Background: an optimization exercise with open tools, aiming at small area, a short achievable clock period and few clock cycles per item. Do not read the settings as production practice.
At most, simulation tests tie the RTL to the original design; equivalence was not proved.
The series may have gaps, and a smaller design here may also do less where the tests do not look.
Function not checked in runs 2 and 3: the RTL went through the layout flow alone.
Power and IR drop assume default switching activity.

==> design/flow/design.v <==
module carry_save_adder_384 (
    input  [383:0] A_sum,
    input  [383:0] A_carry,
    input  [383:0] B,
    output [383:0] C_sum,
    output [383:0] C_carry
);
    assign C_sum   = A_sum ^ A_carry ^ B;   
    assign C_carry = (A_sum & A_carry) | (A_sum & B) | (A_carry & B);  
endmodule
`timescale 1ns / 1ps
module montgomery(
  input           clk,
  input           resetn,
  input           start,
  input  [380:0] in_a,
  input  [380:0] in_b,
  input  [380:0] in_m,
  input          out_read,
  output [380:0] result,
  output reg         done
    );
    localparam S0 = 3'b000;
    localparam S1 = 3'b001;
    localparam S2 = 3'b010;
    localparam S3 = 3'b011;
    localparam S4 = 3'b100;
    localparam S5 = 3'b101;
    localparam S6 = 3'b110;
    reg [2:0] state, next_state;
    reg [8:0] count;  
    reg done_next;
    reg start_buf, start_buf2;
    always @(posedge clk or negedge resetn) begin
        if (!resetn) begin
            start_buf <= 1'b0;
            start_buf2 <= 1'b0;
        end else begin
            start_buf <= start;
            start_buf2 <= start_buf;
        end
    end
    wire [383:0] C1_sum, C1_carry;
    wire [383:0] C2_sum, C2_carry;
    wire [383:0] C_sum_next, C_carry_next;
    reg [383:0] C_sum, C_carry;
    reg [383:0] C;
    reg [380:0] B_reg, A_reg, M_reg;
    reg [383:0] B2_reg, M2_reg, B3_reg, M3_reg;
    reg [384:0] M_neg_reg;
    wire [384:0] sub_out;
    reg [383:0] B_c, M_c;
    reg increment, reset_count;
    reg increment_next, reset_count_next;
    reg subtract;
    reg subtract_next;
    reg select_in;
    reg select_in_next;
    reg [1:0] select_C;  
    reg [1:0] select_C_next;
    always @(posedge clk or negedge resetn) begin
        if (!resetn) begin
            state <= S0;
        end else begin
            state <= next_state;
        end
    end
    always @(posedge clk or negedge resetn) begin
        if (!resetn) begin
            increment <= 1'b1;
            reset_count <= 1'b0;
            subtract <= 1'b0;
            select_in <= 1'b1;
            select_C <= 2'b00;
            done <= 1'b0;
        end else begin
            increment <= increment_next;
            reset_count <= reset_count_next;
            subtract <= subtract_next;
            select_in <= select_in_next;
            select_C <= select_C_next;
            done <= done_next;
        end
    end
    always @(*) begin
        case (state)
            S0: begin
                if (start_buf2) begin
                    next_state = S1;
                end else begin
                    next_state = S0;
                end
            end
            S1: begin
                if (count == 9'd189) begin
                    next_state = S2;
                end else begin
                    next_state = S1;
                end
            end
            S2: begin
                next_state = S3;
            end
            S3: begin
                next_state = S4;
            end
            S4: begin
                if (sub_out[384] == 1'b0) begin
                    next_state = S4;
                end else begin
                    next_state = S5;
                end
            end
            S5: begin
                if (out_read) begin
                    next_state = S0;
                end else begin
                    next_state = S5;
                end
            end
            default: begin
                next_state = S0;
            end
        endcase
    end
    always @(*) begin
        case (next_state)
            S0: begin
                select_in_next = 1'b1;
                done_next = 1'b0;
                increment_next = 1'b0;
                reset_count_next = 1'b1;
                subtract_next = 1'b0;
                select_C_next = 2'b00;
            end
            S1: begin
                select_in_next = 1'b0;
                done_next = 1'b0;
                increment_next = 1'b1;
                reset_count_next = 1'b0;
                subtract_next = 1'b0;
                select_C_next = 2'b10;
            end
            S2: begin
                select_in_next = 1'b0;
                done_next = 1'b0;
                increment_next = 1'b0;
                reset_count_next = 1'b0;
                subtract_next = 1'b1;
                select_C_next = 2'b01;
            end
            S3: begin
                select_in_next = 1'b0;
                done_next = 1'b0;
                increment_next = 1'b0;
                reset_count_next = 1'b0;
                subtract_next = 1'b1;
                select_C_next = 2'b11;
            end
            S4: begin
                select_in_next = 1'b0;
                done_next = 1'b0;
                increment_next = 1'b0;
                reset_count_next = 1'b0;
                subtract_next = 1'b0;
                select_C_next = 2'b01;
            end
            S5: begin
                select_in_next = 1'b0;
                done_next = 1'b1;
                increment_next = 1'b0;
                reset_count_next = 1'b0;
                subtract_next = 1'b0;
                select_C_next = 2'b00;
            end
            default: begin
                select_in_next = 1'b0;
                done_next = 1'b0;
                increment_next = 1'b0;
                reset_count_next = 1'b0;
                subtract_next = 1'b0;
                select_C_next = 2'b00;
            end
        endcase
    end
    always @(*) begin
        case (A_reg[1:0])
            2'b00: B_c = 384'b0;
            2'b01: B_c = {3'b0, B_reg};
            2'b10: B_c = B2_reg;
            2'b11: B_c = B3_reg;
            default: B_c = 384'b0;
        endcase
    end
    carry_save_adder_384 csa1 (
        .A_sum   (C_sum   ),
        .A_carry (C_carry << 1 ),
        .B       (B_c  ),
        .C_sum   (C1_sum   ),
        .C_carry (C1_carry )
    );
    wire [1:0] r, u;
    assign u = (C1_sum[1:0] + {C1_carry[0], 1'b0}) & 2'b11;  
    always @(*) begin
        if (u == 2'b00 || (state == S2 && u[0] == 1'b0) ) begin
            M_c = 384'b0;
        end else if (state == S2 && u[0] == 1'b1) begin
            M_c = {3'b0, M_reg};
        end else if ({u, M_reg[1:0]} == 4'b0101 || {u, M_reg[1:0]} == 4'b1111) begin
            M_c = M3_reg;
        end else if (u == 2'b10) begin
            M_c = M2_reg;
        end else if ({u, M_reg[1:0]} == 4'b1101 || {u, M_reg[1:0]} == 4'b0111) begin
            M_c = {3'b0, M_reg};
        end else begin
            M_c = 384'b0;
        end
    end
    carry_save_adder_384 csa2 (
        .A_sum   (C1_sum   ),
        .A_carry (C1_carry << 1),
        .B       (M_c  ),
        .C_sum   (C2_sum   ),
        .C_carry (C2_carry )
    );
    wire [3:0] k = C2_sum[1:0] + {C2_carry[1:0], 1'b0};
    wire [383:0] Correction_sum_in, Correction_carry_in, Correction_term;
    assign Correction_sum_in   = (state == S2) ? (C2_sum >> 1) : (C2_sum >> 2);
    assign Correction_carry_in = (state == S2) ? ({C2_carry[383:1], 1'b0}) : ({1'b0, C2_carry[383:2], 1'b0});
    assign Correction_term     = (state == S2) ? ({383'b0, C2_carry[0]}) : ({383'b0, (k[3] | k[2])} );
    carry_save_adder_384 csa_correction (
        .A_sum   (Correction_sum_in   ),
        .A_carry (Correction_carry_in),
        .B       (Correction_term  ),
        .C_sum   (C_sum_next   ),
        .C_carry (C_carry_next )
    );
    assign sub_out = C + M_neg_reg;
    always @(posedge clk or negedge resetn) begin
        if (!resetn) begin
            B_reg <= 381'b0;
            M_reg <= 381'b0;
            M2_reg <= 384'b0;
            M3_reg <= 384'b0;
            M_neg_reg <= 384'b0;
        end else begin
            if ((state == S0) & (!start_buf2)) begin
                B_reg <= in_b;
                M_reg <= in_m;
                M2_reg <= {2'b0, in_m, 1'b0};
                M3_reg <= {3'b0, in_m} + {2'b0, in_m, 1'b0};
                M_neg_reg <= -{3'b0, in_m};
            end else begin
                B_reg <= B_reg;
                M_reg <= M_reg;
                M2_reg <= M2_reg;
                M3_reg <= M3_reg;
                M_neg_reg <= M_neg_reg;
            end
        end
    end
    always @(posedge clk or negedge resetn) begin
        if (!resetn) begin
            A_reg <= 381'b0;
        end else begin
            if ((state == S0)) begin
                if (!start_buf2) begin
                    A_reg <= in_a;
                end else begin
                    A_reg <= A_reg;
                end
            end else begin
                A_reg <= A_reg >> 2;
            end
        end
    end
    always @(posedge clk or negedge resetn) begin
        if (!resetn) begin 
            C_sum <= 384'b0;
            C_carry <= 384'b0;
            B2_reg <= 384'b0;
            B3_reg <= 384'b0;
        end else if (state == S0) begin
            B2_reg <= {2'b0, B_reg, 1'b0};
            B3_reg <= {3'b0, B_reg} + {2'b0, B_reg, 1'b0};
            C_sum <= 384'b0;
            C_carry <= 384'b0;
        end else begin 
            B2_reg <= B2_reg;
            B3_reg <= B3_reg;
            C_sum <= C_sum_next;
            C_carry <= C_carry_next;
        end
    end
    always @(posedge clk or negedge resetn) begin
        if (!resetn) begin
            C <= 384'b0;
        end else begin
            case (state)
                S0: begin
                    C <= 384'b0;
                end
                S1: begin
                    C <= C_sum + {C_carry, 1'b0};
                end
                S2: begin
                    C <= C_sum + {C_carry, 1'b0};
                end
                S3: begin
                    C <= C_sum + {C_carry, 1'b0};
                end
                S4: begin
                    C <= sub_out[384] ? C : sub_out[383:0];
                end
                S5: begin
                    C <= C;
                end
                default: begin
                    C <= 384'b0;
                end
            endcase
        end
    end
    always @(posedge clk or negedge resetn) begin
        if (!resetn) begin
            count <= 9'd0;
        end else begin
            if (reset_count) begin
                count <= 9'd0;
            end else if (increment) begin
                count <= count + 9'd1;
            end else begin
                count <= count;
            end
        end
    end
    assign result = C[380:0];
endmodule
==> design/flow/run.sh <==
#!/bin/bash
# synth_recipe.tcl (not shown) runs the flow's synth.tcl, then flattens the netlist and writes it again
# the make line also repeats each setting of config.mk as NAME=value (left out here)
make -C /OpenROAD-flow-scripts/flow DESIGN_CONFIG=/design/flow/config.mk WORK_HOME=/design/flow/orfs CLKGATE_MAP_FILE= SYNTH_SCRIPT=/design/flow/synth_recipe.tcl finish
==> design/flow/config.mk <==
export PLATFORM = sky130hd
export DESIGN_NAME = montgomery
export DESIGN_NICKNAME = montgomery
export VERILOG_FILES = /design/flow/design.v
export SDC_FILE = /design/flow/constraint.sdc
export NUM_CORES = 8
export LEC_CHECK = 0
export CAP_MARGIN = 40
export CORE_MARGIN = 2
export CORE_UTILIZATION = 30
export SLEW_MARGIN = 40
==> design/flow/constraint.sdc <==
create_clock -name core_clock -period 10.0 [get_ports {clk}]
set_input_delay 2.0000 -clock core_clock [delete_from_list [all_inputs] [get_ports {clk}]]
set_output_delay 2.0000 -clock core_clock [all_outputs]
set_load 0.01 [all_outputs]
**Run 1: nets reached from selected ports**

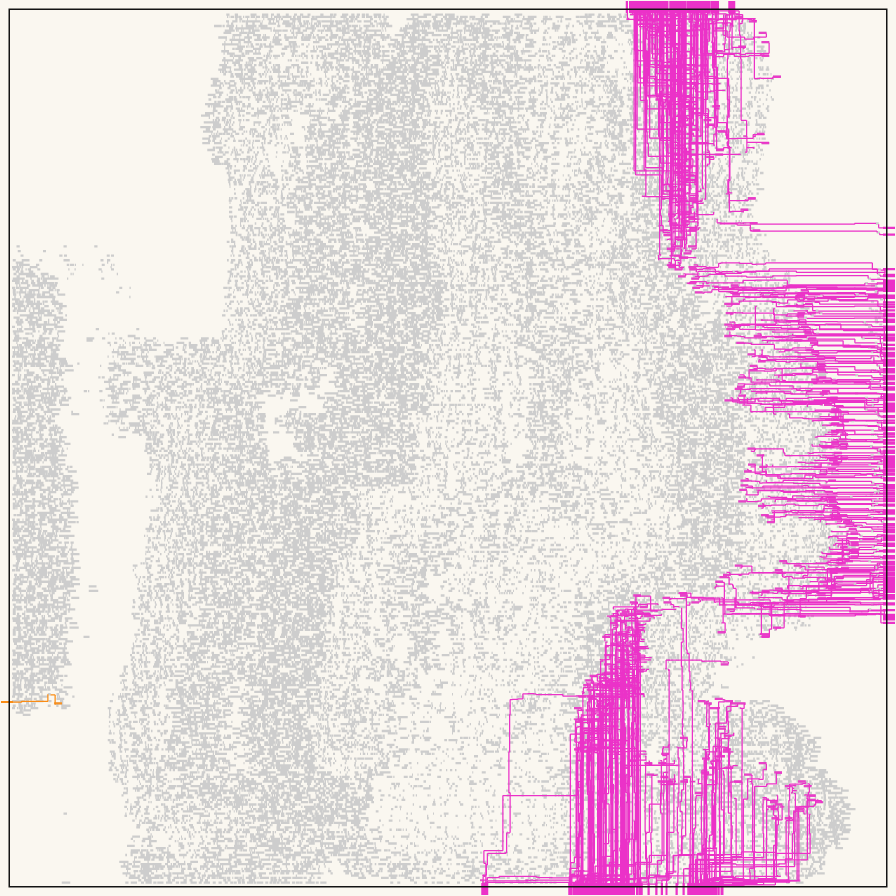
Orange is start, bits 1, direction input, end cells 1, buffers 1, wire 69.9 microns. Magenta is result, bits 381, direction output, end cells 381, buffers 381, wire 78.1 mm.

**Run 1: local utilization**

26 x 26 tiles, from dark purple (low) to yellow (high), 0 to 100% covered.
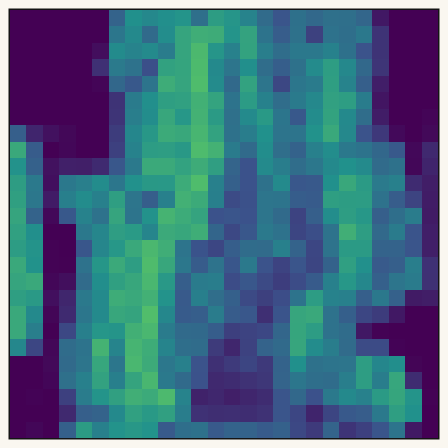
16% of the tiles are nearly empty. The emptiest ninth of the die: upper left. The fullest tile reaches 70%. The densest ninth of the die: top centre.

**Run 1: congestion heat map**

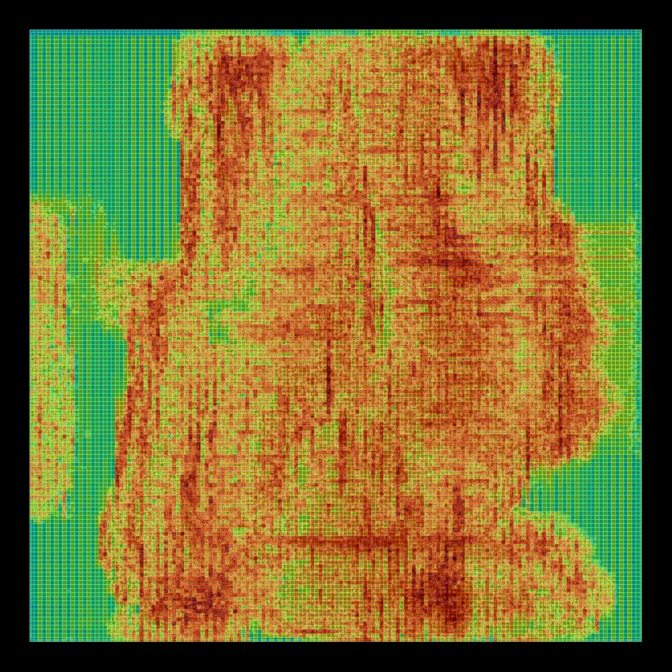
wire length per cell after detailed routing: 33.8 microns
M1 GR Usage: 47.6%
final core occ: 34.7%
total track usage: 32.9%
met3 usage: 14.7%

**Run 1: cells coloured by class**

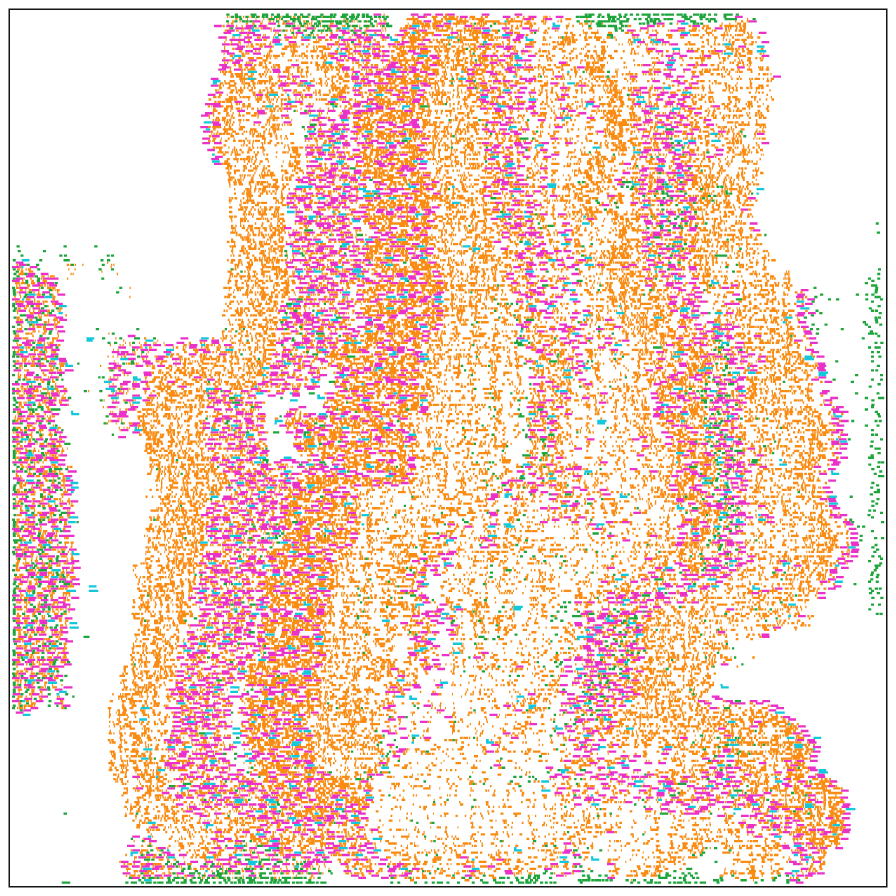
Cyan is clock drivers and dummy loads, cells 894, share of their area 4.8%. Green is remaining buffers and delay cells, cells 2124, share of their area 6.0%. Orange is remaining logic cells, cells 33346, share of their area 62%. Magenta is registers, cells 3839, share of their area 27%.
core region area: 1070000 sq um
sequential cell area share: 26.0%

==> qor.yml, run 1 <==
sta:
  report.final.hold_viol_count: 0
  relSlewSlack_pct: 24.9
  hold_slack_ps: 369
  skew_ps: 131
  worstMarginPinSlew_ps: 1100
  fin_crit_sh_pct: 84.0
  rsz0062_at_grt: "no"
power:
  power_leakage_nw: 160
  p_sw_mw: 96.0
  p_seq_share_pct: 18.2
  p_per_area_nw_per_um2: 466
  p_comb_share_pct: 70.6
  irDropWorstVdd_mv: 0.511
  power.internal_mw: 76.1
place:
  numPortBuffers: 1528
  place.gp.congestion: 1.08
  postPlaceCellArea_sq_um: 351000
  dpl.cell_count: 53400
finish:
  layout.cells.non_filler: 54600
  final_cell_mix: "nand2_1 (7110), o21ai_0 (4290), dfrtp_1 (3835)"
  final_area_sq_um: 370000
  layout-drive-gt1-share_pct: 6.28
  fin_nets: 44000
logic_synthesis:
  ys_seq_area_share_pct: 30.0
  synth_compound_area_share_pct: 22.4
  yosys_warnings: 1
  synth_top_family_by_area: "compound AO/OA/AOI/OAI gates"
  synth_edf_count: 0
  syn_inst: 39700
  yosysTopAreaCellShare_pct: 30.0
  async_flop_share_pct: 100
  yosys.area_share.simple_pct: 18.2
  synthTopCellsByArea: "dfrtp_1 (30%), ha_1 (9.0%), nand2_1 (8.3%)"
  syn_area_sq_um: 321000
  yosys-mux-area-fraction_pct: 4.97
  synthTopCellsByCount: "nand2_1 (7117), o21ai_0 (4322), dfrtp_1 (3838)"
  synth_seq_cells: 3839
clock_tree:
  clk_pin_slew_ps: 60
  clock-sinks: 3839
  insertion_delay_ps: 1240
  cts_setup_buffers: 0
  cts_htree_levels: 5
  cts_tree: "yes"
  clock_tree.buffer_depth: 5
  ctsHoldBuffers: 0
detailed_routing:
  ant_nets: 0
  first_iter_violations: 42100
  viasPerCell: 5.77
  via_count: 315000
global_route:
  grt_pass1_vias: 294000
  grt_max_degree: 263
  overflow: 0
hold_path:
  hp-class: "register to register"
setup_path:
  cp-end-kind: "register"
  start_kind: "register"
  critPathRequiredTime_ps: 10970
  cp.arrival_ps: 9370
run_status:
  status: "finished clean"
floorplan:
  design.die.area_sq_um: 1080000
  start_util_pct: 30.1
  die-height_microns: 1040
  die_w_microns: 1040
flow_run:
  maxCapViolCount: 0
Testbench counts for the RTL of run 1, summed over its fixed seeds: cycles 37,858, items 192.
run 1: per-layer routing:
| layer | wire length (microns) | global-route usage, % | vias up |
|---|---|---|---|
| li1 | - | - | 139000 |
| met1 | 834000 | 47.6 | 157000 |
| met2 | 654000 | 40.3 | 15900 |
| met3 | 249000 | 14.7 | 2490 |
| met4 | 106000 | 15.7 | 204 |
| met5 | 1270 | 0.197 | - |
run 1: layout make-up:
cell class                      instances  area (sq um)
Tap cell                            14100         17600
Clock buffer                          648         13500
Clock inverter                        246          3460
Inverter                             1803          6770
Timing Repair Buffer                 2124         21100
Multi-Input combinational cell      31500        210000
Sequential cell                      3839         96100
Antenna cell                          254           636
Fill cell                          113000        695000
run 1: metrics by stage:
step,power (mW),setup WS (ps)
6_report,172,1600
5_1_grt,182,1590
4_1_cts,167,1830
3_5_place_dp,146,657
3_3_place_gp,145,381
2_1_floorplan,96.8,3810
run 1: power groups by stage:
stage	logic, mW	clock network, mW	registers, mW
global placement	114	0	31.1
CTS	116	19.5	31.0
global route	130	20.1	31.8
finish	121	19.3	31.3
detailed placement	115	0	31.1
floorplan	70.0	0	26.8
run 1: final timing paths:
| check | start | to | slack (ps) | cells past startpoint |
|---|---|---|---|---|
| min in group asynchronous | resetn | B_reg[9]$_DFFE_PN0P_ | 690 | 1 |
| max | C_sum[30]$_DFF_PN0_ | C[383]$_DFFE_PN0P_ | 1600 | 20 |
| min reg2reg | start_buf$_DFF_PN0_ | start_buf2$_DFF_PN0_ | 370 | 0 |
| max in group asynchronous | resetn | C[265]$_DFFE_PN0P_ | 6890 | 5 |
| max reg2reg | C_sum[30]$_DFF_PN0_ | C[383]$_DFFE_PN0P_ | 1600 | 20 |
| min | start_buf$_DFF_PN0_ | start_buf2$_DFF_PN0_ | 370 | 0 |
run 1: critical path: stages (launching register included):
cell and delay [ps]:
dfrtp_1 400, ha_1 400, nand2_1 750, o21ai_0 270, a311oi_1 580, a211oi_2 150, buf_4 240, a211oi_1 730
o21ai_2 270, a41oi_1 470, o21a_1 520, o31a_1 580, o41ai_2 160, buf_4 200, a31o_2 290, a31o_2 260
a31oi_1 490, o21ai_0 230, a21oi_1 270, xor2_2 690, o221ai_1 190
**Run 1: met1 routing**

Scale bar: 200 microns. Supply wires on this layer in grey.
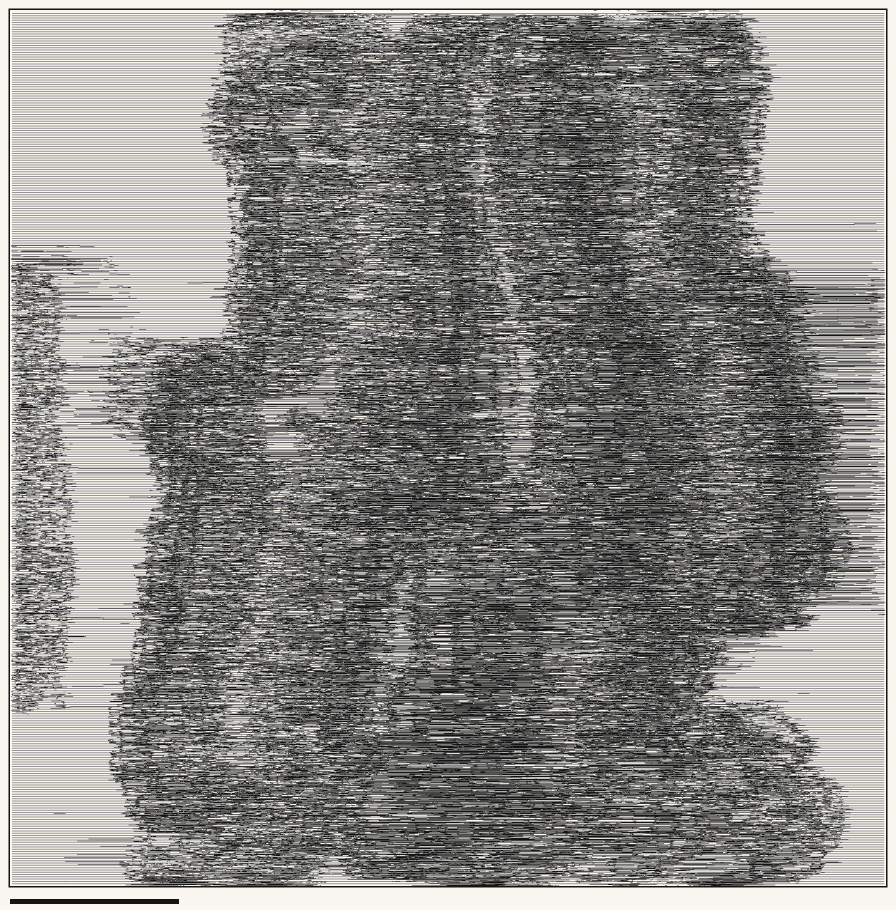

==> run 2: a larger rewrite; changed files in full <==
==> design/flow/design.v <==
`timescale 1ns / 1ps
module montgomery(
  input           clk,
  input           resetn,
  input           start,
  input  [380:0]  in_a,
  input  [380:0]  in_b,
  input  [380:0]  in_m,
  input           out_read,
  output [380:0]  result,
  output reg      done
);
  localparam W = 386;    
  reg  [383:0] S;        
  reg  [381:0] C;        
  reg          corr;     
  reg        m_it;       
  reg        m_rs;       
  reg        first;      
  reg        safe;       
  reg  [7:0] cnt;        
  reg        d_one, d_two, d_neg;        
  reg        q_one, q_two, q_neg;        
  reg        k_one, y_neg;               
  reg        n_hi, n_lo, cur_hi;         
  wire [W-1:0] Bx = {{(W-381){1'b0}}, in_b};
  wire [W-1:0] Mx = {{(W-381){1'b0}}, in_m};
  wire [W-1:0] S_ext = {{2{S[383]}}, S};
  wire [W-1:0] C_ext = {{(W-382){1'b0}}, C};
  wire [W-1:0] S_in = ({W{m_it}} & S_ext) | ({W{m_rs}} & {S_ext[W-3:0], 2'b00});
  wire [W-1:0] C_in = ({W{m_it}} & C_ext) | ({W{m_rs}} & {C_ext[W-3:0], 2'b00});
  wire [W-1:0] Zoc = (({W{d_one}} & Bx) | ({W{d_two}} & {Bx[W-2:0], 1'b0})) ^ {W{d_neg}};
  wire [W-1:0] X;
  assign X[0]       = corr & m_it;
  assign X[1]       = Zoc[0];
  assign X[2]       = Zoc[1] | (corr & m_rs);
  assign X[W-1:3]   = Zoc[W-2:2];
  wire [W-1:0] Ysel = ({W{q_one}} & Mx) | ({W{q_two}} & {Mx[W-2:0], 1'b0})
                    | ({W{k_one}} & {Mx[W-3:0], 2'b00});
  wire [W-1:0] Y;
  assign Y[0]     = q_one;
  assign Y[1]     = Ysel[1] ^ q_neg;
  assign Y[2]     = (Ysel[2] & ~k_one) ^ q_neg | k_one;
  assign Y[W-1:3] = Ysel[W-1:3] ^ {(W-3){y_neg}};
  wire [W-1:0] sum1 = S_in ^ C_in ^ X;
  wire [W-1:0] cy1  = {(S_in[W-2:0] & C_in[W-2:0]) | (S_in[W-2:0] & X[W-2:0]) | (C_in[W-2:0] & X[W-2:0]), d_neg};
  wire [W-1:0] P    = sum1 ^ cy1 ^ Y;
  wire [W-1:0] Q    = {(sum1[W-2:0] & cy1[W-2:0]) | (sum1[W-2:0] & Y[W-2:0]) | (cy1[W-2:0] & Y[W-2:0]), d_neg};
  wire [1:0]   u      = P[W-1:W-2] + Q[W-1:W-2];
  wire [383:0] S_next = {u[1], u[0], P[W-3:2]};
  wire [381:0] C_next = Q[W-3:2];
  wire         corr_next = P[1] | P[0];
  wire         cz     = ~|C_next;
  wire         sgn    = u[1];
  function [2:0] booth(input hi, input lo, input pr);
    begin
      booth[0] = lo ^ pr;                            
      booth[1] = (hi & ~lo & ~pr) | (~hi & lo & pr);  
      booth[2] = hi & ~(lo & pr);                     
    end
  endfunction
  wire [2:0] nd = m_it ? booth(n_hi, n_lo, cur_hi) : booth(in_a[1], in_a[0], 1'b0);
  wire [511:0] ax = {131'b0, in_a};
  wire a_hi = ax[{cnt, 1'b1}];
  wire a_lo = ax[{cnt, 1'b0}];
  wire       zoc0 = (nd[0] & in_b[0]) ^ nd[2];
  wire [1:0] t0 = {1'b0, P[2]} + {1'b0, Q[2]} + {1'b0, corr_next} + {nd[2], 1'b0}
                + {P[3] ^ Q[3] ^ zoc0, 1'b0};
  wire [1:0] qq = in_m[1] ? t0 : (2'd0 - t0);
  wire signed [15:0] vhat = $signed(S[383:370]) + $signed({1'b0, C[381:370]});
  wire signed [15:0] mt   = $signed({5'b0, in_m[380:370]});
  wire conf   = in_m[380];
  wire est_hi = conf & (vhat >= mt - 16'sd1);    
  wire est_lo = conf & (vhat <= -16'sd2);        
  wire last = (cnt == 8'd192);
  wire go   = ~m_it & ~m_rs & start;
  wire to_it = go | (m_it & ~last);
  always @(posedge clk) begin
    S    <= S_next;
    C    <= C_next;
    corr <= corr_next;
    n_hi   <= m_it ? a_hi : in_a[3];
    n_lo   <= m_it ? a_lo : in_a[2];
    cur_hi <= m_it ? n_hi : in_a[1];
  end
  always @(posedge clk or negedge resetn) begin
    if (!resetn) begin
      m_it <= 1'b0; m_rs <= 1'b0; first <= 1'b0; safe <= 1'b0; done <= 1'b0;
      cnt <= 8'd0;
      d_one <= 1'b0; d_two <= 1'b0; d_neg <= 1'b0;
      q_one <= 1'b0; q_two <= 1'b0; q_neg <= 1'b0;
      k_one <= 1'b0; y_neg <= 1'b0;
    end else begin
      d_one <= to_it & nd[0];
      d_two <= to_it & nd[1];
      d_neg <= to_it & nd[2];
      q_one <= to_it & qq[0];
      q_two <= to_it & (qq == 2'd2);
      q_neg <= to_it & (qq == 2'd3);
      cnt   <= go ? 8'd2 : cnt + 8'd1;
      k_one <= 1'b0;
      y_neg <= to_it & (qq == 2'd3);
      if (go) begin
        m_it <= 1'b1;
      end else if (m_it) begin
        if (last) begin
          m_it  <= 1'b0;
          m_rs  <= 1'b1;
          first <= 1'b1;
        end
      end else if (m_rs & ~done) begin
        if (first) begin
          first <= 1'b0;
          safe  <= conf;
          k_one <= est_hi | est_lo;
          y_neg <= est_hi;
        end else if (cz) begin
          if (sgn) begin
            k_one <= 1'b1;
            safe  <= 1'b1;
          end else if (safe) begin
            done  <= 1'b1;
          end else begin
            k_one <= 1'b1;
            y_neg <= 1'b1;
            safe  <= 1'b1;
          end
        end
      end else if (done & out_read) begin
        done <= 1'b0;
        m_rs <= 1'b0;
      end
    end
  end
  assign result = S[380:0];
endmodule
**Run 2: met1 routing**

Scale bar: 100 microns. Supply wires on this layer in grey.
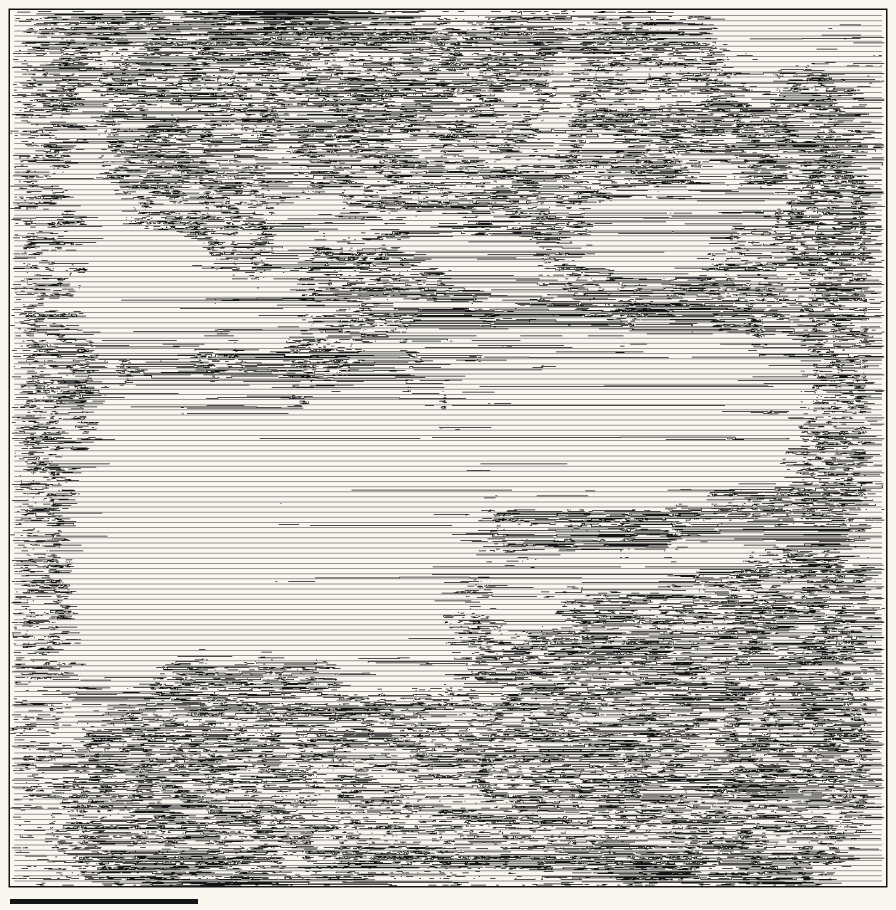
The layer holds 37% of the routed length. The layer carries 117 mm of wire. The wires run mostly horizontal.
M1 GR Usage: 33.2%
vias post-DR: 56500

**Run 2: local utilization**

23 x 23 tiles, from dark purple (low) to yellow (high), 0 to 100% covered.
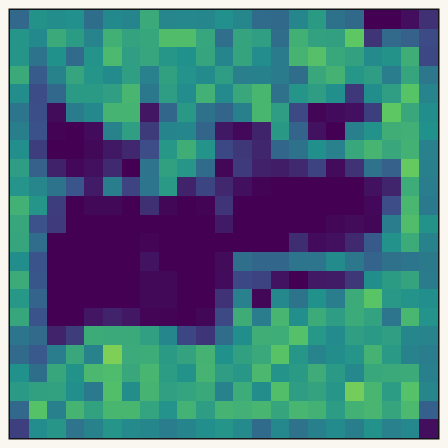
Initial Util: 30.1%
final core occ: 39.1%
core region area: 212000 sq um

==> qor.yml, run 2 <==
detailed_routing:
  wl_microns: 319000  # was 1840000 microns
  post_drt_wl_per_cell_microns: 31.7  # was 33.8 microns
  drt_pass1_iterations: 15  # was 7
  viasPerCell: 5.62  # was 5.77
  ant_nets: 0  # unchanged
  drc: 0  # unchanged
  first_iter_violations: 7790  # was 42100
power:
  p_sw_mw: 20.3  # was 96.0 mW
  p_total_mw: 40.1  # was 172 mW
  power_leakage_nw: 32.6  # was 160 nW
  p_per_area_nw_per_um2: 484  # was 466 nW/um^2
  power.internal_mw: 19.8  # was 76.1 mW
  p_comb_share_pct: 71.0  # was 70.6%
  clkPwrFrac_pct: 9.9  # was 11.2%
  irDropWorstVdd_mv: 0.281  # was 0.511 mV
  switching_share_pct: 50.5  # was 55.8%
  p_seq_share_pct: 19.1  # was 18.2%
global_route:
  overflow: 0  # unchanged
  antenna_found_initial: 139  # was 458
  grt_max_degree: 154  # was 263
  grt_pass1_wl_microns: 442000  # was 2480000 microns
  grt_pass1_vias: 57300  # was 294000
  track_usage_pct: 28.4  # was 32.9%
place:
  dpl.cell_count: 9770  # was 53400
  hpwl_microns: 262000  # was 1560000 microns
  postPlaceCellArea_sq_um: 78900  # was 351000 sq um
  dp_slack_ps: 2790  # was 657 ps
  numPortBuffers: 1528  # unchanged
  place.gp.congestion: 0.980  # was 1.08
logic_synthesis:
  synth.most_common_cell: "a22oi_1"  # was nand2_1
  synth_edf_count: 0  # unchanged
  synthTopCellsByCount: "a22oi_1 (1154), xnor2_1 (790), inv_1 (787)"  # was nand2_1 (7117), o21ai_0 (4322), dfrtp_1 (3838)
  async_flop_share_pct: 2.65  # was 100%
  yosysTopAreaCellShare_pct: 24.1  # was 30.0%
  synth_seq_cells: 791  # was 3839
  yosys_warnings: 1  # unchanged
  synth_top_area_cell: "dfxtp_1"  # was dfrtp_1
  syn_avg_cell_area_sq_um: 10.2  # was 8.08 sq um
  synth_flop_cell: "dfxtp_1"  # was dfrtp_1
  ys_seq_area_share_pct: 25.0  # was 30.0%
  syn_area_sq_um: 63900  # was 321000 sq um
  synth.net_count: 8180  # was 43900
  synthDistinctLibCells: 70  # was 115
  synthTopCellsByArea: "dfxtp_1 (24%), fa_1 (24%), a22oi_1 (14%)"  # was dfrtp_1 (30%), ha_1 (9.0%), nand2_1 (8.3%)
  syn_inst: 6230  # was 39700
setup_path:
  critPathRequiredTime_ps: 10620  # was 10970 ps
  timing.critical_path.to: "k_one$_DFF_PN0_"  # was C[383]$_DFFE_PN0P_
  reg2reg_setup_slack_ps: 3500  # was 1600 ps
  cp.arrival_ps: 7130  # was 9370 ps
  crit-reg2reg-launch: "d_neg$_DFF_PN0_"  # was C_sum[30]$_DFF_PN0_
  path_class: "register to register"  # unchanged
  start_kind: "register"  # unchanged
  cp-end-kind: "register"  # unchanged
  rr_worst_depth: 16  # was 20
  critPathLaunch: "d_neg$_DFF_PN0_"  # was C_sum[30]$_DFF_PN0_
  cp_max_fo: 74  # was 5
  regToRegEndpoint: "k_one$_DFF_PN0_"  # was C[383]$_DFFE_PN0P_
clock_tree:
  clk_pin_slew_ps: 60  # about the same
  clock_tree.buffer_depth: 3  # was 5
  cts_htree_levels: 3  # was 5
  cts_resized: 0  # unchanged
  clock-sinks: 791  # was 3839
  insertion_delay_ps: 760  # was 1240 ps
  ctsHoldBuffers: 0  # unchanged
  root_buffer: "clkbuf_16"  # unchanged
  cts_setup_buffers: 0  # unchanged
  cts_tree: "yes"  # unchanged
  numCtsBuffers: 100  # was 480
sta:
  setup_tns_ps: 0  # unchanged
  drv_slew: 0  # unchanged
  hold_slack_ps: 498  # was 369 ps
  fin_crit_sh_pct: 65.0  # was 84.0%
  finalSetupViolations: 0  # unchanged
  worstMarginPinSlew_ps: 882  # was 1100 ps
  relSlewSlack_pct: 40.7  # was 24.9%
  rsz0062_at_grt: "no"  # unchanged
  report.final.hold_viol_count: 0  # unchanged
  min_period_ps: 6500  # was 8400 ps
  setup_ws_ps: 3500  # was 1600 ps
  skew_ps: 99.3  # was 131 ps
  fmax_ghz: 0.154  # was 0.119 GHz
finish:
  n_all_inverters: 791  # was 1803
  largestClassByArea: "multi-input gates"  # unchanged
  multi_input_area_share_pct: 48.6  # was 56.9%
  register_area_sq_um: 16000  # was 96100 sq um
  layout_commonest_cell: "clkdlybuf4s50_1"  # was nand2_1
  layout-drive-gt1-share_pct: 5.08  # was 6.28%
  seq_cells: 791  # was 3839
  multiInputGateArea_sq_um: 40200  # was 210000 sq um
  regMostFlops: "S"
  layout.nonclk_buf_share_pct: 19.6  # was 5.71%
  final_cell_mix: "clkdlybuf4s50_1 (1527), a22oi_1 (1154), xnor2_1 (790)"  # was nand2_1 (7110), o21ai_0 (4290), dfrtp_1 (3835)
  layout.cells.non_filler: 10100  # was 54600
  antennaDiodeCount: 108  # was 254
  n_fill_cell: 21000  # was 113000
  final_area_sq_um: 82800  # was 370000 sq um
  area_growth_pct: 29.7  # was 15.3%
  fin_nets: 9002  # was 44000
  multi_input_cells: 3749  # was 31500
  clock_area_share_pct: 4.33  # was 4.60%
  clockBufferCount: 136  # was 648
  sh_seq_area_pct: 19.3  # was 26.0%
  n_all_buffers: 1619  # was 2124
floorplan:
  die-height_microns: 465  # was 1040 microns
  die_w_microns: 465  # was 1040 microns
  num_rows: 169  # was 379
  design.die.area_sq_um: 217000  # was 1080000 sq um
  n_tap_cell: 2821  # was 14100
flow_run:
  maxCapViolCount: 0  # unchanged
hold_path:
  hp-class: "register to register"  # unchanged
run_status:
  status: "finished clean"  # unchanged
**Run 2: cells coloured by class**

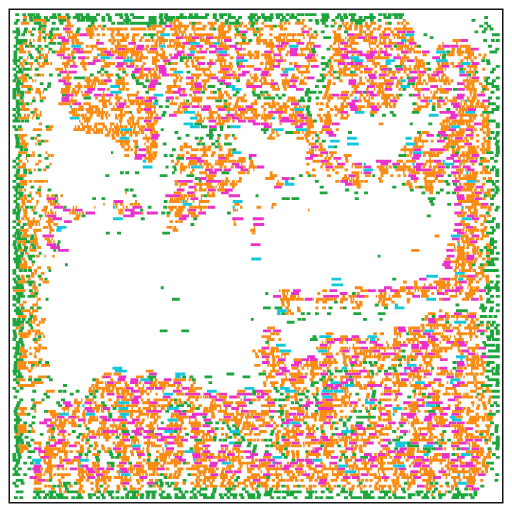
Cyan is clock drivers and dummy loads, cells 183, share of their area 4.5%. Orange is remaining logic cells, cells 4540, share of their area 55%. Green is remaining buffers and delay cells, cells 1619, share of their area 21%. Magenta is registers, cells 791, share of their area 20%.

-- run 2: cell count changes after synthesis, sizes merged, moves of 1093 or more --
| cell | delta |
|---|---|
| dfrtp | -3817 |
| nor2 | -2375 |
| o21ai | -4339 |
| nand2 | -7071 |
| ha | -2265 |
| a21oi | -3180 |
| clkbuf | -1517 |
| mux2i | -1093 |
-- run 2: how the worst min path moves through the flow --
stage,from,endpoint,slack [ps],cells after the start
final,n_hi$_DFF_P_,cur_hi$_DFF_P_,500,2
after global routing,n_hi$_DFF_P_,cur_hi$_DFF_P_,530,2
after CTS,n_hi$_DFF_P_,cur_hi$_DFF_P_,500,2
after detailed placement,n_hi$_DFF_P_,cur_hi$_DFF_P_,490,2
after global placement,n_hi$_DFF_P_,cur_hi$_DFF_P_,480,2
after floorplan,n_hi$_DFF_P_,cur_hi$_DFF_P_,450,2
-- run 2: power by group through the flow --
| stage | Clock (mW) | Combinational, mW | Sequential [mW] |
|---|---|---|---|
| final | 3.98 | 28.5 | 7.66 |
| after global routing | 4.16 | 32.1 | 7.80 |
| after CTS | 4.05 | 28.6 | 7.61 |
| after detailed placement | 0 | 28.3 | 7.65 |
| after global placement | 0 | 27.2 | 7.68 |
| after floorplan | 0 | 19.3 | 6.50 |
-- run 2: critical path: stages (launching register included) --
cell	delay, ps
dfrtp_1	400
buf_4	220
inv_8	390
buf_12	470
buf_4	590
xnor2_1	200
fa_1	550
inv_1	50
fa_1	400
nor4_1	690
nand4_1	370
nor4_1	610
nand2_1	280
nor2_1	400
o21a_1	180
o21ai_0	140
a211oi_1	250
-- run 2: metal layers --
layer	track usage, %	vias to the layer above	share of wire (%)	wire length, microns
li1	-	23700	-	-
met1	33.2	28800	37	117000
met2	45.0	3325	46	147000
met3	7.31	672	9.1	29100
met4	20.7	20	8.1	25900
met5	0	-	0.039	124
-- run 2: logic make-up (layout without fill, tap and decap cells) --
kind of cell | Yosys count | in the layout | share of synthesized area, %
compound gates | 1725 | 1725 | 21.6
xor+xnor | 801 | 801 | 11.0
fa+ha+maj | 803 | 803 | 24.8
buf+inv | 1690 | 2593 | 12.4
flops | 791 | 791 | 25.0
mux | 115 | 115 | 2.67
other cells | 0 | 108 | 0
simple gates | 305 | 305 | 2.63
**Run 2: worst path highlighted**

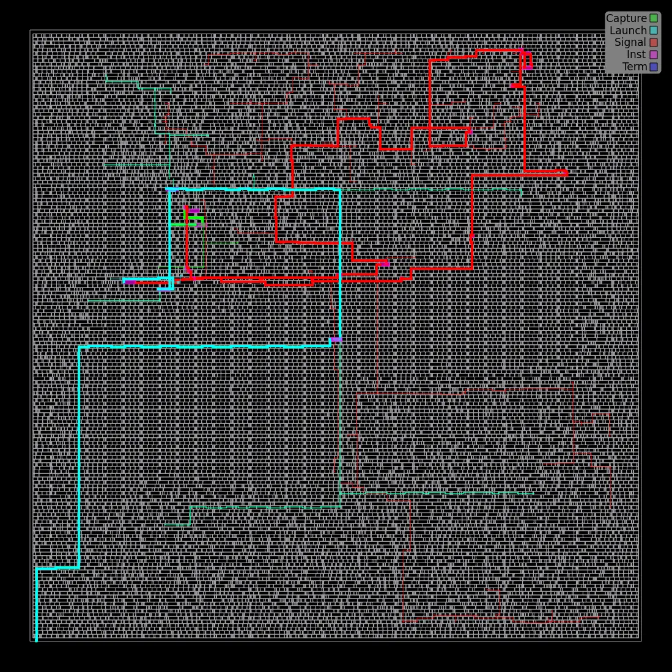

==> inputs of run 3 (changes only) <==
--- a/design/flow/design.v
+++ b/design/flow/design.v
@@ -52,4 +52,4 @@
   wire         corr_next = P[1] | P[0];
-  wire         cz     = ~|C_next;
-  wire         sgn    = u[1];
+  wire         cz     = ~|C;
+  wire         sgn    = S[383];
   function [2:0] booth(input hi, input lo, input pr);
@@ -69,7 +69,7 @@
   wire [1:0] qq = in_m[1] ? t0 : (2'd0 - t0);
-  wire signed [15:0] vhat = $signed(S[383:370]) + $signed({1'b0, C[381:370]});
-  wire signed [15:0] mt   = $signed({5'b0, in_m[380:370]});
+  wire [14:0] vh   = {1'b0, ~S[383], S[382:370]} + {3'b000, C[381:370]};
+  wire [14:0] mt   = {4'b0, in_m[380:370]};
   wire conf   = in_m[380];
-  wire est_hi = conf & (vhat >= mt - 16'sd1);    
-  wire est_lo = conf & (vhat <= -16'sd2);        
+  wire est_hi = conf & (vh >= mt + 15'd8191);    
+  wire est_lo = conf & (vh <= 15'd8190);         
   wire last = (cnt == 8'd192);
@@ -116,3 +116,3 @@
           y_neg <= est_hi;
-        end else if (cz) begin
+        end else if (cz & ~k_one) begin
           if (sgn) begin
**Run 3: worst path highlighted**

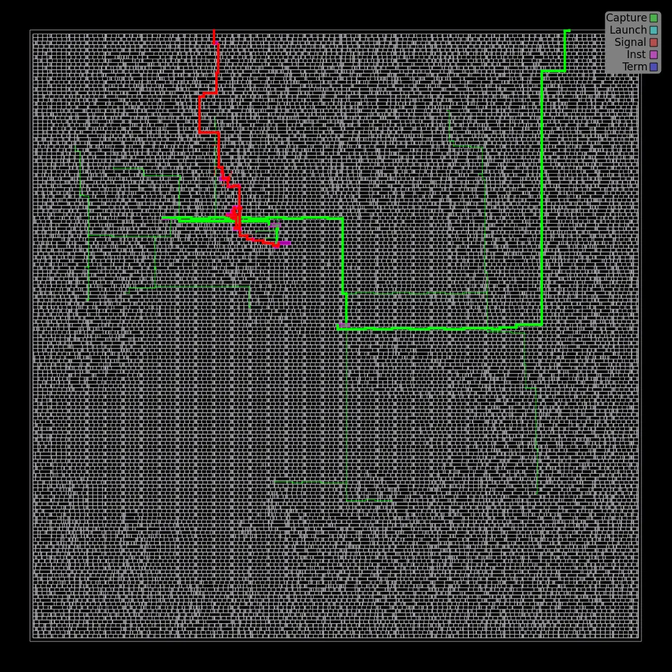
final worst slack: 4630 ps
final core occ: 39.0%
setup TNS: 0 ps

**Run 3: congestion heat map**

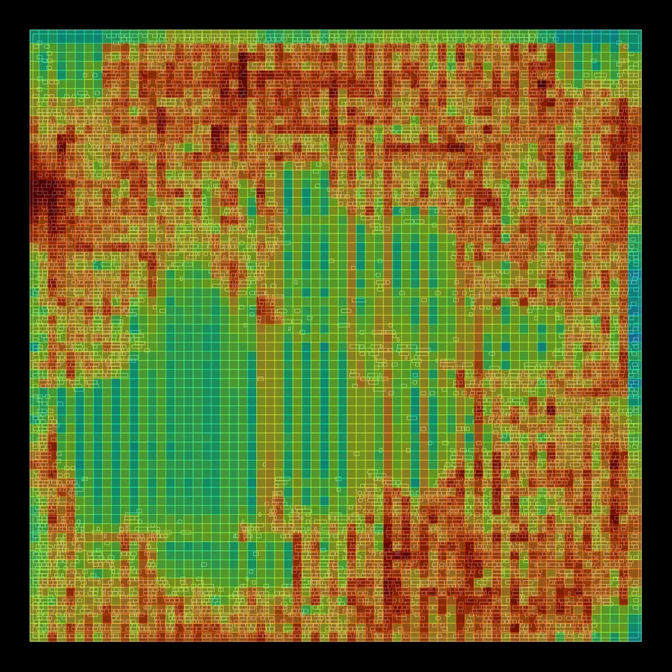
M1 GR Usage: 36.6%
wire length per cell after detailed routing: 32.8 microns
met2 usage: 44.9%
GRT busiest layer: met2

==> qor.yml, run 3 <==
place:
  postPlaceCellArea_sq_um: 78800  # was 78900 sq um
  numPortBuffers: 1528  # unchanged
  place.gp.congestion: 1.03  # was 0.980
  hpwl_microns: 269000  # was 262000 microns
  dp_slack_ps: 3940  # was 2790 ps
hold_path:
  hold_start: "done$_DFFE_PN0P_"  # was n_hi$_DFF_P_
  holdPathEnd: "done$_DFFE_PN0P_"  # was cur_hi$_DFF_P_
  hp-class: "register to register"  # unchanged
  hold_depth: 2  # unchanged
floorplan:
  die_w_microns: 465  # about the same
  coreArea_sq_um: 212000  # unchanged
  design.die.area_sq_um: 217000  # about the same
  num_rows: 169  # unchanged
  die-height_microns: 465  # about the same
  start_util_pct: 30.1  # about the same
clock_tree:
  cts_tree: "yes"  # unchanged
  cts_setup_buffers: 0  # unchanged
  numCtsBuffers: 102  # was 100
  cts_resized: 0  # unchanged
  insertion_delay_ps: 770  # was 760 ps
  clock-sinks: 791  # unchanged
logic_synthesis:
  synth_top_family_by_area: "adder cells"  # unchanged
  synth.most_common_cell: "a22oi_1"  # unchanged
  syn_inst: 6223  # was 6230
  ys_seq_area_share_pct: 25.0  # about the same
  synthDistinctLibCells: 69  # was 70
  synth_compound_area_share_pct: 21.6  # about the same
  synthTopCellsByArea: "dfxtp_1 (24%), fa_1 (24%), a22oi_1 (14%)"  # unchanged
  synth_seq_cells: 791  # unchanged
  synth.net_count: 8172  # was 8180
  synth_edf_count: 0  # unchanged
  yosysTopAreaCellShare_pct: 24.1  # about the same
setup_path:
  cp.arrival_ps: 6020  # was 7130 ps
  critPathRequiredTime_ps: 10640  # was 10620 ps
  regToRegEndpoint: "y_neg$_DFF_PN0_"  # was k_one$_DFF_PN0_
  reg2reg_setup_slack_ps: 5240  # was 3500 ps
  crit_chain: "clkdlybuf4s50_1, inv_1, ha_1, nand2_1, nor3_1, nand2b_1, nor4_1, xnor2_1, ha_1, a21oi_1, o21ai_0, a21o_1, a2111oi_0, o21ai_0, a221o_1"  # was buf_4, inv_8, buf_12, buf_4, xnor2_1, fa_1, inv_1, fa_1, nor4_1, nand4_1, nor4_1, nand2_1, nor2_1, o21a_1, o21ai_0, a211oi_1
  cp-end-kind: "register"  # unchanged
  path_class: "input port to register"  # was register to register
  crit-reg2reg-launch: "m_rs$_DFFE_PN0P_"  # was d_neg$_DFF_PN0_
  start_kind: "input port"  # was register
  slowest_stage: "a2111oi_0"  # was nor4_1
sta:
  report.final.hold_viol_count: 0  # unchanged
  min_period_ps: 5380  # was 6500 ps
  drv_slew: 0  # unchanged
  finalSetupViolations: 0  # unchanged
  skew_ps: 74.1  # was 99.3 ps
  fin_crit_sh_pct: 53.8  # was 65.0%
detailed_routing:
  via_count: 56700  # was 56500
  first_iter_violations: 7879  # was 7790
  drt_pass1_iterations: 14  # was 15
  wl_microns: 330000  # was 319000 microns
  viasPerCell: 5.65  # was 5.62
global_route:
  track_usage_pct: 29.3  # was 28.4%
  grt_max_degree: 192  # was 154
  overflow: 0  # unchanged
run_status:
  status: "finished clean"  # unchanged
power:
  p_per_area_nw_per_um2: 443  # was 484 nW/um^2
  p_total_mw: 36.6  # was 40.1 mW
finish:
  final_cell_mix: "clkdlybuf4s50_1 (1524), a22oi_1 (1163), inv_1 (795)"  # was clkdlybuf4s50_1 (1527), a22oi_1 (1154), xnor2_1 (790)
  layout-drive-gt1-share_pct: 4.90  # was 5.08%
  fin_nets: 8984  # was 9002
  area_growth_pct: 29.3  # was 29.7%
flow_run:
  maxCapViolCount: 0  # unchanged
**Run 3: nets reached from selected ports**

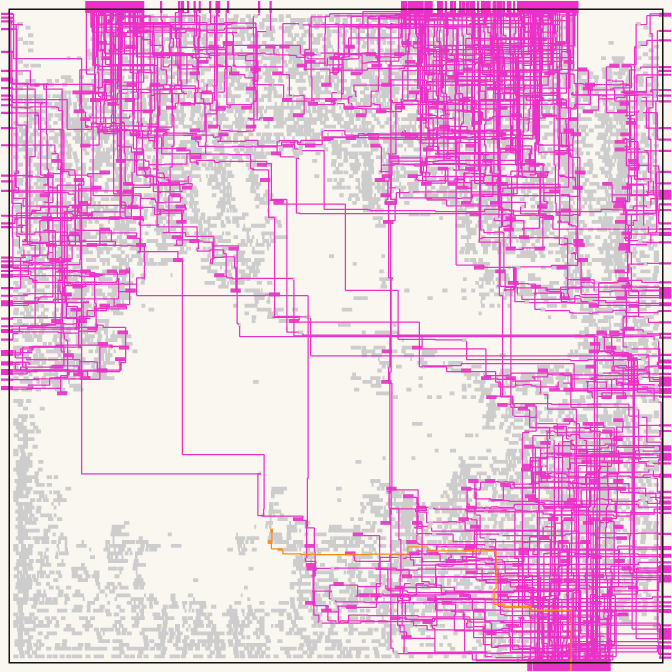
Magenta is result, bits 381, direction output, end cells 381, buffers 381, wire 61.4 mm. Orange is start, bits 1, direction input, end cells 2, buffers 1, wire 328 microns.

## run 3: cell count changes after synthesis, sizes merged, moves of 6 or more
cell / before / now
clkbuf: 417 / 428
mux2: 15 / 28
a31oi: 13 / 7
a21oi: 44 / 34
buf: 482 / 473
a311oi: 0 / 7
mux2i: 57 / 46
a22oi: 1154 / 1163
and2: 12 / 6
## run 3: per-layer routing
layer	routed length (microns)	vias up	track usage [%]
li1	-	23700	-
met1	127000	29000	36.6
met2	148000	3325	44.9
met3	32200	613	7.64
met4	21300	36	18.7
met5	228	-	0
## run 3: cell type report
class,instances,area [sq um]
tap,2821,3530
clock inverter,35,443
antenna,99,248
timing repair buffer,1609,16300
sequential,791,16000
inverter,797,3000
fill,20900,129000
multi-input combinational,3734,40100
clock buffer,150,2990
## run 3: how the worst max path moves through the flow
stage                    from               to  slack, ps  depth (start not counted)
floorplan             in_b[0]  y_neg$_DFF_PN0_       5020                         13
global placement      in_b[1]  y_neg$_DFF_PN0_       3830                         14
detailed placement    in_b[1]  y_neg$_DFF_PN0_       3940                         14
CTS                   in_b[1]  y_neg$_DFF_PN0_       4760                         14
global route        in_m[370]  y_neg$_DFF_PN0_       4500                         15
finish              in_m[370]  y_neg$_DFF_PN0_       4630                         15
## run 3: kinds of logic after synthesis
kind of cell,after synthesis
xor gates and xnor gates,799
buffers and inverters,1698
adders and majority gates,802
and+or+nand+nor,295
muxes,117
AOI/OAI and AO/OA,1721
DFF,791
## run 3: power breakdown
group          internal [mW]  total, mW  switching, mW  leakage [nW]
registers               5.69       8.35           2.66          6.74
clock network           2.23       3.86           1.63          1.69
logic                   10.5       24.3           13.9          23.5
## run 3: through the flow
step                      utilization, %  std cells
after floorplan                        -       6223
after global placement              37.0       9739
after detailed placement            37.2       9749
after CTS                           38.8       9934
after global routing                39.0      10000
final                               39.0      10000
## run 3: worst max-delay path: cells and delay by family
family	cells	cell delay, ps
AOI/OAI and AO/OA	6	1790
buffers and inverters	2	790
xor gates and xnor gates	1	130
and+or+nand+nor	4	770
adders and majority gates	2	540
**Run 3: local utilization**

23 x 23 tiles, from dark purple (low) to yellow (high), 0 to 100% covered.
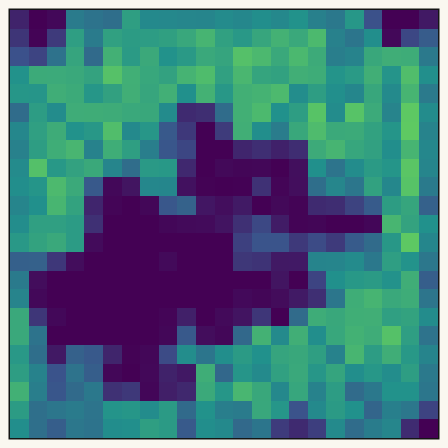

==> inputs of run 4 (changes only) <==
--- a/design/flow/design.v
+++ b/design/flow/design.v
@@ -14,3 +14,3 @@
   reg  [383:0] S;        
-  reg  [381:0] C;        
+  reg  [383:0] C;        
   reg          corr;     
@@ -27,6 +27,7 @@
   wire [W-1:0] Mx = {{(W-381){1'b0}}, in_m};
-  wire [W-1:0] S_ext = {{2{S[383]}}, S};
-  wire [W-1:0] C_ext = {{(W-382){1'b0}}, C};
-  wire [W-1:0] S_in = ({W{m_it}} & S_ext) | ({W{m_rs}} & {S_ext[W-3:0], 2'b00});
-  wire [W-1:0] C_in = ({W{m_it}} & C_ext) | ({W{m_rs}} & {C_ext[W-3:0], 2'b00});
+  wire [1:0]   u     = S[383:382] + C[383:382];
+  wire [W-1:0] S_ext = {{(W-383){u[1]}}, u[0], S[381:0]};
+  wire [W-1:0] C_ext = {{(W-382){1'b0}}, C[381:0]};
+  wire [W-1:0] S_in = m_it ? S_ext : m_rs ? {S_ext[W-3:0], 2'b00} : {W{1'b0}};
+  wire [W-1:0] C_in = m_it ? C_ext : m_rs ? {C_ext[W-3:0], 2'b00} : {W{1'b0}};
   wire [W-1:0] Zoc = (({W{d_one}} & Bx) | ({W{d_two}} & {Bx[W-2:0], 1'b0})) ^ {W{d_neg}};
@@ -48,8 +49,7 @@
   wire [W-1:0] Q    = {(sum1[W-2:0] & cy1[W-2:0]) | (sum1[W-2:0] & Y[W-2:0]) | (cy1[W-2:0] & Y[W-2:0]), d_neg};
-  wire [1:0]   u      = P[W-1:W-2] + Q[W-1:W-2];
-  wire [383:0] S_next = {u[1], u[0], P[W-3:2]};
-  wire [381:0] C_next = Q[W-3:2];
+  wire [383:0] S_next = P[W-1:2];
+  wire [383:0] C_next = Q[W-1:2];
   wire         corr_next = P[1] | P[0];
-  wire         cz     = ~|C;
-  wire         sgn    = S[383];
+  wire         cz     = ~|C[381:0];
+  wire         sgn    = u[1];
   function [2:0] booth(input hi, input lo, input pr);
@@ -69,7 +69,6 @@
   wire [1:0] qq = in_m[1] ? t0 : (2'd0 - t0);
-  wire [14:0] vh   = {1'b0, ~S[383], S[382:370]} + {3'b000, C[381:370]};
-  wire [14:0] mt   = {4'b0, in_m[380:370]};
+  wire [8:0] vh   = {1'b0, ~S_ext[383], S_ext[382:376]} + {3'd0, C[381:376]} + 9'd1;
   wire conf   = in_m[380];
-  wire est_hi = conf & (vh >= mt + 15'd8191);    
-  wire est_lo = conf & (vh <= 15'd8190);         
+  wire est_hi = conf & (vh >= {4'd4, in_m[380:376]});    
+  wire est_lo = conf & (vh <= 9'd127);                     
   wire last = (cnt == 8'd192);
==> design/flow/flow/run.sh (new file) <==
#!/bin/bash
set -euo pipefail
export BUFFER_PORTS_ARGS="-buffer_cell sky130_fd_sc_hd__buf_1"
export SETUP_SLACK_MARGIN=6.5
bash standard.sh finish > standard_flow.log 2>&1
==> design/flow/standard.sh (new file) <==
#!/bin/bash
# synth_recipe.tcl (not shown) runs the flow's synth.tcl, then flattens the netlist and writes it again
# the make line also repeats each setting of config.mk as NAME=value (left out here)
make -C /OpenROAD-flow-scripts/flow DESIGN_CONFIG=/design/flow/config.mk WORK_HOME=/design/flow/orfs CLKGATE_MAP_FILE= SYNTH_SCRIPT=/design/flow/synth_recipe.tcl "${@:-finish}"
removed: design/flow/run.sh
**Run 4: local utilization**

23 x 23 tiles, from dark purple (low) to yellow (high), 0 to 100% covered.
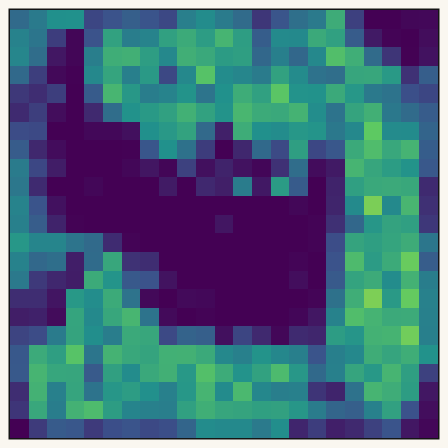
Initial Util: 30.1%
final core occ: 35.0%
core region area: 204000 sq um

**Run 4: cells coloured by class**

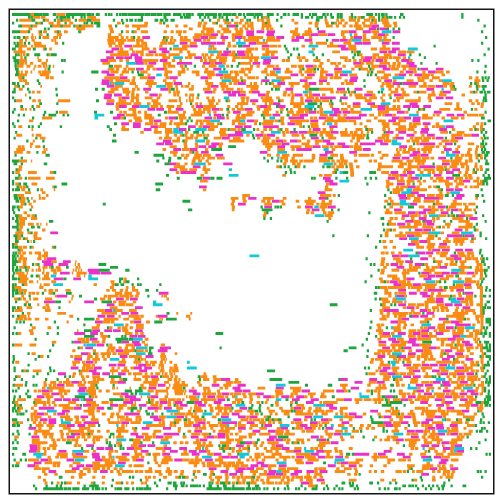
Orange is remaining logic cells, cells 3734, share of their area 60%. Cyan is clock drivers and dummy loads, cells 181, share of their area 4.9%. Green is remaining buffers and delay cells, cells 1633, share of their area 11%. Magenta is registers, cells 793, share of their area 24%.

==> qor.yml, run 4 <==
detailed_routing:
  viasPerCell: 6.10  # was 5.65
  first_iter_violations: 9144  # was 7879
  drt-met1-wl_microns: 124000  # was 127000 microns
  top_layer: "met5"  # unchanged
  wl_microns: 362000  # was 330000 microns
  dr_wl_met2_microns: 164000  # was 148000 microns
  met3_length_microns: 38700  # was 32200 microns
  drt_pass1_iterations: 15  # was 14
  ant_nets: 0  # unchanged
  post_drt_wl_per_cell_microns: 39.6  # was 32.8 microns
  via_count: 55800  # was 56700
  drc: 0  # unchanged
sta:
  worstMarginPinSlew_ps: 932  # was 891 ps
  fin_crit_sh_pct: 44.6  # was 53.8%
  report.final.hold_viol_count: 0  # unchanged
  hold_slack_ps: 541  # was 546 ps
  rsz0062_at_grt: "yes"  # was no
  relSlewSlack_pct: 37.3  # was 40.0%
  setup_tns_ps: 0  # unchanged
  fmax_ghz: 0.224  # was 0.186 GHz
  skew_ps: 44.5  # was 74.1 ps
  finalSetupViolations: 0  # unchanged
  drv_slew: 0  # unchanged
hold_path:
  hold_depth: 2  # unchanged
  hp-class: "register to register"  # unchanged
  holdPathEnd: "first$_DFFE_PN0P_"  # was done$_DFFE_PN0P_
  hold_start: "first$_DFFE_PN0P_"  # was done$_DFFE_PN0P_
logic_synthesis:
  syn_inst: 5429  # was 6223
  syn_avg_cell_area_sq_um: 11.3  # was 10.3 sq um
  synthTopCellsByCount: "xnor2_1 (777), dfxtp_1 (772), fa_1 (770)"  # was a22oi_1 (1163), inv_1 (795), xnor2_1 (790)
  ys_seq_area_share_pct: 25.9  # was 25.0%
  synth_edf_count: 0  # unchanged
  yosys_warnings: 1  # unchanged
  async_flop_share_pct: 2.65  # about the same
  syn_area_sq_um: 61600  # was 63900 sq um
  synth_flop_cell: "dfxtp_1"  # unchanged
  synthTopCellsByArea: "dfxtp_1 (25%), fa_1 (25%), xnor2_1 (11%)"  # was dfxtp_1 (24%), fa_1 (24%), a22oi_1 (14%)
  synth_seq_cells: 793  # was 791
  yosysTopAreaCellShare_pct: 25.1  # was 24.1%
  synth.most_common_cell: "xnor2_1"  # was a22oi_1
  synth_top_area_cell: "dfxtp_1"  # unchanged
  synthDistinctLibCells: 72  # was 69
  synth.net_count: 7362  # was 8172
clock_tree:
  numCtsBuffers: 98  # was 102
  insertion_delay_ps: 780  # was 770 ps
  cts_tree: "yes"  # unchanged
  cts_htree_levels: 3  # unchanged
  clk_pin_slew_ps: 60  # was 50 ps
  clock_tree.buffer_depth: 3  # unchanged
  ctsHoldBuffers: 0  # unchanged
  clock-sinks: 793  # was 791
  root_buffer: "clkbuf_16"  # unchanged
floorplan:
  die-height_microns: 457  # was 465 microns
  die_w_microns: 457  # was 465 microns
  num_rows: 166  # was 169
  io_pins: 1529  # unchanged
  design.die.area_sq_um: 209000  # was 217000 sq um
setup_path:
  crit_buf_inv: 4  # was 2
  cp_max_fo: 3  # was 5
  regToRegEndpoint: "y_neg$_DFF_PN0_"  # unchanged
  crit_chain: "buf_8, a22oi_2, xnor2_1, nand2_1, fa_1, inv_1, fa_1, inv_2, fa_1, nand2b_1, xnor2_1, xnor2_1, xor2_1, nor3b_2, inv_1, o211ai_1"  # was clkdlybuf4s50_1, inv_1, ha_1, nand2_1, nor3_1, nand2b_1, nor4_1, xnor2_1, ha_1, a21oi_1, o21ai_0, a21o_1, a2111oi_0, o21ai_0, a221o_1
  reg2reg_setup_slack_ps: 5860  # was 5240 ps
  crit-reg2reg-launch: "d_neg$_DFF_PN0_"  # was m_rs$_DFFE_PN0P_
  start_kind: "input port"  # unchanged
  rr_worst_depth: 15  # was 12
  cp.arrival_ps: 5100  # was 6020 ps
  slowest_stage: "fa_1"  # was a2111oi_0
  cp.depth: 16  # was 15
  cp-end-kind: "register"  # unchanged
  path_class: "input port to register"  # unchanged
  critPathRequiredTime_ps: 10640  # about the same
  cpLargestDelayFamily: "adder cells"  # was compound AO/OA/AOI/OAI gates
  cpPeakStageDelay_ps: 510  # was 750 ps
global_route:
  grt_pass1_vias: 55000  # was 57400
  grt_max_degree: 174  # was 192
  overflow: 0  # unchanged
  grt_pass1_wl_microns: 478000  # was 453000 microns
  antenna_found_initial: 192  # was 136
  track_usage_pct: 33.2  # was 29.3%
finish:
  final_cell_mix: "buf_1 (1367), xnor2_1 (777), fa_1 (770)"  # was clkdlybuf4s50_1 (1524), a22oi_1 (1163), inv_1 (795)
  n_fill_cell: 20900  # about the same
  final_area_sq_um: 71500  # was 82600 sq um
  layout-drive-gt1-share_pct: 9.00  # was 4.90%
  multiInputGateArea_sq_um: 40700  # was 40100 sq um
  fin_nets: 8193  # was 8984
  layout_commonest_cell: "buf_1"  # was clkdlybuf4s50_1
  area_growth_pct: 16.1  # was 29.3%
  register_area_sq_um: 16100  # was 16000 sq um
power:
  p_per_area_nw_per_um2: 520  # was 443 nW/um^2
  irDropWorstVdd_mv: 0.343  # was 0.326 mV
  power_leakage_nw: 25.0  # was 31.9 nW
place:
  hpwl_microns: 294000  # was 269000 microns
  place.gp.congestion: 1.03  # about the same
  numPortBuffers: 1528  # unchanged
  postPlaceCellArea_sq_um: 66700  # was 78800 sq um
run_status:
  status: "finished clean"  # unchanged
flow_run:
  maxCapViolCount: 0  # unchanged
Testbench counts for the RTL of run 4, summed over its fixed seeds: cycles 38,216, items 192.
**Run 4: worst path highlighted**

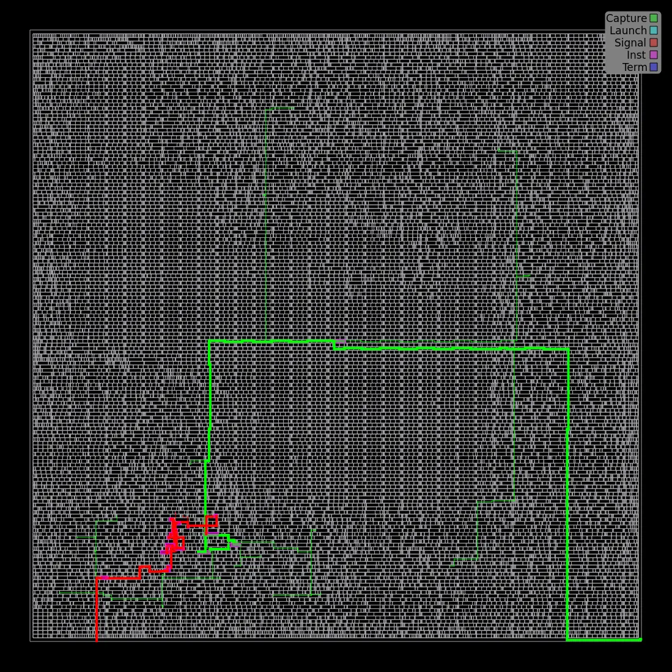
final worst slack: 5540 ps
minimum clock period: 4460 ps
fin cells: 9147

run 4: cell count changes after synthesis, sizes merged, moves of 11 or more:
cell,delta
nor2,-11
inv,-766
ha,-16
a22oi,-764
xnor2,-13
a22o,+751
buf,-21
mux2i,+26
clkbuf,+22
run 4: layer usage:
metal	GRT usage, %	up-vias
met5	0	-
met4	28.2	46
met3	9.43	902
met2	51.5	4087
met1	37.7	28700
li1	-	22100
run 4: area by class of cell:
cell class	count	share of cell area (%)
clock buffer	142	3.97
multi-input combinational	3704	56.9
inverter	30	0.158
antenna	118	0.413
tap	2688	4.70
clock inverter	39	0.655
timing repair buffer	1633	10.7
sequential	793	22.5
run 4: timing repair:
item	CTS	global route
setup buffers	8	5
cloned	5	3
hold endpoints to repair	0	0
resized for setup	287	23
endpoints found under the setup margin	792	402
pin swaps	1	7
run 4: how the worst max path moves through the flow:
| stage | from | endpoint | slack, ps |
|---|---|---|---|
| floorplan | in_b[0] | y_neg$_DFF_PN0_ | 5190 |
| global placement | in_b[0] | y_neg$_DFF_PN0_ | 4510 |
| detailed placement | in_b[0] | y_neg$_DFF_PN0_ | 4630 |
| CTS | in_b[0] | y_neg$_DFF_PN0_ | 5650 |
| global route | in_b[0] | y_neg$_DFF_PN0_ | 5390 |
| finish | in_b[0] | y_neg$_DFF_PN0_ | 5540 |
run 4: cells by family after synthesis:
| kind of cell | Yosys count | share of synthesized area [%] |
|---|---|---|
| AOI/OAI and AO/OA | 1701 | 23.8 |
| xor gates and xnor gates | 784 | 11.1 |
| adders and majority gates | 786 | 25.4 |
| buffers and inverters | 932 | 8.25 |
| DFF | 793 | 25.9 |
| muxes | 130 | 2.86 |
| and+or+nand+nor | 303 | 2.70 |
run 4: per-stage QoR:
step                cells  utilization [%]  worst slack, ps  power (mW)
global placement     8815             32.5             4510        31.0
detailed placement   8822             32.6             4630        32.1
global route         9120             34.9             5390        40.2
floorplan            5429                -             5190        24.7
CTS                  9016             34.7             5650        36.8
finish               9147             35.0             5540        37.2
run 4: power breakdown:
group	switching, mW	total (mW)	internal (mW)	leakage [nW]
combinational	14.2	25.1	10.9	16.6
sequential	2.60	8.28	5.68	6.75
clock	1.63	3.76	2.14	1.62
**Run 4: nets reached from selected ports**

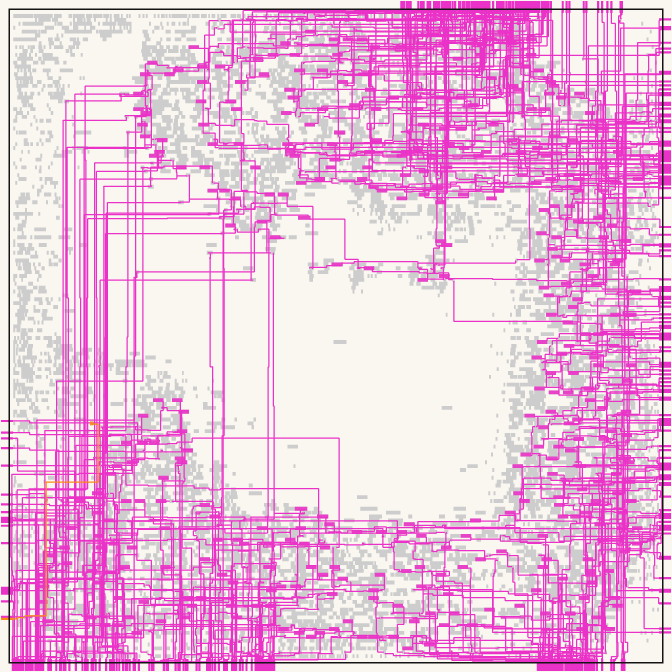

==> inputs of run 5 (changes only) <==
--- a/design/flow/design.v
+++ b/design/flow/design.v
@@ -25,4 +25,7 @@
   reg        n_hi, n_lo, cur_hi;         
-  wire [W-1:0] Bx = {{(W-381){1'b0}}, in_b};
-  wire [W-1:0] Mx = {{(W-381){1'b0}}, in_m};
+  reg  [2:0]   b_lo;
+  reg  [3:0]   m_lo;
+  reg  [4:0]   m_hi;
+  wire [W-1:0] Bx = {{(W-381){1'b0}}, in_b[380:3], b_lo};
+  wire [W-1:0] Mx = {{(W-381){1'b0}}, in_m[380:4], m_lo};
   wire [1:0]   u     = S[383:382] + C[383:382];
@@ -54,2 +57,4 @@
   wire         sgn    = u[1];
+  wire last = (cnt == 8'd192);
+  wire go   = ~m_it & ~m_rs & start;
   function [2:0] booth(input hi, input lo, input pr);
@@ -63,14 +68,23 @@
   wire [511:0] ax = {131'b0, in_a};
-  wire a_hi = ax[{cnt, 1'b1}];
-  wire a_lo = ax[{cnt, 1'b0}];
-  wire       zoc0 = (nd[0] & in_b[0]) ^ nd[2];
-  wire [1:0] t0 = {1'b0, P[2]} + {1'b0, Q[2]} + {1'b0, corr_next} + {nd[2], 1'b0}
-                + {P[3] ^ Q[3] ^ zoc0, 1'b0};
-  wire [1:0] qq = in_m[1] ? t0 : (2'd0 - t0);
+  wire [7:0]   cnt_next = go ? 8'd2 : cnt + 8'd1;
+  reg  [11:0]  g_hi, g_lo;
+  integer gi;
+  always @(posedge clk) begin
+    for (gi = 0; gi < 12; gi = gi + 1) begin
+      g_hi[gi] <= ax[{gi[3:0], cnt_next[3:0], 1'b1}];
+      g_lo[gi] <= ax[{gi[3:0], cnt_next[3:0], 1'b0}];
+    end
+  end
+  wire a_hi = g_hi[cnt[7:4]];
+  wire a_lo = g_lo[cnt[7:4]];
+  wire [1:0] t0;
+  assign t0[0] = P[2] ^ Q[2] ^ corr_next;
+  assign t0[1] = ((P[2] & Q[2]) | (P[2] & corr_next) | (Q[2] & corr_next))
+               ^ P[3] ^ Q[3] ^ (nd[0] & b_lo[0]);
+  wire [1:0] qq = m_it ? {t0[1] ^ (t0[0] & ~m_lo[1]), t0[0]}
+                       : {in_a[0] & in_b[0], 1'b0};
   wire [8:0] vh   = {1'b0, ~S_ext[383], S_ext[382:376]} + {3'd0, C[381:376]} + 9'd1;
-  wire conf   = in_m[380];
-  wire est_hi = conf & (vh >= {4'd4, in_m[380:376]});    
+  wire conf   = m_hi[4];
+  wire est_hi = conf & (vh >= {4'd4, m_hi});             
   wire est_lo = conf & (vh <= 9'd127);                     
-  wire last = (cnt == 8'd192);
-  wire go   = ~m_it & ~m_rs & start;
   wire to_it = go | (m_it & ~last);
@@ -83,2 +97,7 @@
     cur_hi <= m_it ? n_hi : in_a[1];
+    if (~m_it & ~m_rs) begin
+      b_lo <= in_b[2:0];
+      m_lo <= in_m[3:0];
+      m_hi <= in_m[380:376];
+    end
   end
@@ -98,3 +117,3 @@
       q_neg <= to_it & (qq == 2'd3);
-      cnt   <= go ? 8'd2 : cnt + 8'd1;
+      cnt   <= cnt_next;
       k_one <= 1'b0;
**Run 5: nets reached from selected ports**

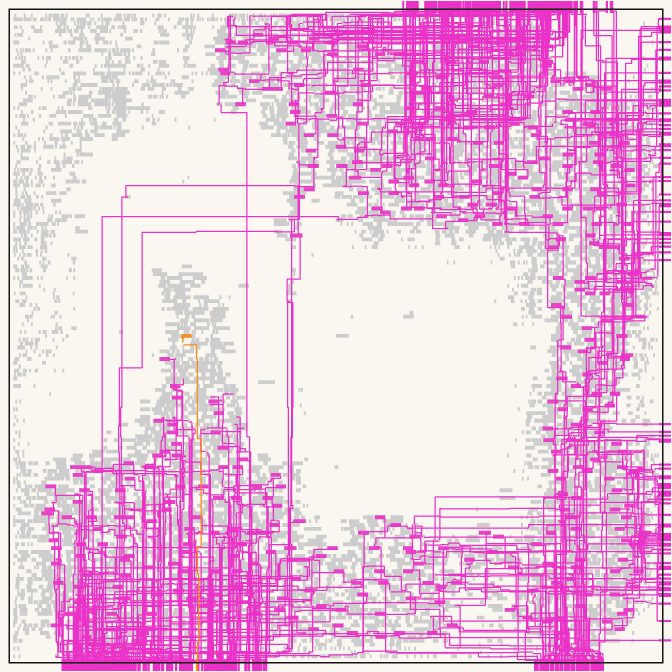
Orange is start, bits 1, direction input, end cells 1, buffers 1, wire 246 microns. Magenta is result, bits 381, direction output, end cells 381, buffers 381, wire 62.2 mm.

**Run 5: cells coloured by class**

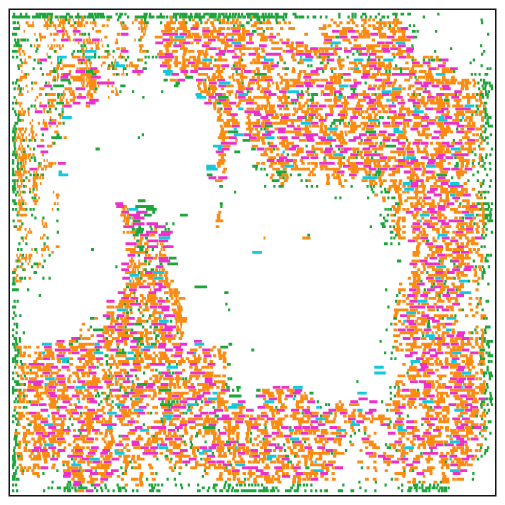
Orange is remaining logic cells, cells 3905, share of their area 59%. Green is remaining buffers and delay cells, cells 1624, share of their area 11%. Cyan is clock drivers and dummy loads, cells 191, share of their area 4.9%. Magenta is registers, cells 829, share of their area 25%.
sequential cell area share: 23.5%
num rows: 167
core region area: 207000 sq um
fin area: 72100 sq um

==> qor.yml, run 5 <==
logic_synthesis:
  synthTopCellsByArea: "dfxtp_1 (26%), fa_1 (25%), xnor2_1 (11%)"  # was dfxtp_1 (25%), fa_1 (25%), xnor2_1 (11%)
  synth_top_area_cell: "dfxtp_1"  # unchanged
  synth_edf_count: 12  # was 0
  synth_flop_cell: "dfxtp_1"  # unchanged
  synth.most_common_cell: "dfxtp_1"  # was xnor2_1
  async_flop_share_pct: 2.53  # was 2.65%
  synthDistinctLibCells: 59  # was 72
  syn_avg_cell_area_sq_um: 11.0  # was 11.3 sq um
  synth.net_count: 7589  # was 7362
  synth_seq_cells: 829  # was 793
  yosys_warnings: 1  # unchanged
  syn_area_sq_um: 62200  # was 61600 sq um
  ys_seq_area_share_pct: 27.0  # was 25.9%
  synthTopCellsByCount: "dfxtp_1 (796), xnor2_1 (773), fa_1 (769)"  # was xnor2_1 (777), dfxtp_1 (772), fa_1 (770)
  yosysTopAreaCellShare_pct: 25.6  # was 25.1%
  syn_inst: 5656  # was 5429
sta:
  setup_tns_ps: 0  # unchanged
  fmax_ghz: 0.285  # was 0.224 GHz
  worstMarginPinSlew_ps: 945  # was 932 ps
  min_period_ps: 3510  # was 4460 ps
  skew_ps: 47.8  # was 44.5 ps
  report.final.hold_viol_count: 0  # unchanged
  drv_slew: 0  # unchanged
  finalSetupViolations: 0  # unchanged
  setup_ws_ps: 6490  # was 5540 ps
  relSlewSlack_pct: 36.4  # was 37.3%
  rsz0062_at_grt: "yes"  # unchanged
  fin_crit_sh_pct: 35.1  # was 44.6%
floorplan:
  die-height_microns: 460  # was 457 microns
  start_util_pct: 30.1  # about the same
  io_pins: 1529  # unchanged
  die_w_microns: 460  # was 457 microns
  design.die.area_sq_um: 211000  # was 209000 sq um
setup_path:
  rr_worst_depth: 5  # was 15
  cp_max_fo: 3  # unchanged
  cpPeakStageDelay_ps: 450  # was 510 ps
  reg2reg_setup_slack_ps: 6560  # was 5860 ps
  cp-end-kind: "output port"  # was register
  crit_chain: "clkbuf_4"  # was buf_8, a22oi_2, xnor2_1, nand2_1, fa_1, inv_1, fa_1, inv_2, fa_1, nand2b_1, xnor2_1, xnor2_1, xor2_1, nor3b_2, inv_1, o211ai_1
  slowest_stage: "dfxtp_1"  # was fa_1
  path_class: "register to output port"  # was input port to register
  start_kind: "register"  # was input port
  regToRegEndpoint: "S[181]$_DFF_P_"  # was y_neg$_DFF_PN0_
  crit-reg2reg-launch: "q_one$_DFF_PN0_"  # was d_neg$_DFF_PN0_
  cp.arrival_ps: 1510  # was 5100 ps
  cpLargestDelayFamily: "flip-flops"  # was adder cells
  critPathRequiredTime_ps: 8000  # was 10640 ps
  crit_buf_inv: 1  # was 4
detailed_routing:
  ant_nets: 0  # unchanged
  first_iter_violations: 8691  # was 9144
  drt_pass1_iterations: 15  # unchanged
  drc: 0  # unchanged
  viasPerCell: 6.07  # was 6.10
  post_drt_wl_per_cell_microns: 37.7  # was 39.6 microns
global_route:
  grt_pass1_vias: 55400  # was 55000
  grt_pass1_wl_microns: 469000  # was 478000 microns
  grt_max_degree: 182  # was 174
  overflow: 0  # unchanged
  grtUsageMet3_pct: 10.0  # was 9.43%
  gr-usage-met2_pct: 49.5  # was 51.5%
  busiest_layer: "met2"  # unchanged
  antenna_found_initial: 190  # was 192
  track_usage_pct: 32.0  # was 33.2%
hold_path:
  hp-class: "register to register"  # unchanged
  hold_depth: 1  # was 2
  hold_start: "first$_DFFE_PN0P_"  # unchanged
  holdPathEnd: "k_one$_DFF_PN0_"  # was first$_DFFE_PN0P_
clock_tree:
  clock-sinks: 829  # was 793
  clk_pin_slew_ps: 60  # about the same
  insertion_delay_ps: 760  # was 780 ps
  numCtsBuffers: 102  # was 98
  ctsHoldBuffers: 0  # unchanged
  clock_tree.buffer_depth: 3  # unchanged
  cts_htree_levels: 3  # unchanged
  root_buffer: "clkbuf_16"  # unchanged
  cts_tree: "yes"  # unchanged
finish:
  fin_nets: 8395  # was 8193
  layout-drive-gt1-share_pct: 8.02  # was 9.00%
  final_cell_mix: "buf_1 (1340), xnor2_1 (773), fa_1 (769)"  # was buf_1 (1367), xnor2_1 (777), fa_1 (770)
  n_fill_cell: 21200  # was 20900
  area_growth_pct: 15.9  # was 16.1%
  layout_commonest_cell: "buf_1"  # unchanged
power:
  power.internal_mw: 17.0  # was 18.7 mW
  irDropWorstVdd_mv: 0.202  # was 0.343 mV
  p_total_mw: 33.6  # was 37.2 mW
  switching_share_pct: 49.4  # was 49.6%
  p_per_area_nw_per_um2: 466  # was 520 nW/um^2
  power_leakage_nw: 26.3  # was 25.0 nW
  clkPwrFrac_pct: 11.4  # was 10.1%
  p_seq_share_pct: 22.6  # was 22.3%
  p_sw_mw: 16.6  # was 18.4 mW
  p_comb_share_pct: 66.0  # was 67.6%
place:
  dp_slack_ps: 4550  # was 4630 ps
  postPlaceCellArea_sq_um: 67100  # was 66700 sq um
  hpwl_microns: 281000  # was 294000 microns
  numPortBuffers: 1528  # unchanged
  place.gp.congestion: 1.04  # was 1.03
flow_run:
  maxCapViolCount: 0  # unchanged
run_status:
  status: "finished clean"  # unchanged
Testbench counts for the RTL of run 5, summed over its fixed seeds: cycles 38,216, items 192.
**Run 5: met1 routing**

Scale bar: 100 microns. Supply wires on this layer in grey.
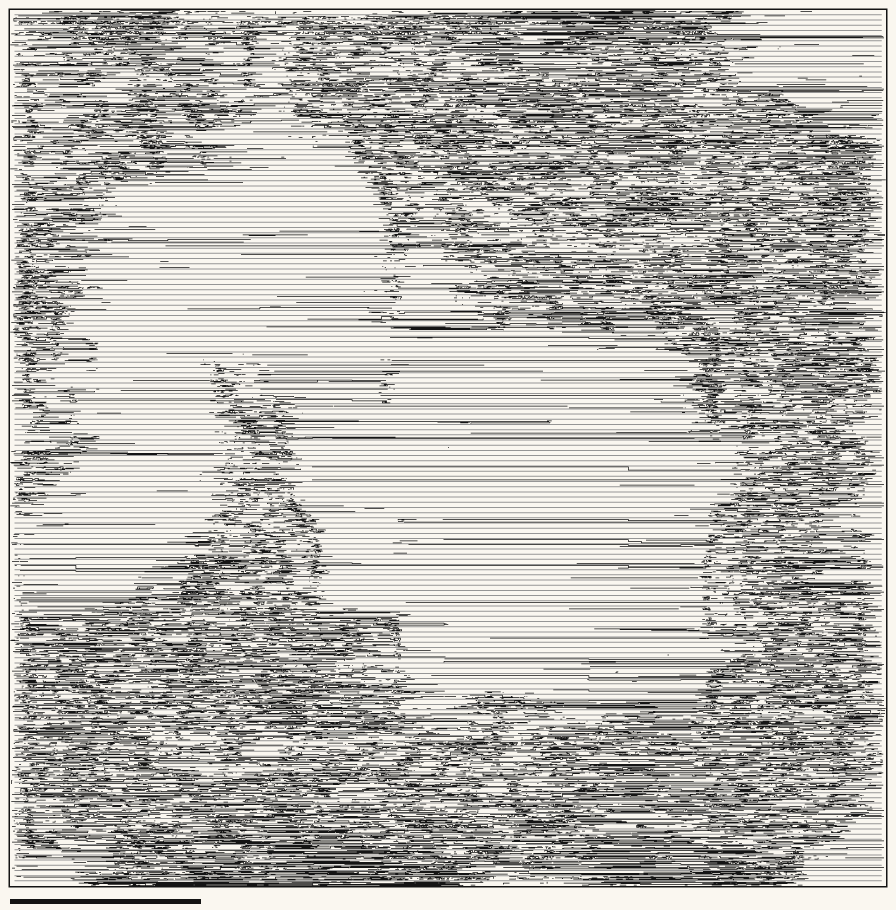
The longest straight run is 234 microns. 7539 nets have wire on it.
Routed WL: 353000 microns
M1 GR Usage: 36.7%
vias post-DR: 56900

## run 5: logic make-up after synthesis
| group | share of synthesized area [%] |
|---|---|
| simple gates | 3.95 |
| mux | 0.302 |
| buf+inv | 8.24 |
| flops | 27.0 |
| fa+ha+maj | 25.1 |
| xor+xnor | 11.0 |
| compound gates | 24.4 |
## run 5: what timing repair did
item,in CTS,in global routing
pin swaps,2,0
endpoints found under the setup margin,913,95
cloned,12,1
setup buffers,22,10
gates resized for setup,292,19
## run 5: power by group through the flow
stage	Sequential, mW	Clock [mW]	Combinational [mW]
after global placement	7.70	0	20.2
after detailed placement	7.70	0	21.1
final	7.59	3.83	22.2
after floorplan	6.36	0	16.1
after global routing	7.66	4.00	24.6
after CTS	7.55	3.88	22.0
## run 5: worst max-delay path by stage
stage	cells past startpoint	slack [ps]	endpoint	startpoint
finish	1	6490	result[160]	S[160]$_DFF_P_
global route	11	6440	y_neg$_DFF_PN0_	m_rs$_DFFE_PN0P_
CTS	11	6490	g_lo[11]$_DFF_P_	cnt[0]$_DFF_PN0_
detailed placement	9	4550	g_lo[11]$_DFF_P_	start
global placement	10	4560	g_lo[9]$_DFF_P_	start
floorplan	15	6550	y_neg$_DFF_PN0_	m_rs$_DFFE_PN0P_
## run 5: metal layers
metal	wire length, microns	up-vias
met5	474	-
met4	31600	74
met3	39500	956
met2	159000	3912
met1	123000	29200
li1	-	22800
## run 5: stage by stage
step	utilization, %	cells	hold slack, ps
after CTS	34.6	9239	471
final	34.9	9368	468
after detailed placement	32.5	9014	463
after floorplan	-	5656	438
after global placement	32.4	9011	449
after global routing	34.9	9325	505
## run 5: cell type report
type	instances	area [sq um]	share of cell area [%]
multi-input combinational	3877	40400	56.0
sequential	829	16900	23.5
timing repair buffer	1624	7580	10.5
tap	2704	3380	4.69
clock buffer	163	3030	4.20
clock inverter	28	357	0.494
antenna	115	288	0.399
inverter	28	155	0.215
**Run 5: congestion heat map**

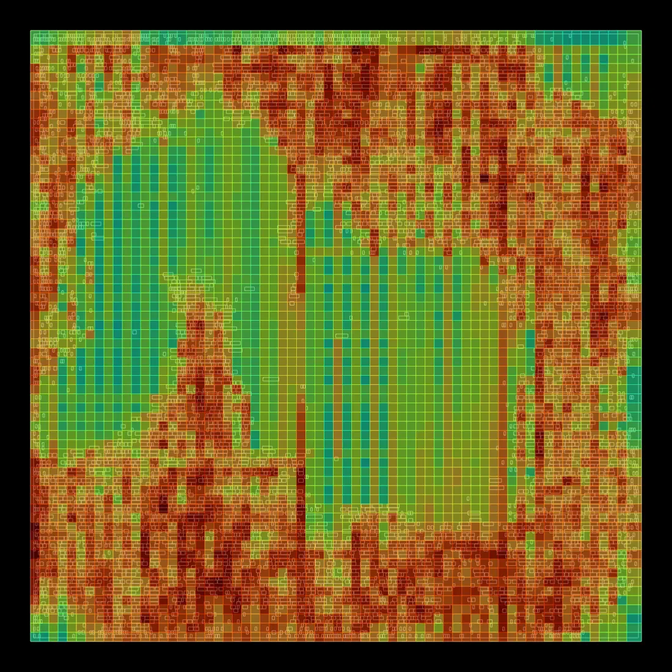

==> inputs of run 6 (changes only) <==
--- a/design/flow/config.mk
+++ b/design/flow/config.mk
@@ -7,5 +7,7 @@
 export LEC_CHECK = 0
-export CAP_MARGIN = 40
+export CAP_MARGIN = 20
 export CORE_MARGIN = 2
 export CORE_UTILIZATION = 30
-export SLEW_MARGIN = 40
+export CTS_CLUSTER_DIAMETER = 90
+export CTS_CLUSTER_SIZE = 25
+export SLEW_MARGIN = 20
**Run 6: congestion heat map**

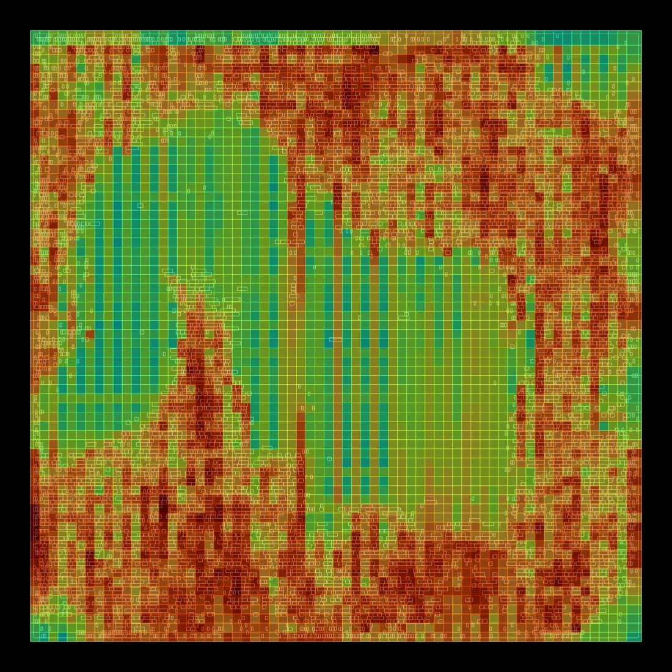
total track usage: 31.8%
met3 usage: 9.69%
final core occ: 34.1%
met2 usage: 49.3%
wire length per cell after detailed routing: 38.0 microns

**Run 6: met1 routing**

Scale bar: 100 microns. Supply wires on this layer in grey.
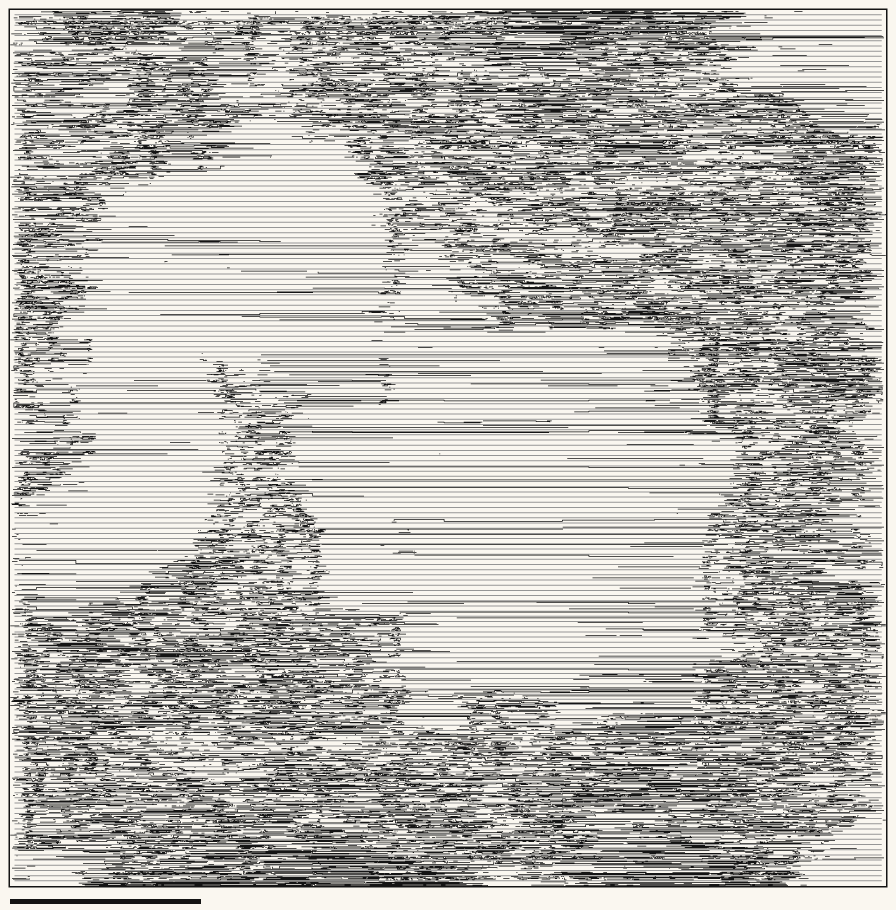
The longest straight run is 231 microns. The layer carries 124 mm of wire.

**Run 6: nets reached from selected ports**

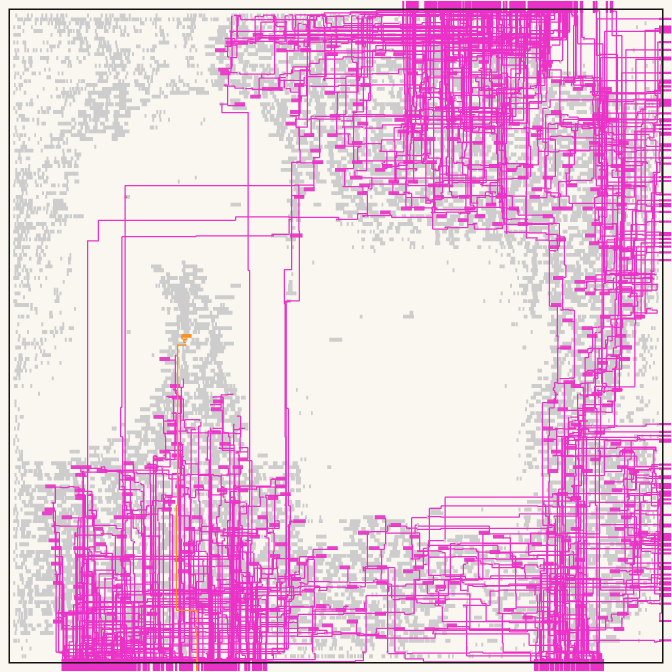
Orange is start, bits 1, direction input, end cells 1, buffers 1, wire 257 microns. Magenta is result, bits 381, direction output, end cells 381, buffers 381, wire 62.2 mm.

==> qor.yml, run 6 <==
detailed_routing:
  viasPerCell: 6.10  # was 6.07
  drt_pass1_iterations: 15  # unchanged
  drc: 0  # unchanged
  first_iter_violations: 9324  # was 8691
  wl_microns: 352000  # was 353000 microns
  ant_nets: 0  # unchanged
  via_count: 56500  # was 56900
sta:
  setup_tns_ps: 0  # unchanged
  drv_slew: 0  # unchanged
  skew_ps: 36.7  # was 47.8 ps
  fin_crit_sh_pct: 34.9  # was 35.1%
  fmax_ghz: 0.286  # was 0.285 GHz
  relSlewSlack_pct: 12.7  # was 36.4%
  finalSetupViolations: 0  # unchanged
  rsz0062_at_grt: "no"  # was yes
  report.final.hold_viol_count: 0  # unchanged
  worstMarginPinSlew_ps: 1300  # was 945 ps
  min_period_ps: 3490  # was 3510 ps
setup_path:
  start_kind: "register"  # unchanged
  cp.depth: 1  # unchanged
  critPathLaunch: "S[360]$_DFF_P_"  # was S[160]$_DFF_P_
  cpPeakStageDelay_ps: 570  # was 450 ps
  slowest_stage: "dfxtp_1"  # unchanged
  reg2reg_setup_slack_ps: 6560  # about the same
  path_class: "register to output port"  # unchanged
  rr_worst_depth: 6  # was 5
  cp.arrival_ps: 1490  # was 1510 ps
  crit-reg2reg-launch: "m_it$_DFF_PN0_"  # was q_one$_DFF_PN0_
  cp_max_fo: 3  # unchanged
  cpLargestDelayFamily: "flip-flops"  # unchanged
  critPathRequiredTime_ps: 8000  # about the same
  cp-end-kind: "output port"  # unchanged
  crit_chain: "buf_1"  # was clkbuf_4
  timing.critical_path.to: "result[360]"  # was result[160]
  regToRegEndpoint: "S[238]$_DFF_P_"  # was S[181]$_DFF_P_
  crit_buf_inv: 1  # unchanged
power:
  p_per_area_nw_per_um2: 459  # was 466 nW/um^2
  power_leakage_nw: 25.5  # was 26.3 nW
  irDropWorstVdd_mv: 0.238  # was 0.202 mV
floorplan:
  die-height_microns: 460  # unchanged
  design.die.area_sq_um: 211000  # unchanged
  io_pins: 1529  # unchanged
  coreArea_sq_um: 207000  # unchanged
  die_w_microns: 460  # unchanged
  start_util_pct: 30.1  # unchanged
  num_rows: 167  # unchanged
logic_synthesis:
  synth.net_count: 7589  # unchanged
  synth_edf_count: 12  # unchanged
  synthDistinctLibCells: 59  # unchanged
  syn_area_sq_um: 62200  # unchanged
  async_flop_share_pct: 2.53  # unchanged
  synth_top_area_cell: "dfxtp_1"  # unchanged
  ys_seq_area_share_pct: 27.0  # unchanged
  synthTopCellsByArea: "dfxtp_1 (26%), fa_1 (25%), xnor2_1 (11%)"  # unchanged
  yosys_warnings: 1  # unchanged
  synth_flop_cell: "dfxtp_1"  # unchanged
  yosysTopAreaCellShare_pct: 25.6  # unchanged
  synth_seq_cells: 829  # unchanged
  synth.most_common_cell: "dfxtp_1"  # unchanged
  syn_avg_cell_area_sq_um: 11.0  # unchanged
  synthTopCellsByCount: "dfxtp_1 (796), xnor2_1 (773), fa_1 (769)"  # unchanged
  syn_inst: 5656  # unchanged
global_route:
  grt_pass1_vias: 55000  # was 55400
  overflow: 0  # unchanged
  use_met1_pct: 36.8  # was 36.7%
  busiest_layer: "met2"  # unchanged
  grt_pass1_wl_microns: 468000  # was 469000 microns
  grt_max_degree: 210  # was 182
  antenna_found_initial: 192  # was 190
finish:
  layout_commonest_cell: "buf_1"  # unchanged
  multiInputGateArea_sq_um: 40400  # about the same
  register_area_sq_um: 16900  # about the same
  n_fill_cell: 21300  # was 21200
  area_growth_pct: 13.3  # was 15.9%
  fin_nets: 8351  # was 8395
  layout-drive-gt1-share_pct: 6.52  # was 8.02%
  final_cell_mix: "buf_1 (1373), xnor2_1 (773), fa_1 (769)"  # was buf_1 (1340), xnor2_1 (773), fa_1 (769)
clock_tree:
  cts_htree_levels: 2  # was 3
  clk_pin_slew_ps: 100  # was 60 ps
  cts_tree: "yes"  # unchanged
  clock-sinks: 829  # unchanged
  root_buffer: "clkbuf_16"  # unchanged
  clock_tree.buffer_depth: 3  # unchanged
  numCtsBuffers: 53  # was 102
  insertion_delay_ps: 750  # was 760 ps
run_status:
  status: "finished clean"  # unchanged
place:
  hpwl_microns: 281000  # about the same
  numPortBuffers: 1528  # unchanged
  place.gp.congestion: 1.04  # unchanged
hold_path:
  hp-class: "register to register"  # unchanged
  hold_start: "first$_DFFE_PN0P_"  # unchanged
flow_run:
  maxCapViolCount: 0  # unchanged
run 6: area by class of cell:
cell class / count / share of cell area, %
diodes: 114 / 0.404
clock buffers: 54 / 1.92
clock inverters: 37 / 0.802
inverters: 28 / 0.220
multi-input cells: 3877 / 57.3
flip-flops and latches: 829 / 24.0
well taps: 2704 / 4.80
repair buffers: 1629 / 10.6
run 6: per-layer routing:
metal	share of wire, %	routed length, microns
met4	8.9	31400
met3	11	38500
met5	0.14	483
met1	35	124000
met2	45	158000
run 6: worst min path at each step:
stage                           end  cells after the start  slack [ps]
floorplan           k_one$_DFF_PN0_                      1         440
global placement    k_one$_DFF_PN0_                      1         450
detailed placement  k_one$_DFF_PN0_                      1         460
CTS                 k_one$_DFF_PN0_                      1         470
global route        k_one$_DFF_PN0_                      1         500
finish              k_one$_DFF_PN0_                      1         470
run 6: cells by family (layout without fill, tap and decap cells):
kind of cell    after synthesis  in the layout  synth area share [%]
compound gates             1802           1802                  24.4
buf+inv                     955           1748                  8.24
flops                       829            829                  27.0
fa+ha+maj                   786            786                  25.1
xor+xnor                    783            783                  11.0
simple gates                491            496                  3.95
mux                          10             10                 0.302
other cells                   0            114                     0
run 6: repair_timing:
action,4_1_cts,5_1_grt
endpoints found under the setup margin,948,179
pin swaps,2,1
setup buffers,23,19
hold buffers,0,0
gates cloned,10,4
resized for setup,248,27
run 6: where the power goes:
part,switching (mW),leakage [nW],internal (mW)
clock network,1.54,0.926,1.16
logic,12.9,17.6,9.23
registers,2.07,7.02,5.50
total,16.5,25.5,15.9
run 6: per-stage QoR:
step	instances	power, mW	hold WS, ps	worst slack (ps)	area (sq um)
2_1_floorplan	5656	22.5	438	6550	62200
3_3_place_gp	9011	27.9	449	4560	67000
3_5_place_dp	9011	28.7	462	4500	67000
4_1_cts	9135	32.1	475	6440	69900
5_1_grt	9230	35.1	503	6500	70400
6_report	9272	32.4	472	6510	70500
**Run 6: local utilization**

23 x 23 tiles, from dark purple (low) to yellow (high), 0 to 100% covered.
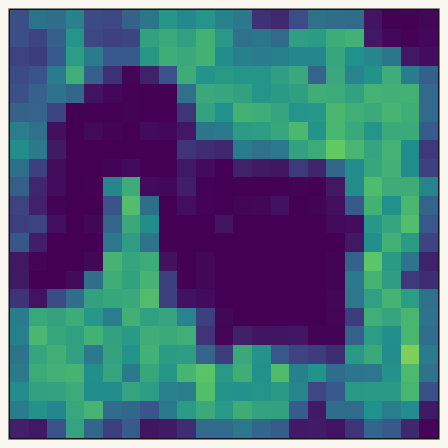

==> inputs of run 7 (changes only) <==
--- a/design/flow/config.mk
+++ b/design/flow/config.mk
@@ -12,2 +12,3 @@
 export CTS_CLUSTER_SIZE = 25
+export PLACE_DENSITY = 0.75
 export SLEW_MARGIN = 20
**Run 7: local utilization**

23 x 23 tiles, from dark purple (low) to yellow (high), 0 to 100% covered.
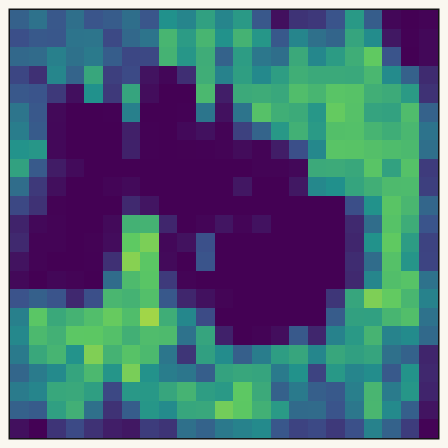
Initial Util: 30.1%
final core occ: 34.4%

**Run 7: met1 routing**

Scale bar: 100 microns. Supply wires on this layer in grey.
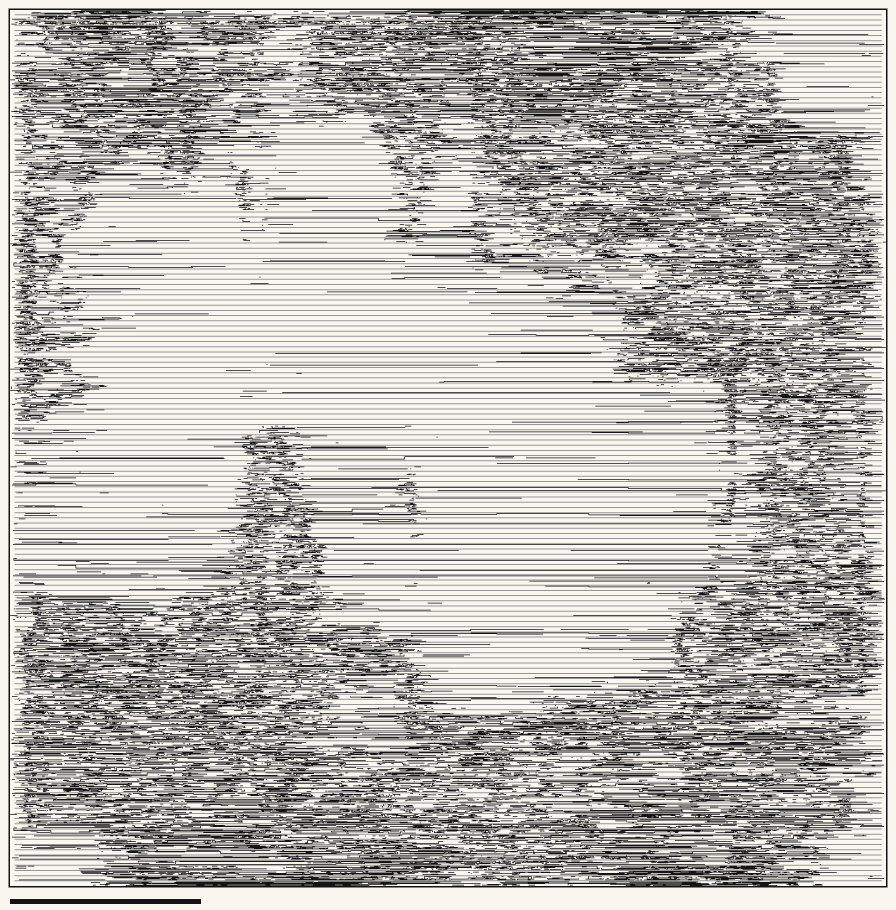
The layer carries 124 mm of wire. The longest straight run is 239 microns. The wires run mostly horizontal.
Routed WL: 369000 microns
vias post-DR: 57800

==> qor.yml, run 7 <==
sta:
  finalSetupViolations: 0  # unchanged
  drv_slew: 0  # unchanged
  setup_ws_ps: 6470  # was 6510 ps
  worstMarginPinSlew_ps: 1100  # was 1300 ps
  fmax_ghz: 0.284  # was 0.286 GHz
  fin_crit_sh_pct: 35.3  # was 34.9%
  min_period_ps: 3530  # was 3490 ps
  setup_tns_ps: 0  # unchanged
  relSlewSlack_pct: 25.7  # was 12.7%
  report.final.hold_viol_count: 0  # unchanged
  skew_ps: 81.3  # was 36.7 ps
  rsz0062_at_grt: "yes"  # was no
logic_synthesis:
  synthDistinctLibCells: 59  # unchanged
  synthTopCellsByCount: "dfxtp_1 (796), xnor2_1 (773), fa_1 (769)"  # unchanged
  synth.net_count: 7589  # unchanged
  yosysTopAreaCellShare_pct: 25.6  # unchanged
  synth_flop_cell: "dfxtp_1"  # unchanged
  synth_seq_cells: 829  # unchanged
  ys_seq_area_share_pct: 27.0  # unchanged
  synthTopCellsByArea: "dfxtp_1 (26%), fa_1 (25%), xnor2_1 (11%)"  # unchanged
  synth.most_common_cell: "dfxtp_1"  # unchanged
  yosys_warnings: 1  # unchanged
  syn_area_sq_um: 62200  # unchanged
  syn_avg_cell_area_sq_um: 11.0  # unchanged
  syn_inst: 5656  # unchanged
  async_flop_share_pct: 2.53  # unchanged
  synth_top_area_cell: "dfxtp_1"  # unchanged
  synth_edf_count: 12  # unchanged
floorplan:
  die_w_microns: 460  # unchanged
  io_pins: 1529  # unchanged
  design.die.area_sq_um: 211000  # unchanged
  coreArea_sq_um: 207000  # unchanged
  num_rows: 167  # unchanged
  die-height_microns: 460  # unchanged
power:
  power_leakage_nw: 25.8  # was 25.5 nW
  power.internal_mw: 16.2  # was 15.9 mW
  p_seq_share_pct: 23.0  # was 23.4%
  p_per_area_nw_per_um2: 468  # was 459 nW/um^2
  switching_share_pct: 51.3  # was 50.9%
  p_sw_mw: 17.1  # was 16.5 mW
  p_comb_share_pct: 69.0  # was 68.3%
  clkPwrFrac_pct: 8.0  # was 8.3%
  irDropWorstVdd_mv: 0.238  # about the same
hold_path:
  holdPathEnd: "k_one$_DFF_PN0_"  # unchanged
  hold_depth: 1  # unchanged
  hold_start: "first$_DFFE_PN0P_"  # unchanged
  hp-class: "register to register"  # unchanged
detailed_routing:
  drt-met1-wl_microns: 124000  # about the same
  ant_nets: 0  # unchanged
  top_layer: "met5"  # unchanged
  dr_wl_met2_microns: 160000  # was 158000 microns
  first_iter_violations: 9606  # was 9324
  viasPerCell: 6.20  # was 6.10
  drt_pass1_iterations: 14  # was 15
  met3_length_microns: 46900  # was 38500 microns
  drc: 0  # unchanged
clock_tree:
  cts_htree_levels: 2  # unchanged
  cts_setup_buffers: 21  # was 23
  root_buffer: "clkbuf_16"  # unchanged
  ctsHoldBuffers: 0  # unchanged
  cts_tree: "yes"  # unchanged
  clock-sinks: 829  # unchanged
  numCtsBuffers: 54  # was 53
  cts_resized: 358  # was 248
  clock_tree.buffer_depth: 3  # unchanged
  insertion_delay_ps: 780  # was 750 ps
  clk_pin_slew_ps: 100  # about the same
setup_path:
  cp.arrival_ps: 4110  # was 1490 ps
  reg2reg_setup_slack_ps: 6570  # was 6560 ps
  cp_max_fo: 52  # was 3
  crit-reg2reg-launch: "d_neg$_DFF_PN0_"  # was m_it$_DFF_PN0_
  path_class: "input port to register"  # was register to output port
  regToRegEndpoint: "S[142]$_DFF_P_"  # was S[238]$_DFF_P_
  cp-end-kind: "register"  # was output port
  start_kind: "input port"  # was register
  critPathRequiredTime_ps: 10580  # was 8000 ps
  rr_worst_depth: 6  # unchanged
finish:
  area_growth_pct: 14.2  # was 13.3%
  final_cell_mix: "buf_1 (1341), xnor2_1 (773), fa_1 (769)"  # was buf_1 (1373), xnor2_1 (773), fa_1 (769)
  layout_commonest_cell: "buf_1"  # unchanged
  n_fill_cell: 21000  # was 21300
  fin_nets: 8367  # was 8351
  layout-drive-gt1-share_pct: 7.70  # was 6.52%
  layout.cells.non_filler: 9319  # was 9272
  final_area_sq_um: 71100  # was 70500 sq um
place:
  postPlaceCellArea_sq_um: 67000  # about the same
  numPortBuffers: 1528  # unchanged
  place.gp.congestion: 1.04  # about the same
  dp_slack_ps: 4370  # was 4500 ps
  dpl.cell_count: 9018  # was 9011
  hpwl_microns: 294000  # was 281000 microns
flow_run:
  maxCapViolCount: 0  # unchanged
global_route:
  grt_pass1_wl_microns: 482000  # was 468000 microns
  grt_max_degree: 194  # was 210
  overflow: 0  # unchanged
  antenna_found_initial: 194  # was 192
  grt_pass1_vias: 55700  # was 55000
run_status:
  status: "finished clean"  # unchanged
**Run 7: congestion heat map**

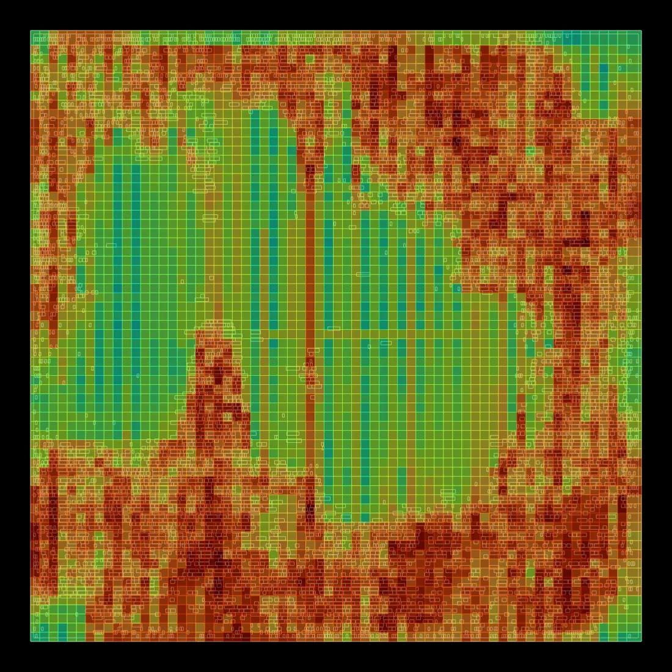
met2 usage: 49.6%
wire length per cell after detailed routing: 39.5 microns
met3 usage: 12.0%
total track usage: 33.0%

run 7: cell counts after synthesis:
No cell type changed its count.
run 7: metrics by stage:
| step | hold WS (ps) | power (mW) |
|---|---|---|
| floorplan | 438 | 22.5 |
| global placement | 444 | 28.0 |
| detailed placement | 466 | 29.1 |
| CTS | 480 | 32.7 |
| global route | 505 | 35.8 |
| finish | 482 | 33.3 |
run 7: worst max-delay path by stage:
stage / startpoint / to / slack [ps]
2_1_floorplan: m_rs$_DFFE_PN0P_ / y_neg$_DFF_PN0_ / 6550
3_3_place_gp: start / g_hi[2]$_DFF_P_ / 4430
3_5_place_dp: start / g_hi[2]$_DFF_P_ / 4370
4_1_cts: m_it$_DFF_PN0_ / y_neg$_DFF_PN0_ / 6330
5_1_grt: d_one$_DFF_PN0_ / y_neg$_DFF_PN0_ / 6370
6_report: start / g_hi[4]$_DFF_P_ / 6470
run 7: kinds of logic after synthesis:
group,synth area share (%)
AO/OA/AOI/OAI,24.4
buffers and inverters,8.24
flip-flops,27.0
adder cells (fa/ha/maj),25.1
XOR/XNOR,11.0
AND/OR/NAND/NOR,3.95
multiplexers,0.302
run 7: cell type report:
class                           count  area [sq um]  share of cell area (%)
Tap cell                         2704          3380                    4.76
Multi-Input combinational cell   3876         40500                    56.9
Clock inverter                     38           537                   0.755
Antenna cell                      137           343                   0.482
Clock buffer                       62          1390                    1.96
Inverter                           28           171                   0.241
Timing Repair inverter              3          33.8                  0.0475
Timing Repair Buffer             1642          7820                    11.0
Sequential cell                   829         16900                    23.8
run 7: power groups by stage:
stage	Combinational [mW]	Clock [mW]	Sequential, mW
2_1_floorplan	16.1	0	6.36
3_3_place_gp	20.3	0	7.69
3_5_place_dp	21.3	0	7.72
4_1_cts	22.4	2.70	7.58
5_1_grt	25.3	2.80	7.69
6_report	22.9	2.67	7.64
run 7: worst max-delay path, cell delays in order:
cell and delay [ps]:
buf_2 220, nor3b_4 260, buf_12 170, nand2b_4 270, buf_4 170, buf_12 100, inv_8 100, nand2_1 100
nand3_1 80, a311oi_2 500, a21oi_1 70
run 7: routing by layer:
| metal | up-vias | track usage [%] |
|---|---|---|
| met1 | 29500 | 37.1 |
| met4 | 76 | 28.0 |
| met2 | 4613 | 49.6 |
| met5 | - | 0 |
| li1 | 22700 | - |
| met3 | 998 | 12.0 |
**Run 7: nets reached from selected ports**

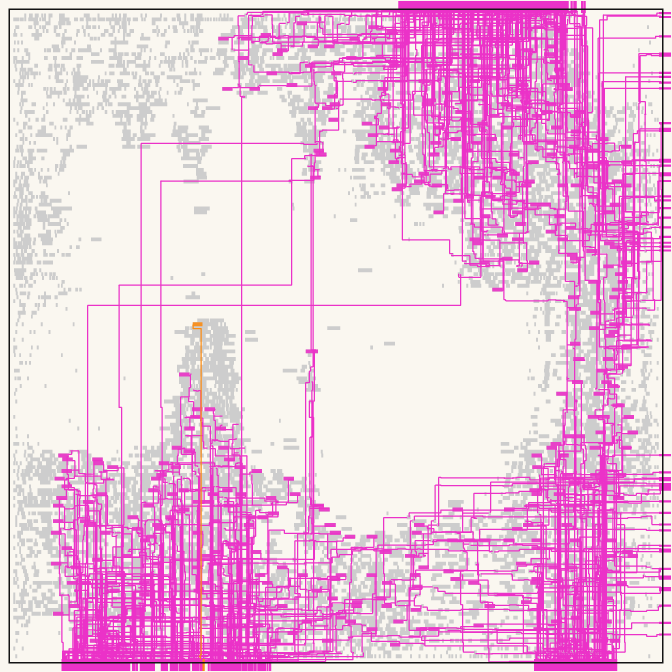

==> inputs of run 8 (changes only) <==
--- a/design/flow/config.mk
+++ b/design/flow/config.mk
@@ -10,5 +10,5 @@
 export CORE_UTILIZATION = 30
-export CTS_CLUSTER_DIAMETER = 90
-export CTS_CLUSTER_SIZE = 25
-export PLACE_DENSITY = 0.75
+export CTS_CLUSTER_DIAMETER = 100
+export CTS_CLUSTER_SIZE = 20
+export PLACE_DENSITY = 0.4
 export SLEW_MARGIN = 20
**Run 8: nets reached from selected ports**

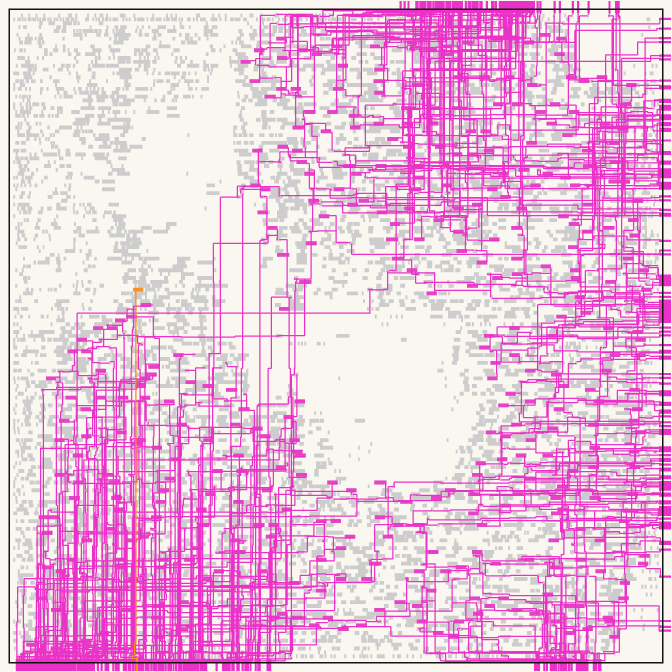
Magenta is result, bits 381, direction output, end cells 381, buffers 381, wire 62.2 mm. Orange is start, bits 1, direction input, end cells 1, buffers 1, wire 269 microns.

**Run 8: cells coloured by class**

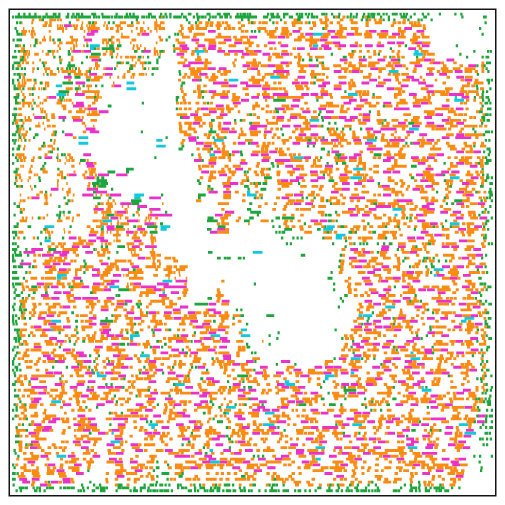
Magenta is registers, cells 829, share of their area 25%. Cyan is clock drivers and dummy loads, cells 100, share of their area 3.0%. Green is remaining buffers and delay cells, cells 1621, share of their area 11%. Orange is remaining logic cells, cells 3906, share of their area 61%.

==> qor.yml, run 8 <==
floorplan:
  io_pins: 1529  # unchanged
  start_util_pct: 30.1  # unchanged
  n_tap_cell: 2704  # unchanged
  num_rows: 167  # unchanged
  die-height_microns: 460  # unchanged
  coreArea_sq_um: 207000  # unchanged
  design.die.area_sq_um: 211000  # unchanged
  die_w_microns: 460  # unchanged
logic_synthesis:
  syn_inst: 5656  # unchanged
  synth_flop_cell: "dfxtp_1"  # unchanged
  synth_compound_area_share_pct: 24.4  # unchanged
  synthXorXnorAreaFrac_pct: 11.0  # unchanged
  synth.most_common_cell: "dfxtp_1"  # unchanged
  synthTopCellsByCount: "dfxtp_1 (796), xnor2_1 (773), fa_1 (769)"  # unchanged
  synth_seq_cells: 829  # unchanged
  synth_edf_count: 12  # unchanged
  synthDistinctLibCells: 59  # unchanged
  ys_seq_area_share_pct: 27.0  # unchanged
  synthTopCellsByArea: "dfxtp_1 (26%), fa_1 (25%), xnor2_1 (11%)"  # unchanged
  synth.net_count: 7589  # unchanged
  synth_top_family_by_area: "adder cells"  # unchanged
  synth_top_area_cell: "dfxtp_1"  # unchanged
  syn_avg_cell_area_sq_um: 11.0  # unchanged
  async_flop_share_pct: 2.53  # unchanged
  yosysTopAreaCellShare_pct: 25.6  # unchanged
  yosys_warnings: 1  # unchanged
  yosys.area_share.adder_pct: 25.1  # unchanged
  yosys.area_share.simple_pct: 3.95  # unchanged
  yosys-mux-area-fraction_pct: 0.302  # unchanged
  syn_area_sq_um: 62200  # unchanged
setup_path:
  crit_chain: "buf_2, nor3b_4, buf_12, or2_4, inv_8, clkbuf_16, o221ai_1, a21oi_1, a311oi_1, a21oi_1"  # was buf_2, nor3b_4, buf_12, nand2b_4, buf_4, buf_12, inv_8, nand2_1, nand3_1, a311oi_2, a21oi_1
  start_kind: "input port"  # unchanged
  cp.arrival_ps: 4110  # about the same
  critPathRequiredTime_ps: 10600  # was 10580 ps
  cpPeakStageDelay_ps: 420  # was 500 ps
  rr_worst_depth: 5  # was 6
  cp_max_fo: 60  # was 52
  regToRegEndpoint: "S[134]$_DFF_P_"  # was S[142]$_DFF_P_
  path_class: "input port to register"  # unchanged
  cp_common_cell: "a21oi_1"  # was buf_12
  slowest_stage: "a311oi_1"  # was a311oi_2
  reg2reg_setup_slack_ps: 6550  # was 6570 ps
  crit-reg2reg-launch: "q_one$_DFF_PN0_"  # was d_neg$_DFF_PN0_
  cp-end-kind: "register"  # unchanged
sta:
  skew_ps: 62.8  # was 81.3 ps
  drv_slew: 0  # unchanged
  worstMarginPinSlew_ps: 1100  # about the same
  fin_crit_sh_pct: 35.1  # was 35.3%
  fmax_ghz: 0.285  # was 0.284 GHz
  relSlewSlack_pct: 26.5  # was 25.7%
  report.final.hold_viol_count: 0  # unchanged
  hold_slack_ps: 488  # was 482 ps
  setup_tns_ps: 0  # unchanged
  min_period_ps: 3510  # was 3530 ps
  finalSetupViolations: 0  # unchanged
  rsz0062_at_grt: "yes"  # unchanged
global_route:
  overflow: 0  # unchanged
  grt_pass1_vias: 55500  # was 55700
  antenna_found_initial: 204  # was 194
  grt_pass1_wl_microns: 481000  # was 482000 microns
  grt_max_degree: 199  # was 194
  track_usage_pct: 32.7  # was 33.0%
power:
  p_comb_share_pct: 67.6  # was 69.0%
  p_seq_mw: 7.68  # was 7.64 mW
  power_leakage_nw: 25.6  # was 25.8 nW
  pg_clk_mw: 2.85  # was 2.67 mW
  power.internal_mw: 16.0  # was 16.2 mW
  irDropWorstVdd_mv: 0.216  # was 0.238 mV
  powerComb_mw: 22.0  # was 22.9 mW
  p_per_area_nw_per_um2: 460  # was 468 nW/um^2
  clkPwrFrac_pct: 8.7  # was 8.0%
  p_seq_share_pct: 23.6  # was 23.0%
  p_sw_mw: 16.5  # was 17.1 mW
  switching_share_pct: 50.7  # was 51.3%
  maxPowerGroup: "combinational cells"  # unchanged
clock_tree:
  clock_tree.buffer_depth: 3  # unchanged
  clk_pin_slew_ps: 80  # was 100 ps
  cts_htree_levels: 2  # unchanged
  clock-sinks: 829  # unchanged
  cts_tree: "yes"  # unchanged
  ctsHoldBuffers: 0  # unchanged
  root_buffer: "clkbuf_16"  # unchanged
  insertion_delay_ps: 780  # about the same
  numCtsBuffers: 60  # was 54
finish:
  multi_input_area_share_pct: 57.2  # was 56.9%
  layout_commonest_cell: "buf_1"  # unchanged
  layout.nonclk_buf_share_pct: 10.6  # was 11.0%
  final_area_sq_um: 70700  # was 71100 sq um
  largestClassByArea: "multi-input gates"  # unchanged
  multi_input_cells: 3877  # was 3876
  n_fill_cell: 21600  # was 21000
  n_all_inverters: 29  # was 31
  area_growth_pct: 13.5  # was 14.2%
  register_area_sq_um: 16900  # about the same
  clockBufferCount: 69  # was 62
  multiInputGateArea_sq_um: 40400  # was 40500 sq um
  clock_area_share_pct: 2.83  # was 2.71%
  n_all_buffers: 1621  # was 1642
  final_cell_mix: "buf_1 (1360), xnor2_1 (773), fa_1 (768)"  # was buf_1 (1341), xnor2_1 (773), fa_1 (769)
  layout-drive-gt1-share_pct: 7.05  # was 7.70%
  seq_cells: 829  # unchanged
  antennaDiodeCount: 110  # was 137
  fin_nets: 8351  # was 8367
  sh_seq_area_pct: 24.0  # was 23.8%
place:
  place.gp.congestion: 0.975  # was 1.04
  postPlaceCellArea_sq_um: 67000  # about the same
  numPortBuffers: 1528  # unchanged
  hpwl_microns: 287000  # was 294000 microns
hold_path:
  hp-class: "register to register"  # unchanged
  hold_start: "first$_DFFE_PN0P_"  # unchanged
  holdPathEnd: "k_one$_DFF_PN0_"  # unchanged
  hold_depth: 1  # unchanged
detailed_routing:
  drc: 0  # unchanged
  ant_nets: 0  # unchanged
  first_iter_violations: 7317  # was 9606
  viasPerCell: 5.96  # was 6.20
  wl_microns: 360000  # was 369000 microns
  via_count: 55200  # was 57800
  drt_pass1_iterations: 17  # was 14
run_status:
  status: "finished clean"  # unchanged
flow_run:
  maxCapViolCount: 0  # unchanged
**Run 8: congestion heat map**

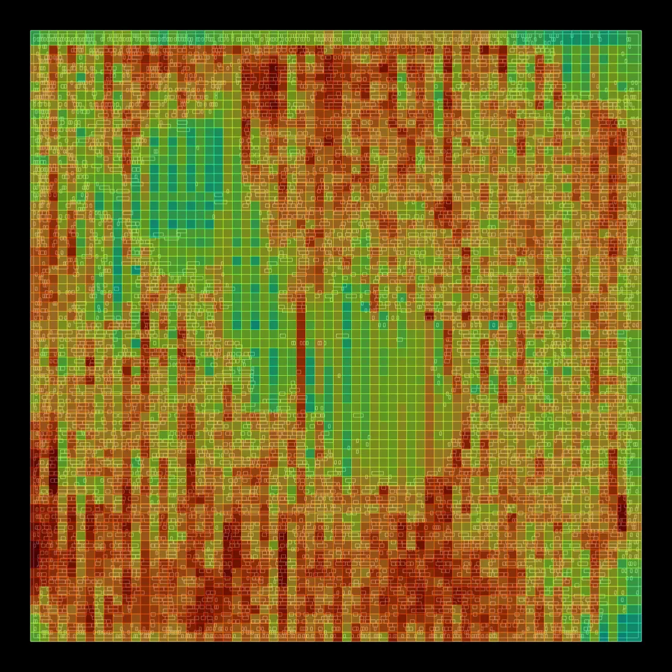
wire length per cell after detailed routing: 38.8 microns
met2 usage: 53.6%
met3 usage: 6.88%
final core occ: 34.2%

[run 8: cell types whose count changed in the layout (fill, tap and decap cells not counted), moves of 5 or more]
| cell | change |
|---|---|
| buf_6 | -6 |
| a311oi_2 | -6 |
| buf_2 | -33 |
| buf_1 | +19 |
| diode_2 | -27 |
| clkinv_16 | -6 |
| a311oi_1 | +7 |
| buf_8 | +5 |
| clkinv_8 | -5 |
[run 8: cell families after synthesis]
group                    after synthesis
AO/OA/AOI/OAI                       1802
buffers and inverters                955
flip-flops                           829
adder cells (fa/ha/maj)              786
XOR/XNOR                             783
AND/OR/NAND/NOR                      491
multiplexers                          10
[run 8: metrics by stage]
| stage | cells | power (mW) | setup slack (ps) |
|---|---|---|---|
| final | 9270 | 32.5 | 6490 |
| after global routing | 9243 | 35.6 | 6410 |
| after CTS | 9153 | 32.6 | 6500 |
| after detailed placement | 9017 | 28.8 | 4070 |
| after global placement | 9017 | 28.6 | 4120 |
| after floorplan | 5656 | 22.5 | 6550 |
[run 8: critical path: cells and delay by family]
family / cells / cell delay (ps)
buffers and inverters: 4 / 800
AO/OA/AOI/OAI: 4 / 790
AND/OR/NAND/NOR: 2 / 430
[run 8: what timing repair did]
action / CTS / global route
setup endpoints to repair: 992 / 71
gates resized for setup: 335 / 29
cloned: 10 / 1
pin swaps: 1 / 4
buffers inserted: 26 / 6
[run 8: per-layer routing]
| layer | wire length (microns) | share of wire (%) | up-vias | track usage (%) |
|---|---|---|---|---|
| met4 | 23200 | 6.4 | 62 | 19.0 |
| met5 | 396 | 0.11 | - | 0 |
| li1 | - | - | 22600 | - |
| met3 | 27700 | 7.7 | 667 | 6.88 |
| met2 | 171000 | 47 | 2882 | 53.6 |
| met1 | 138000 | 38 | 29000 | 39.7 |
[run 8: worst max path at each step]
| stage | cells past startpoint | to | slack [ps] | from |
|---|---|---|---|---|
| after floorplan | 15 | y_neg$_DFF_PN0_ | 6550 | m_rs$_DFFE_PN0P_ |
| after global placement | 9 | g_lo[1]$_DFF_P_ | 4120 | start |
| after detailed placement | 9 | g_lo[3]$_DFF_P_ | 4070 | start |
| after CTS | 1 | result[29] | 6500 | S[29]$_DFF_P_ |
| after global routing | 11 | y_neg$_DFF_PN0_ | 6410 | d_two$_DFF_PN0_ |
| final | 10 | g_lo[3]$_DFF_P_ | 6490 | start |

re-timing with driven ports:
The flow's constraints put no driver on any port. The routed layouts listed below were extracted and timed again, unchanged, in two steps.
Step 1, drivers: a clkbuf_16 drives clk and a buf_2 each remaining input, both assumed.
Step 2, shift: input delay + t, output delay - t, t = (earliest + latest rising clock arrival at the registers) / 2. This alone moves slack from input paths to output paths.
a / b / c = ideal ports / drivers / drivers and shift; a / b = the first two.
run | shift t [ns] | setup WS [ns] | worst hold slack (ns) | worst setup path at the end | worst slew at a driven data input, ns
run 1 | 1.316 | 1.595 / 1.595 / 0.353 | 0.369 / 0.369 / 0.369 | input to register | 0.43
run 2 | 0.811 | 3.498 / 3.498 / 2.994 | 0.498 / 0.498 / 0.498 | input to register | 0.28
run 3 | 0.822 | 4.625 / 4.690 / 3.868 | 0.546 / 0.546 / 0.546 | input to register | 0.38
run 4 | 0.853 | 5.538 / 5.577 / 4.724 | 0.541 / 0.541 / 0.541 | input to register | 0.41
run 5 | 0.829 | 6.495 / 6.400 / 5.695 | 0.468 / 0.468 / 0.468 | input to register | 0.49
run 6 | 0.818 | 6.507 / 6.413 / 5.736 | 0.472 / 0.472 / 0.472 | input to register | 0.46
run 7 | 0.843 | 6.474 / 6.395 / 5.709 | 0.482 / 0.482 / 0.482 | input to register | 0.45
run 8 | 0.811 | 6.488 / 6.470 / 5.717 | 0.488 / 0.488 / 0.488 | input to register | 0.39
After both steps setup and hold are still met in every run listed. The setup slack of run 1, which loses most, moves by 0.000 ns with the drivers and by -1.242 ns with both steps.
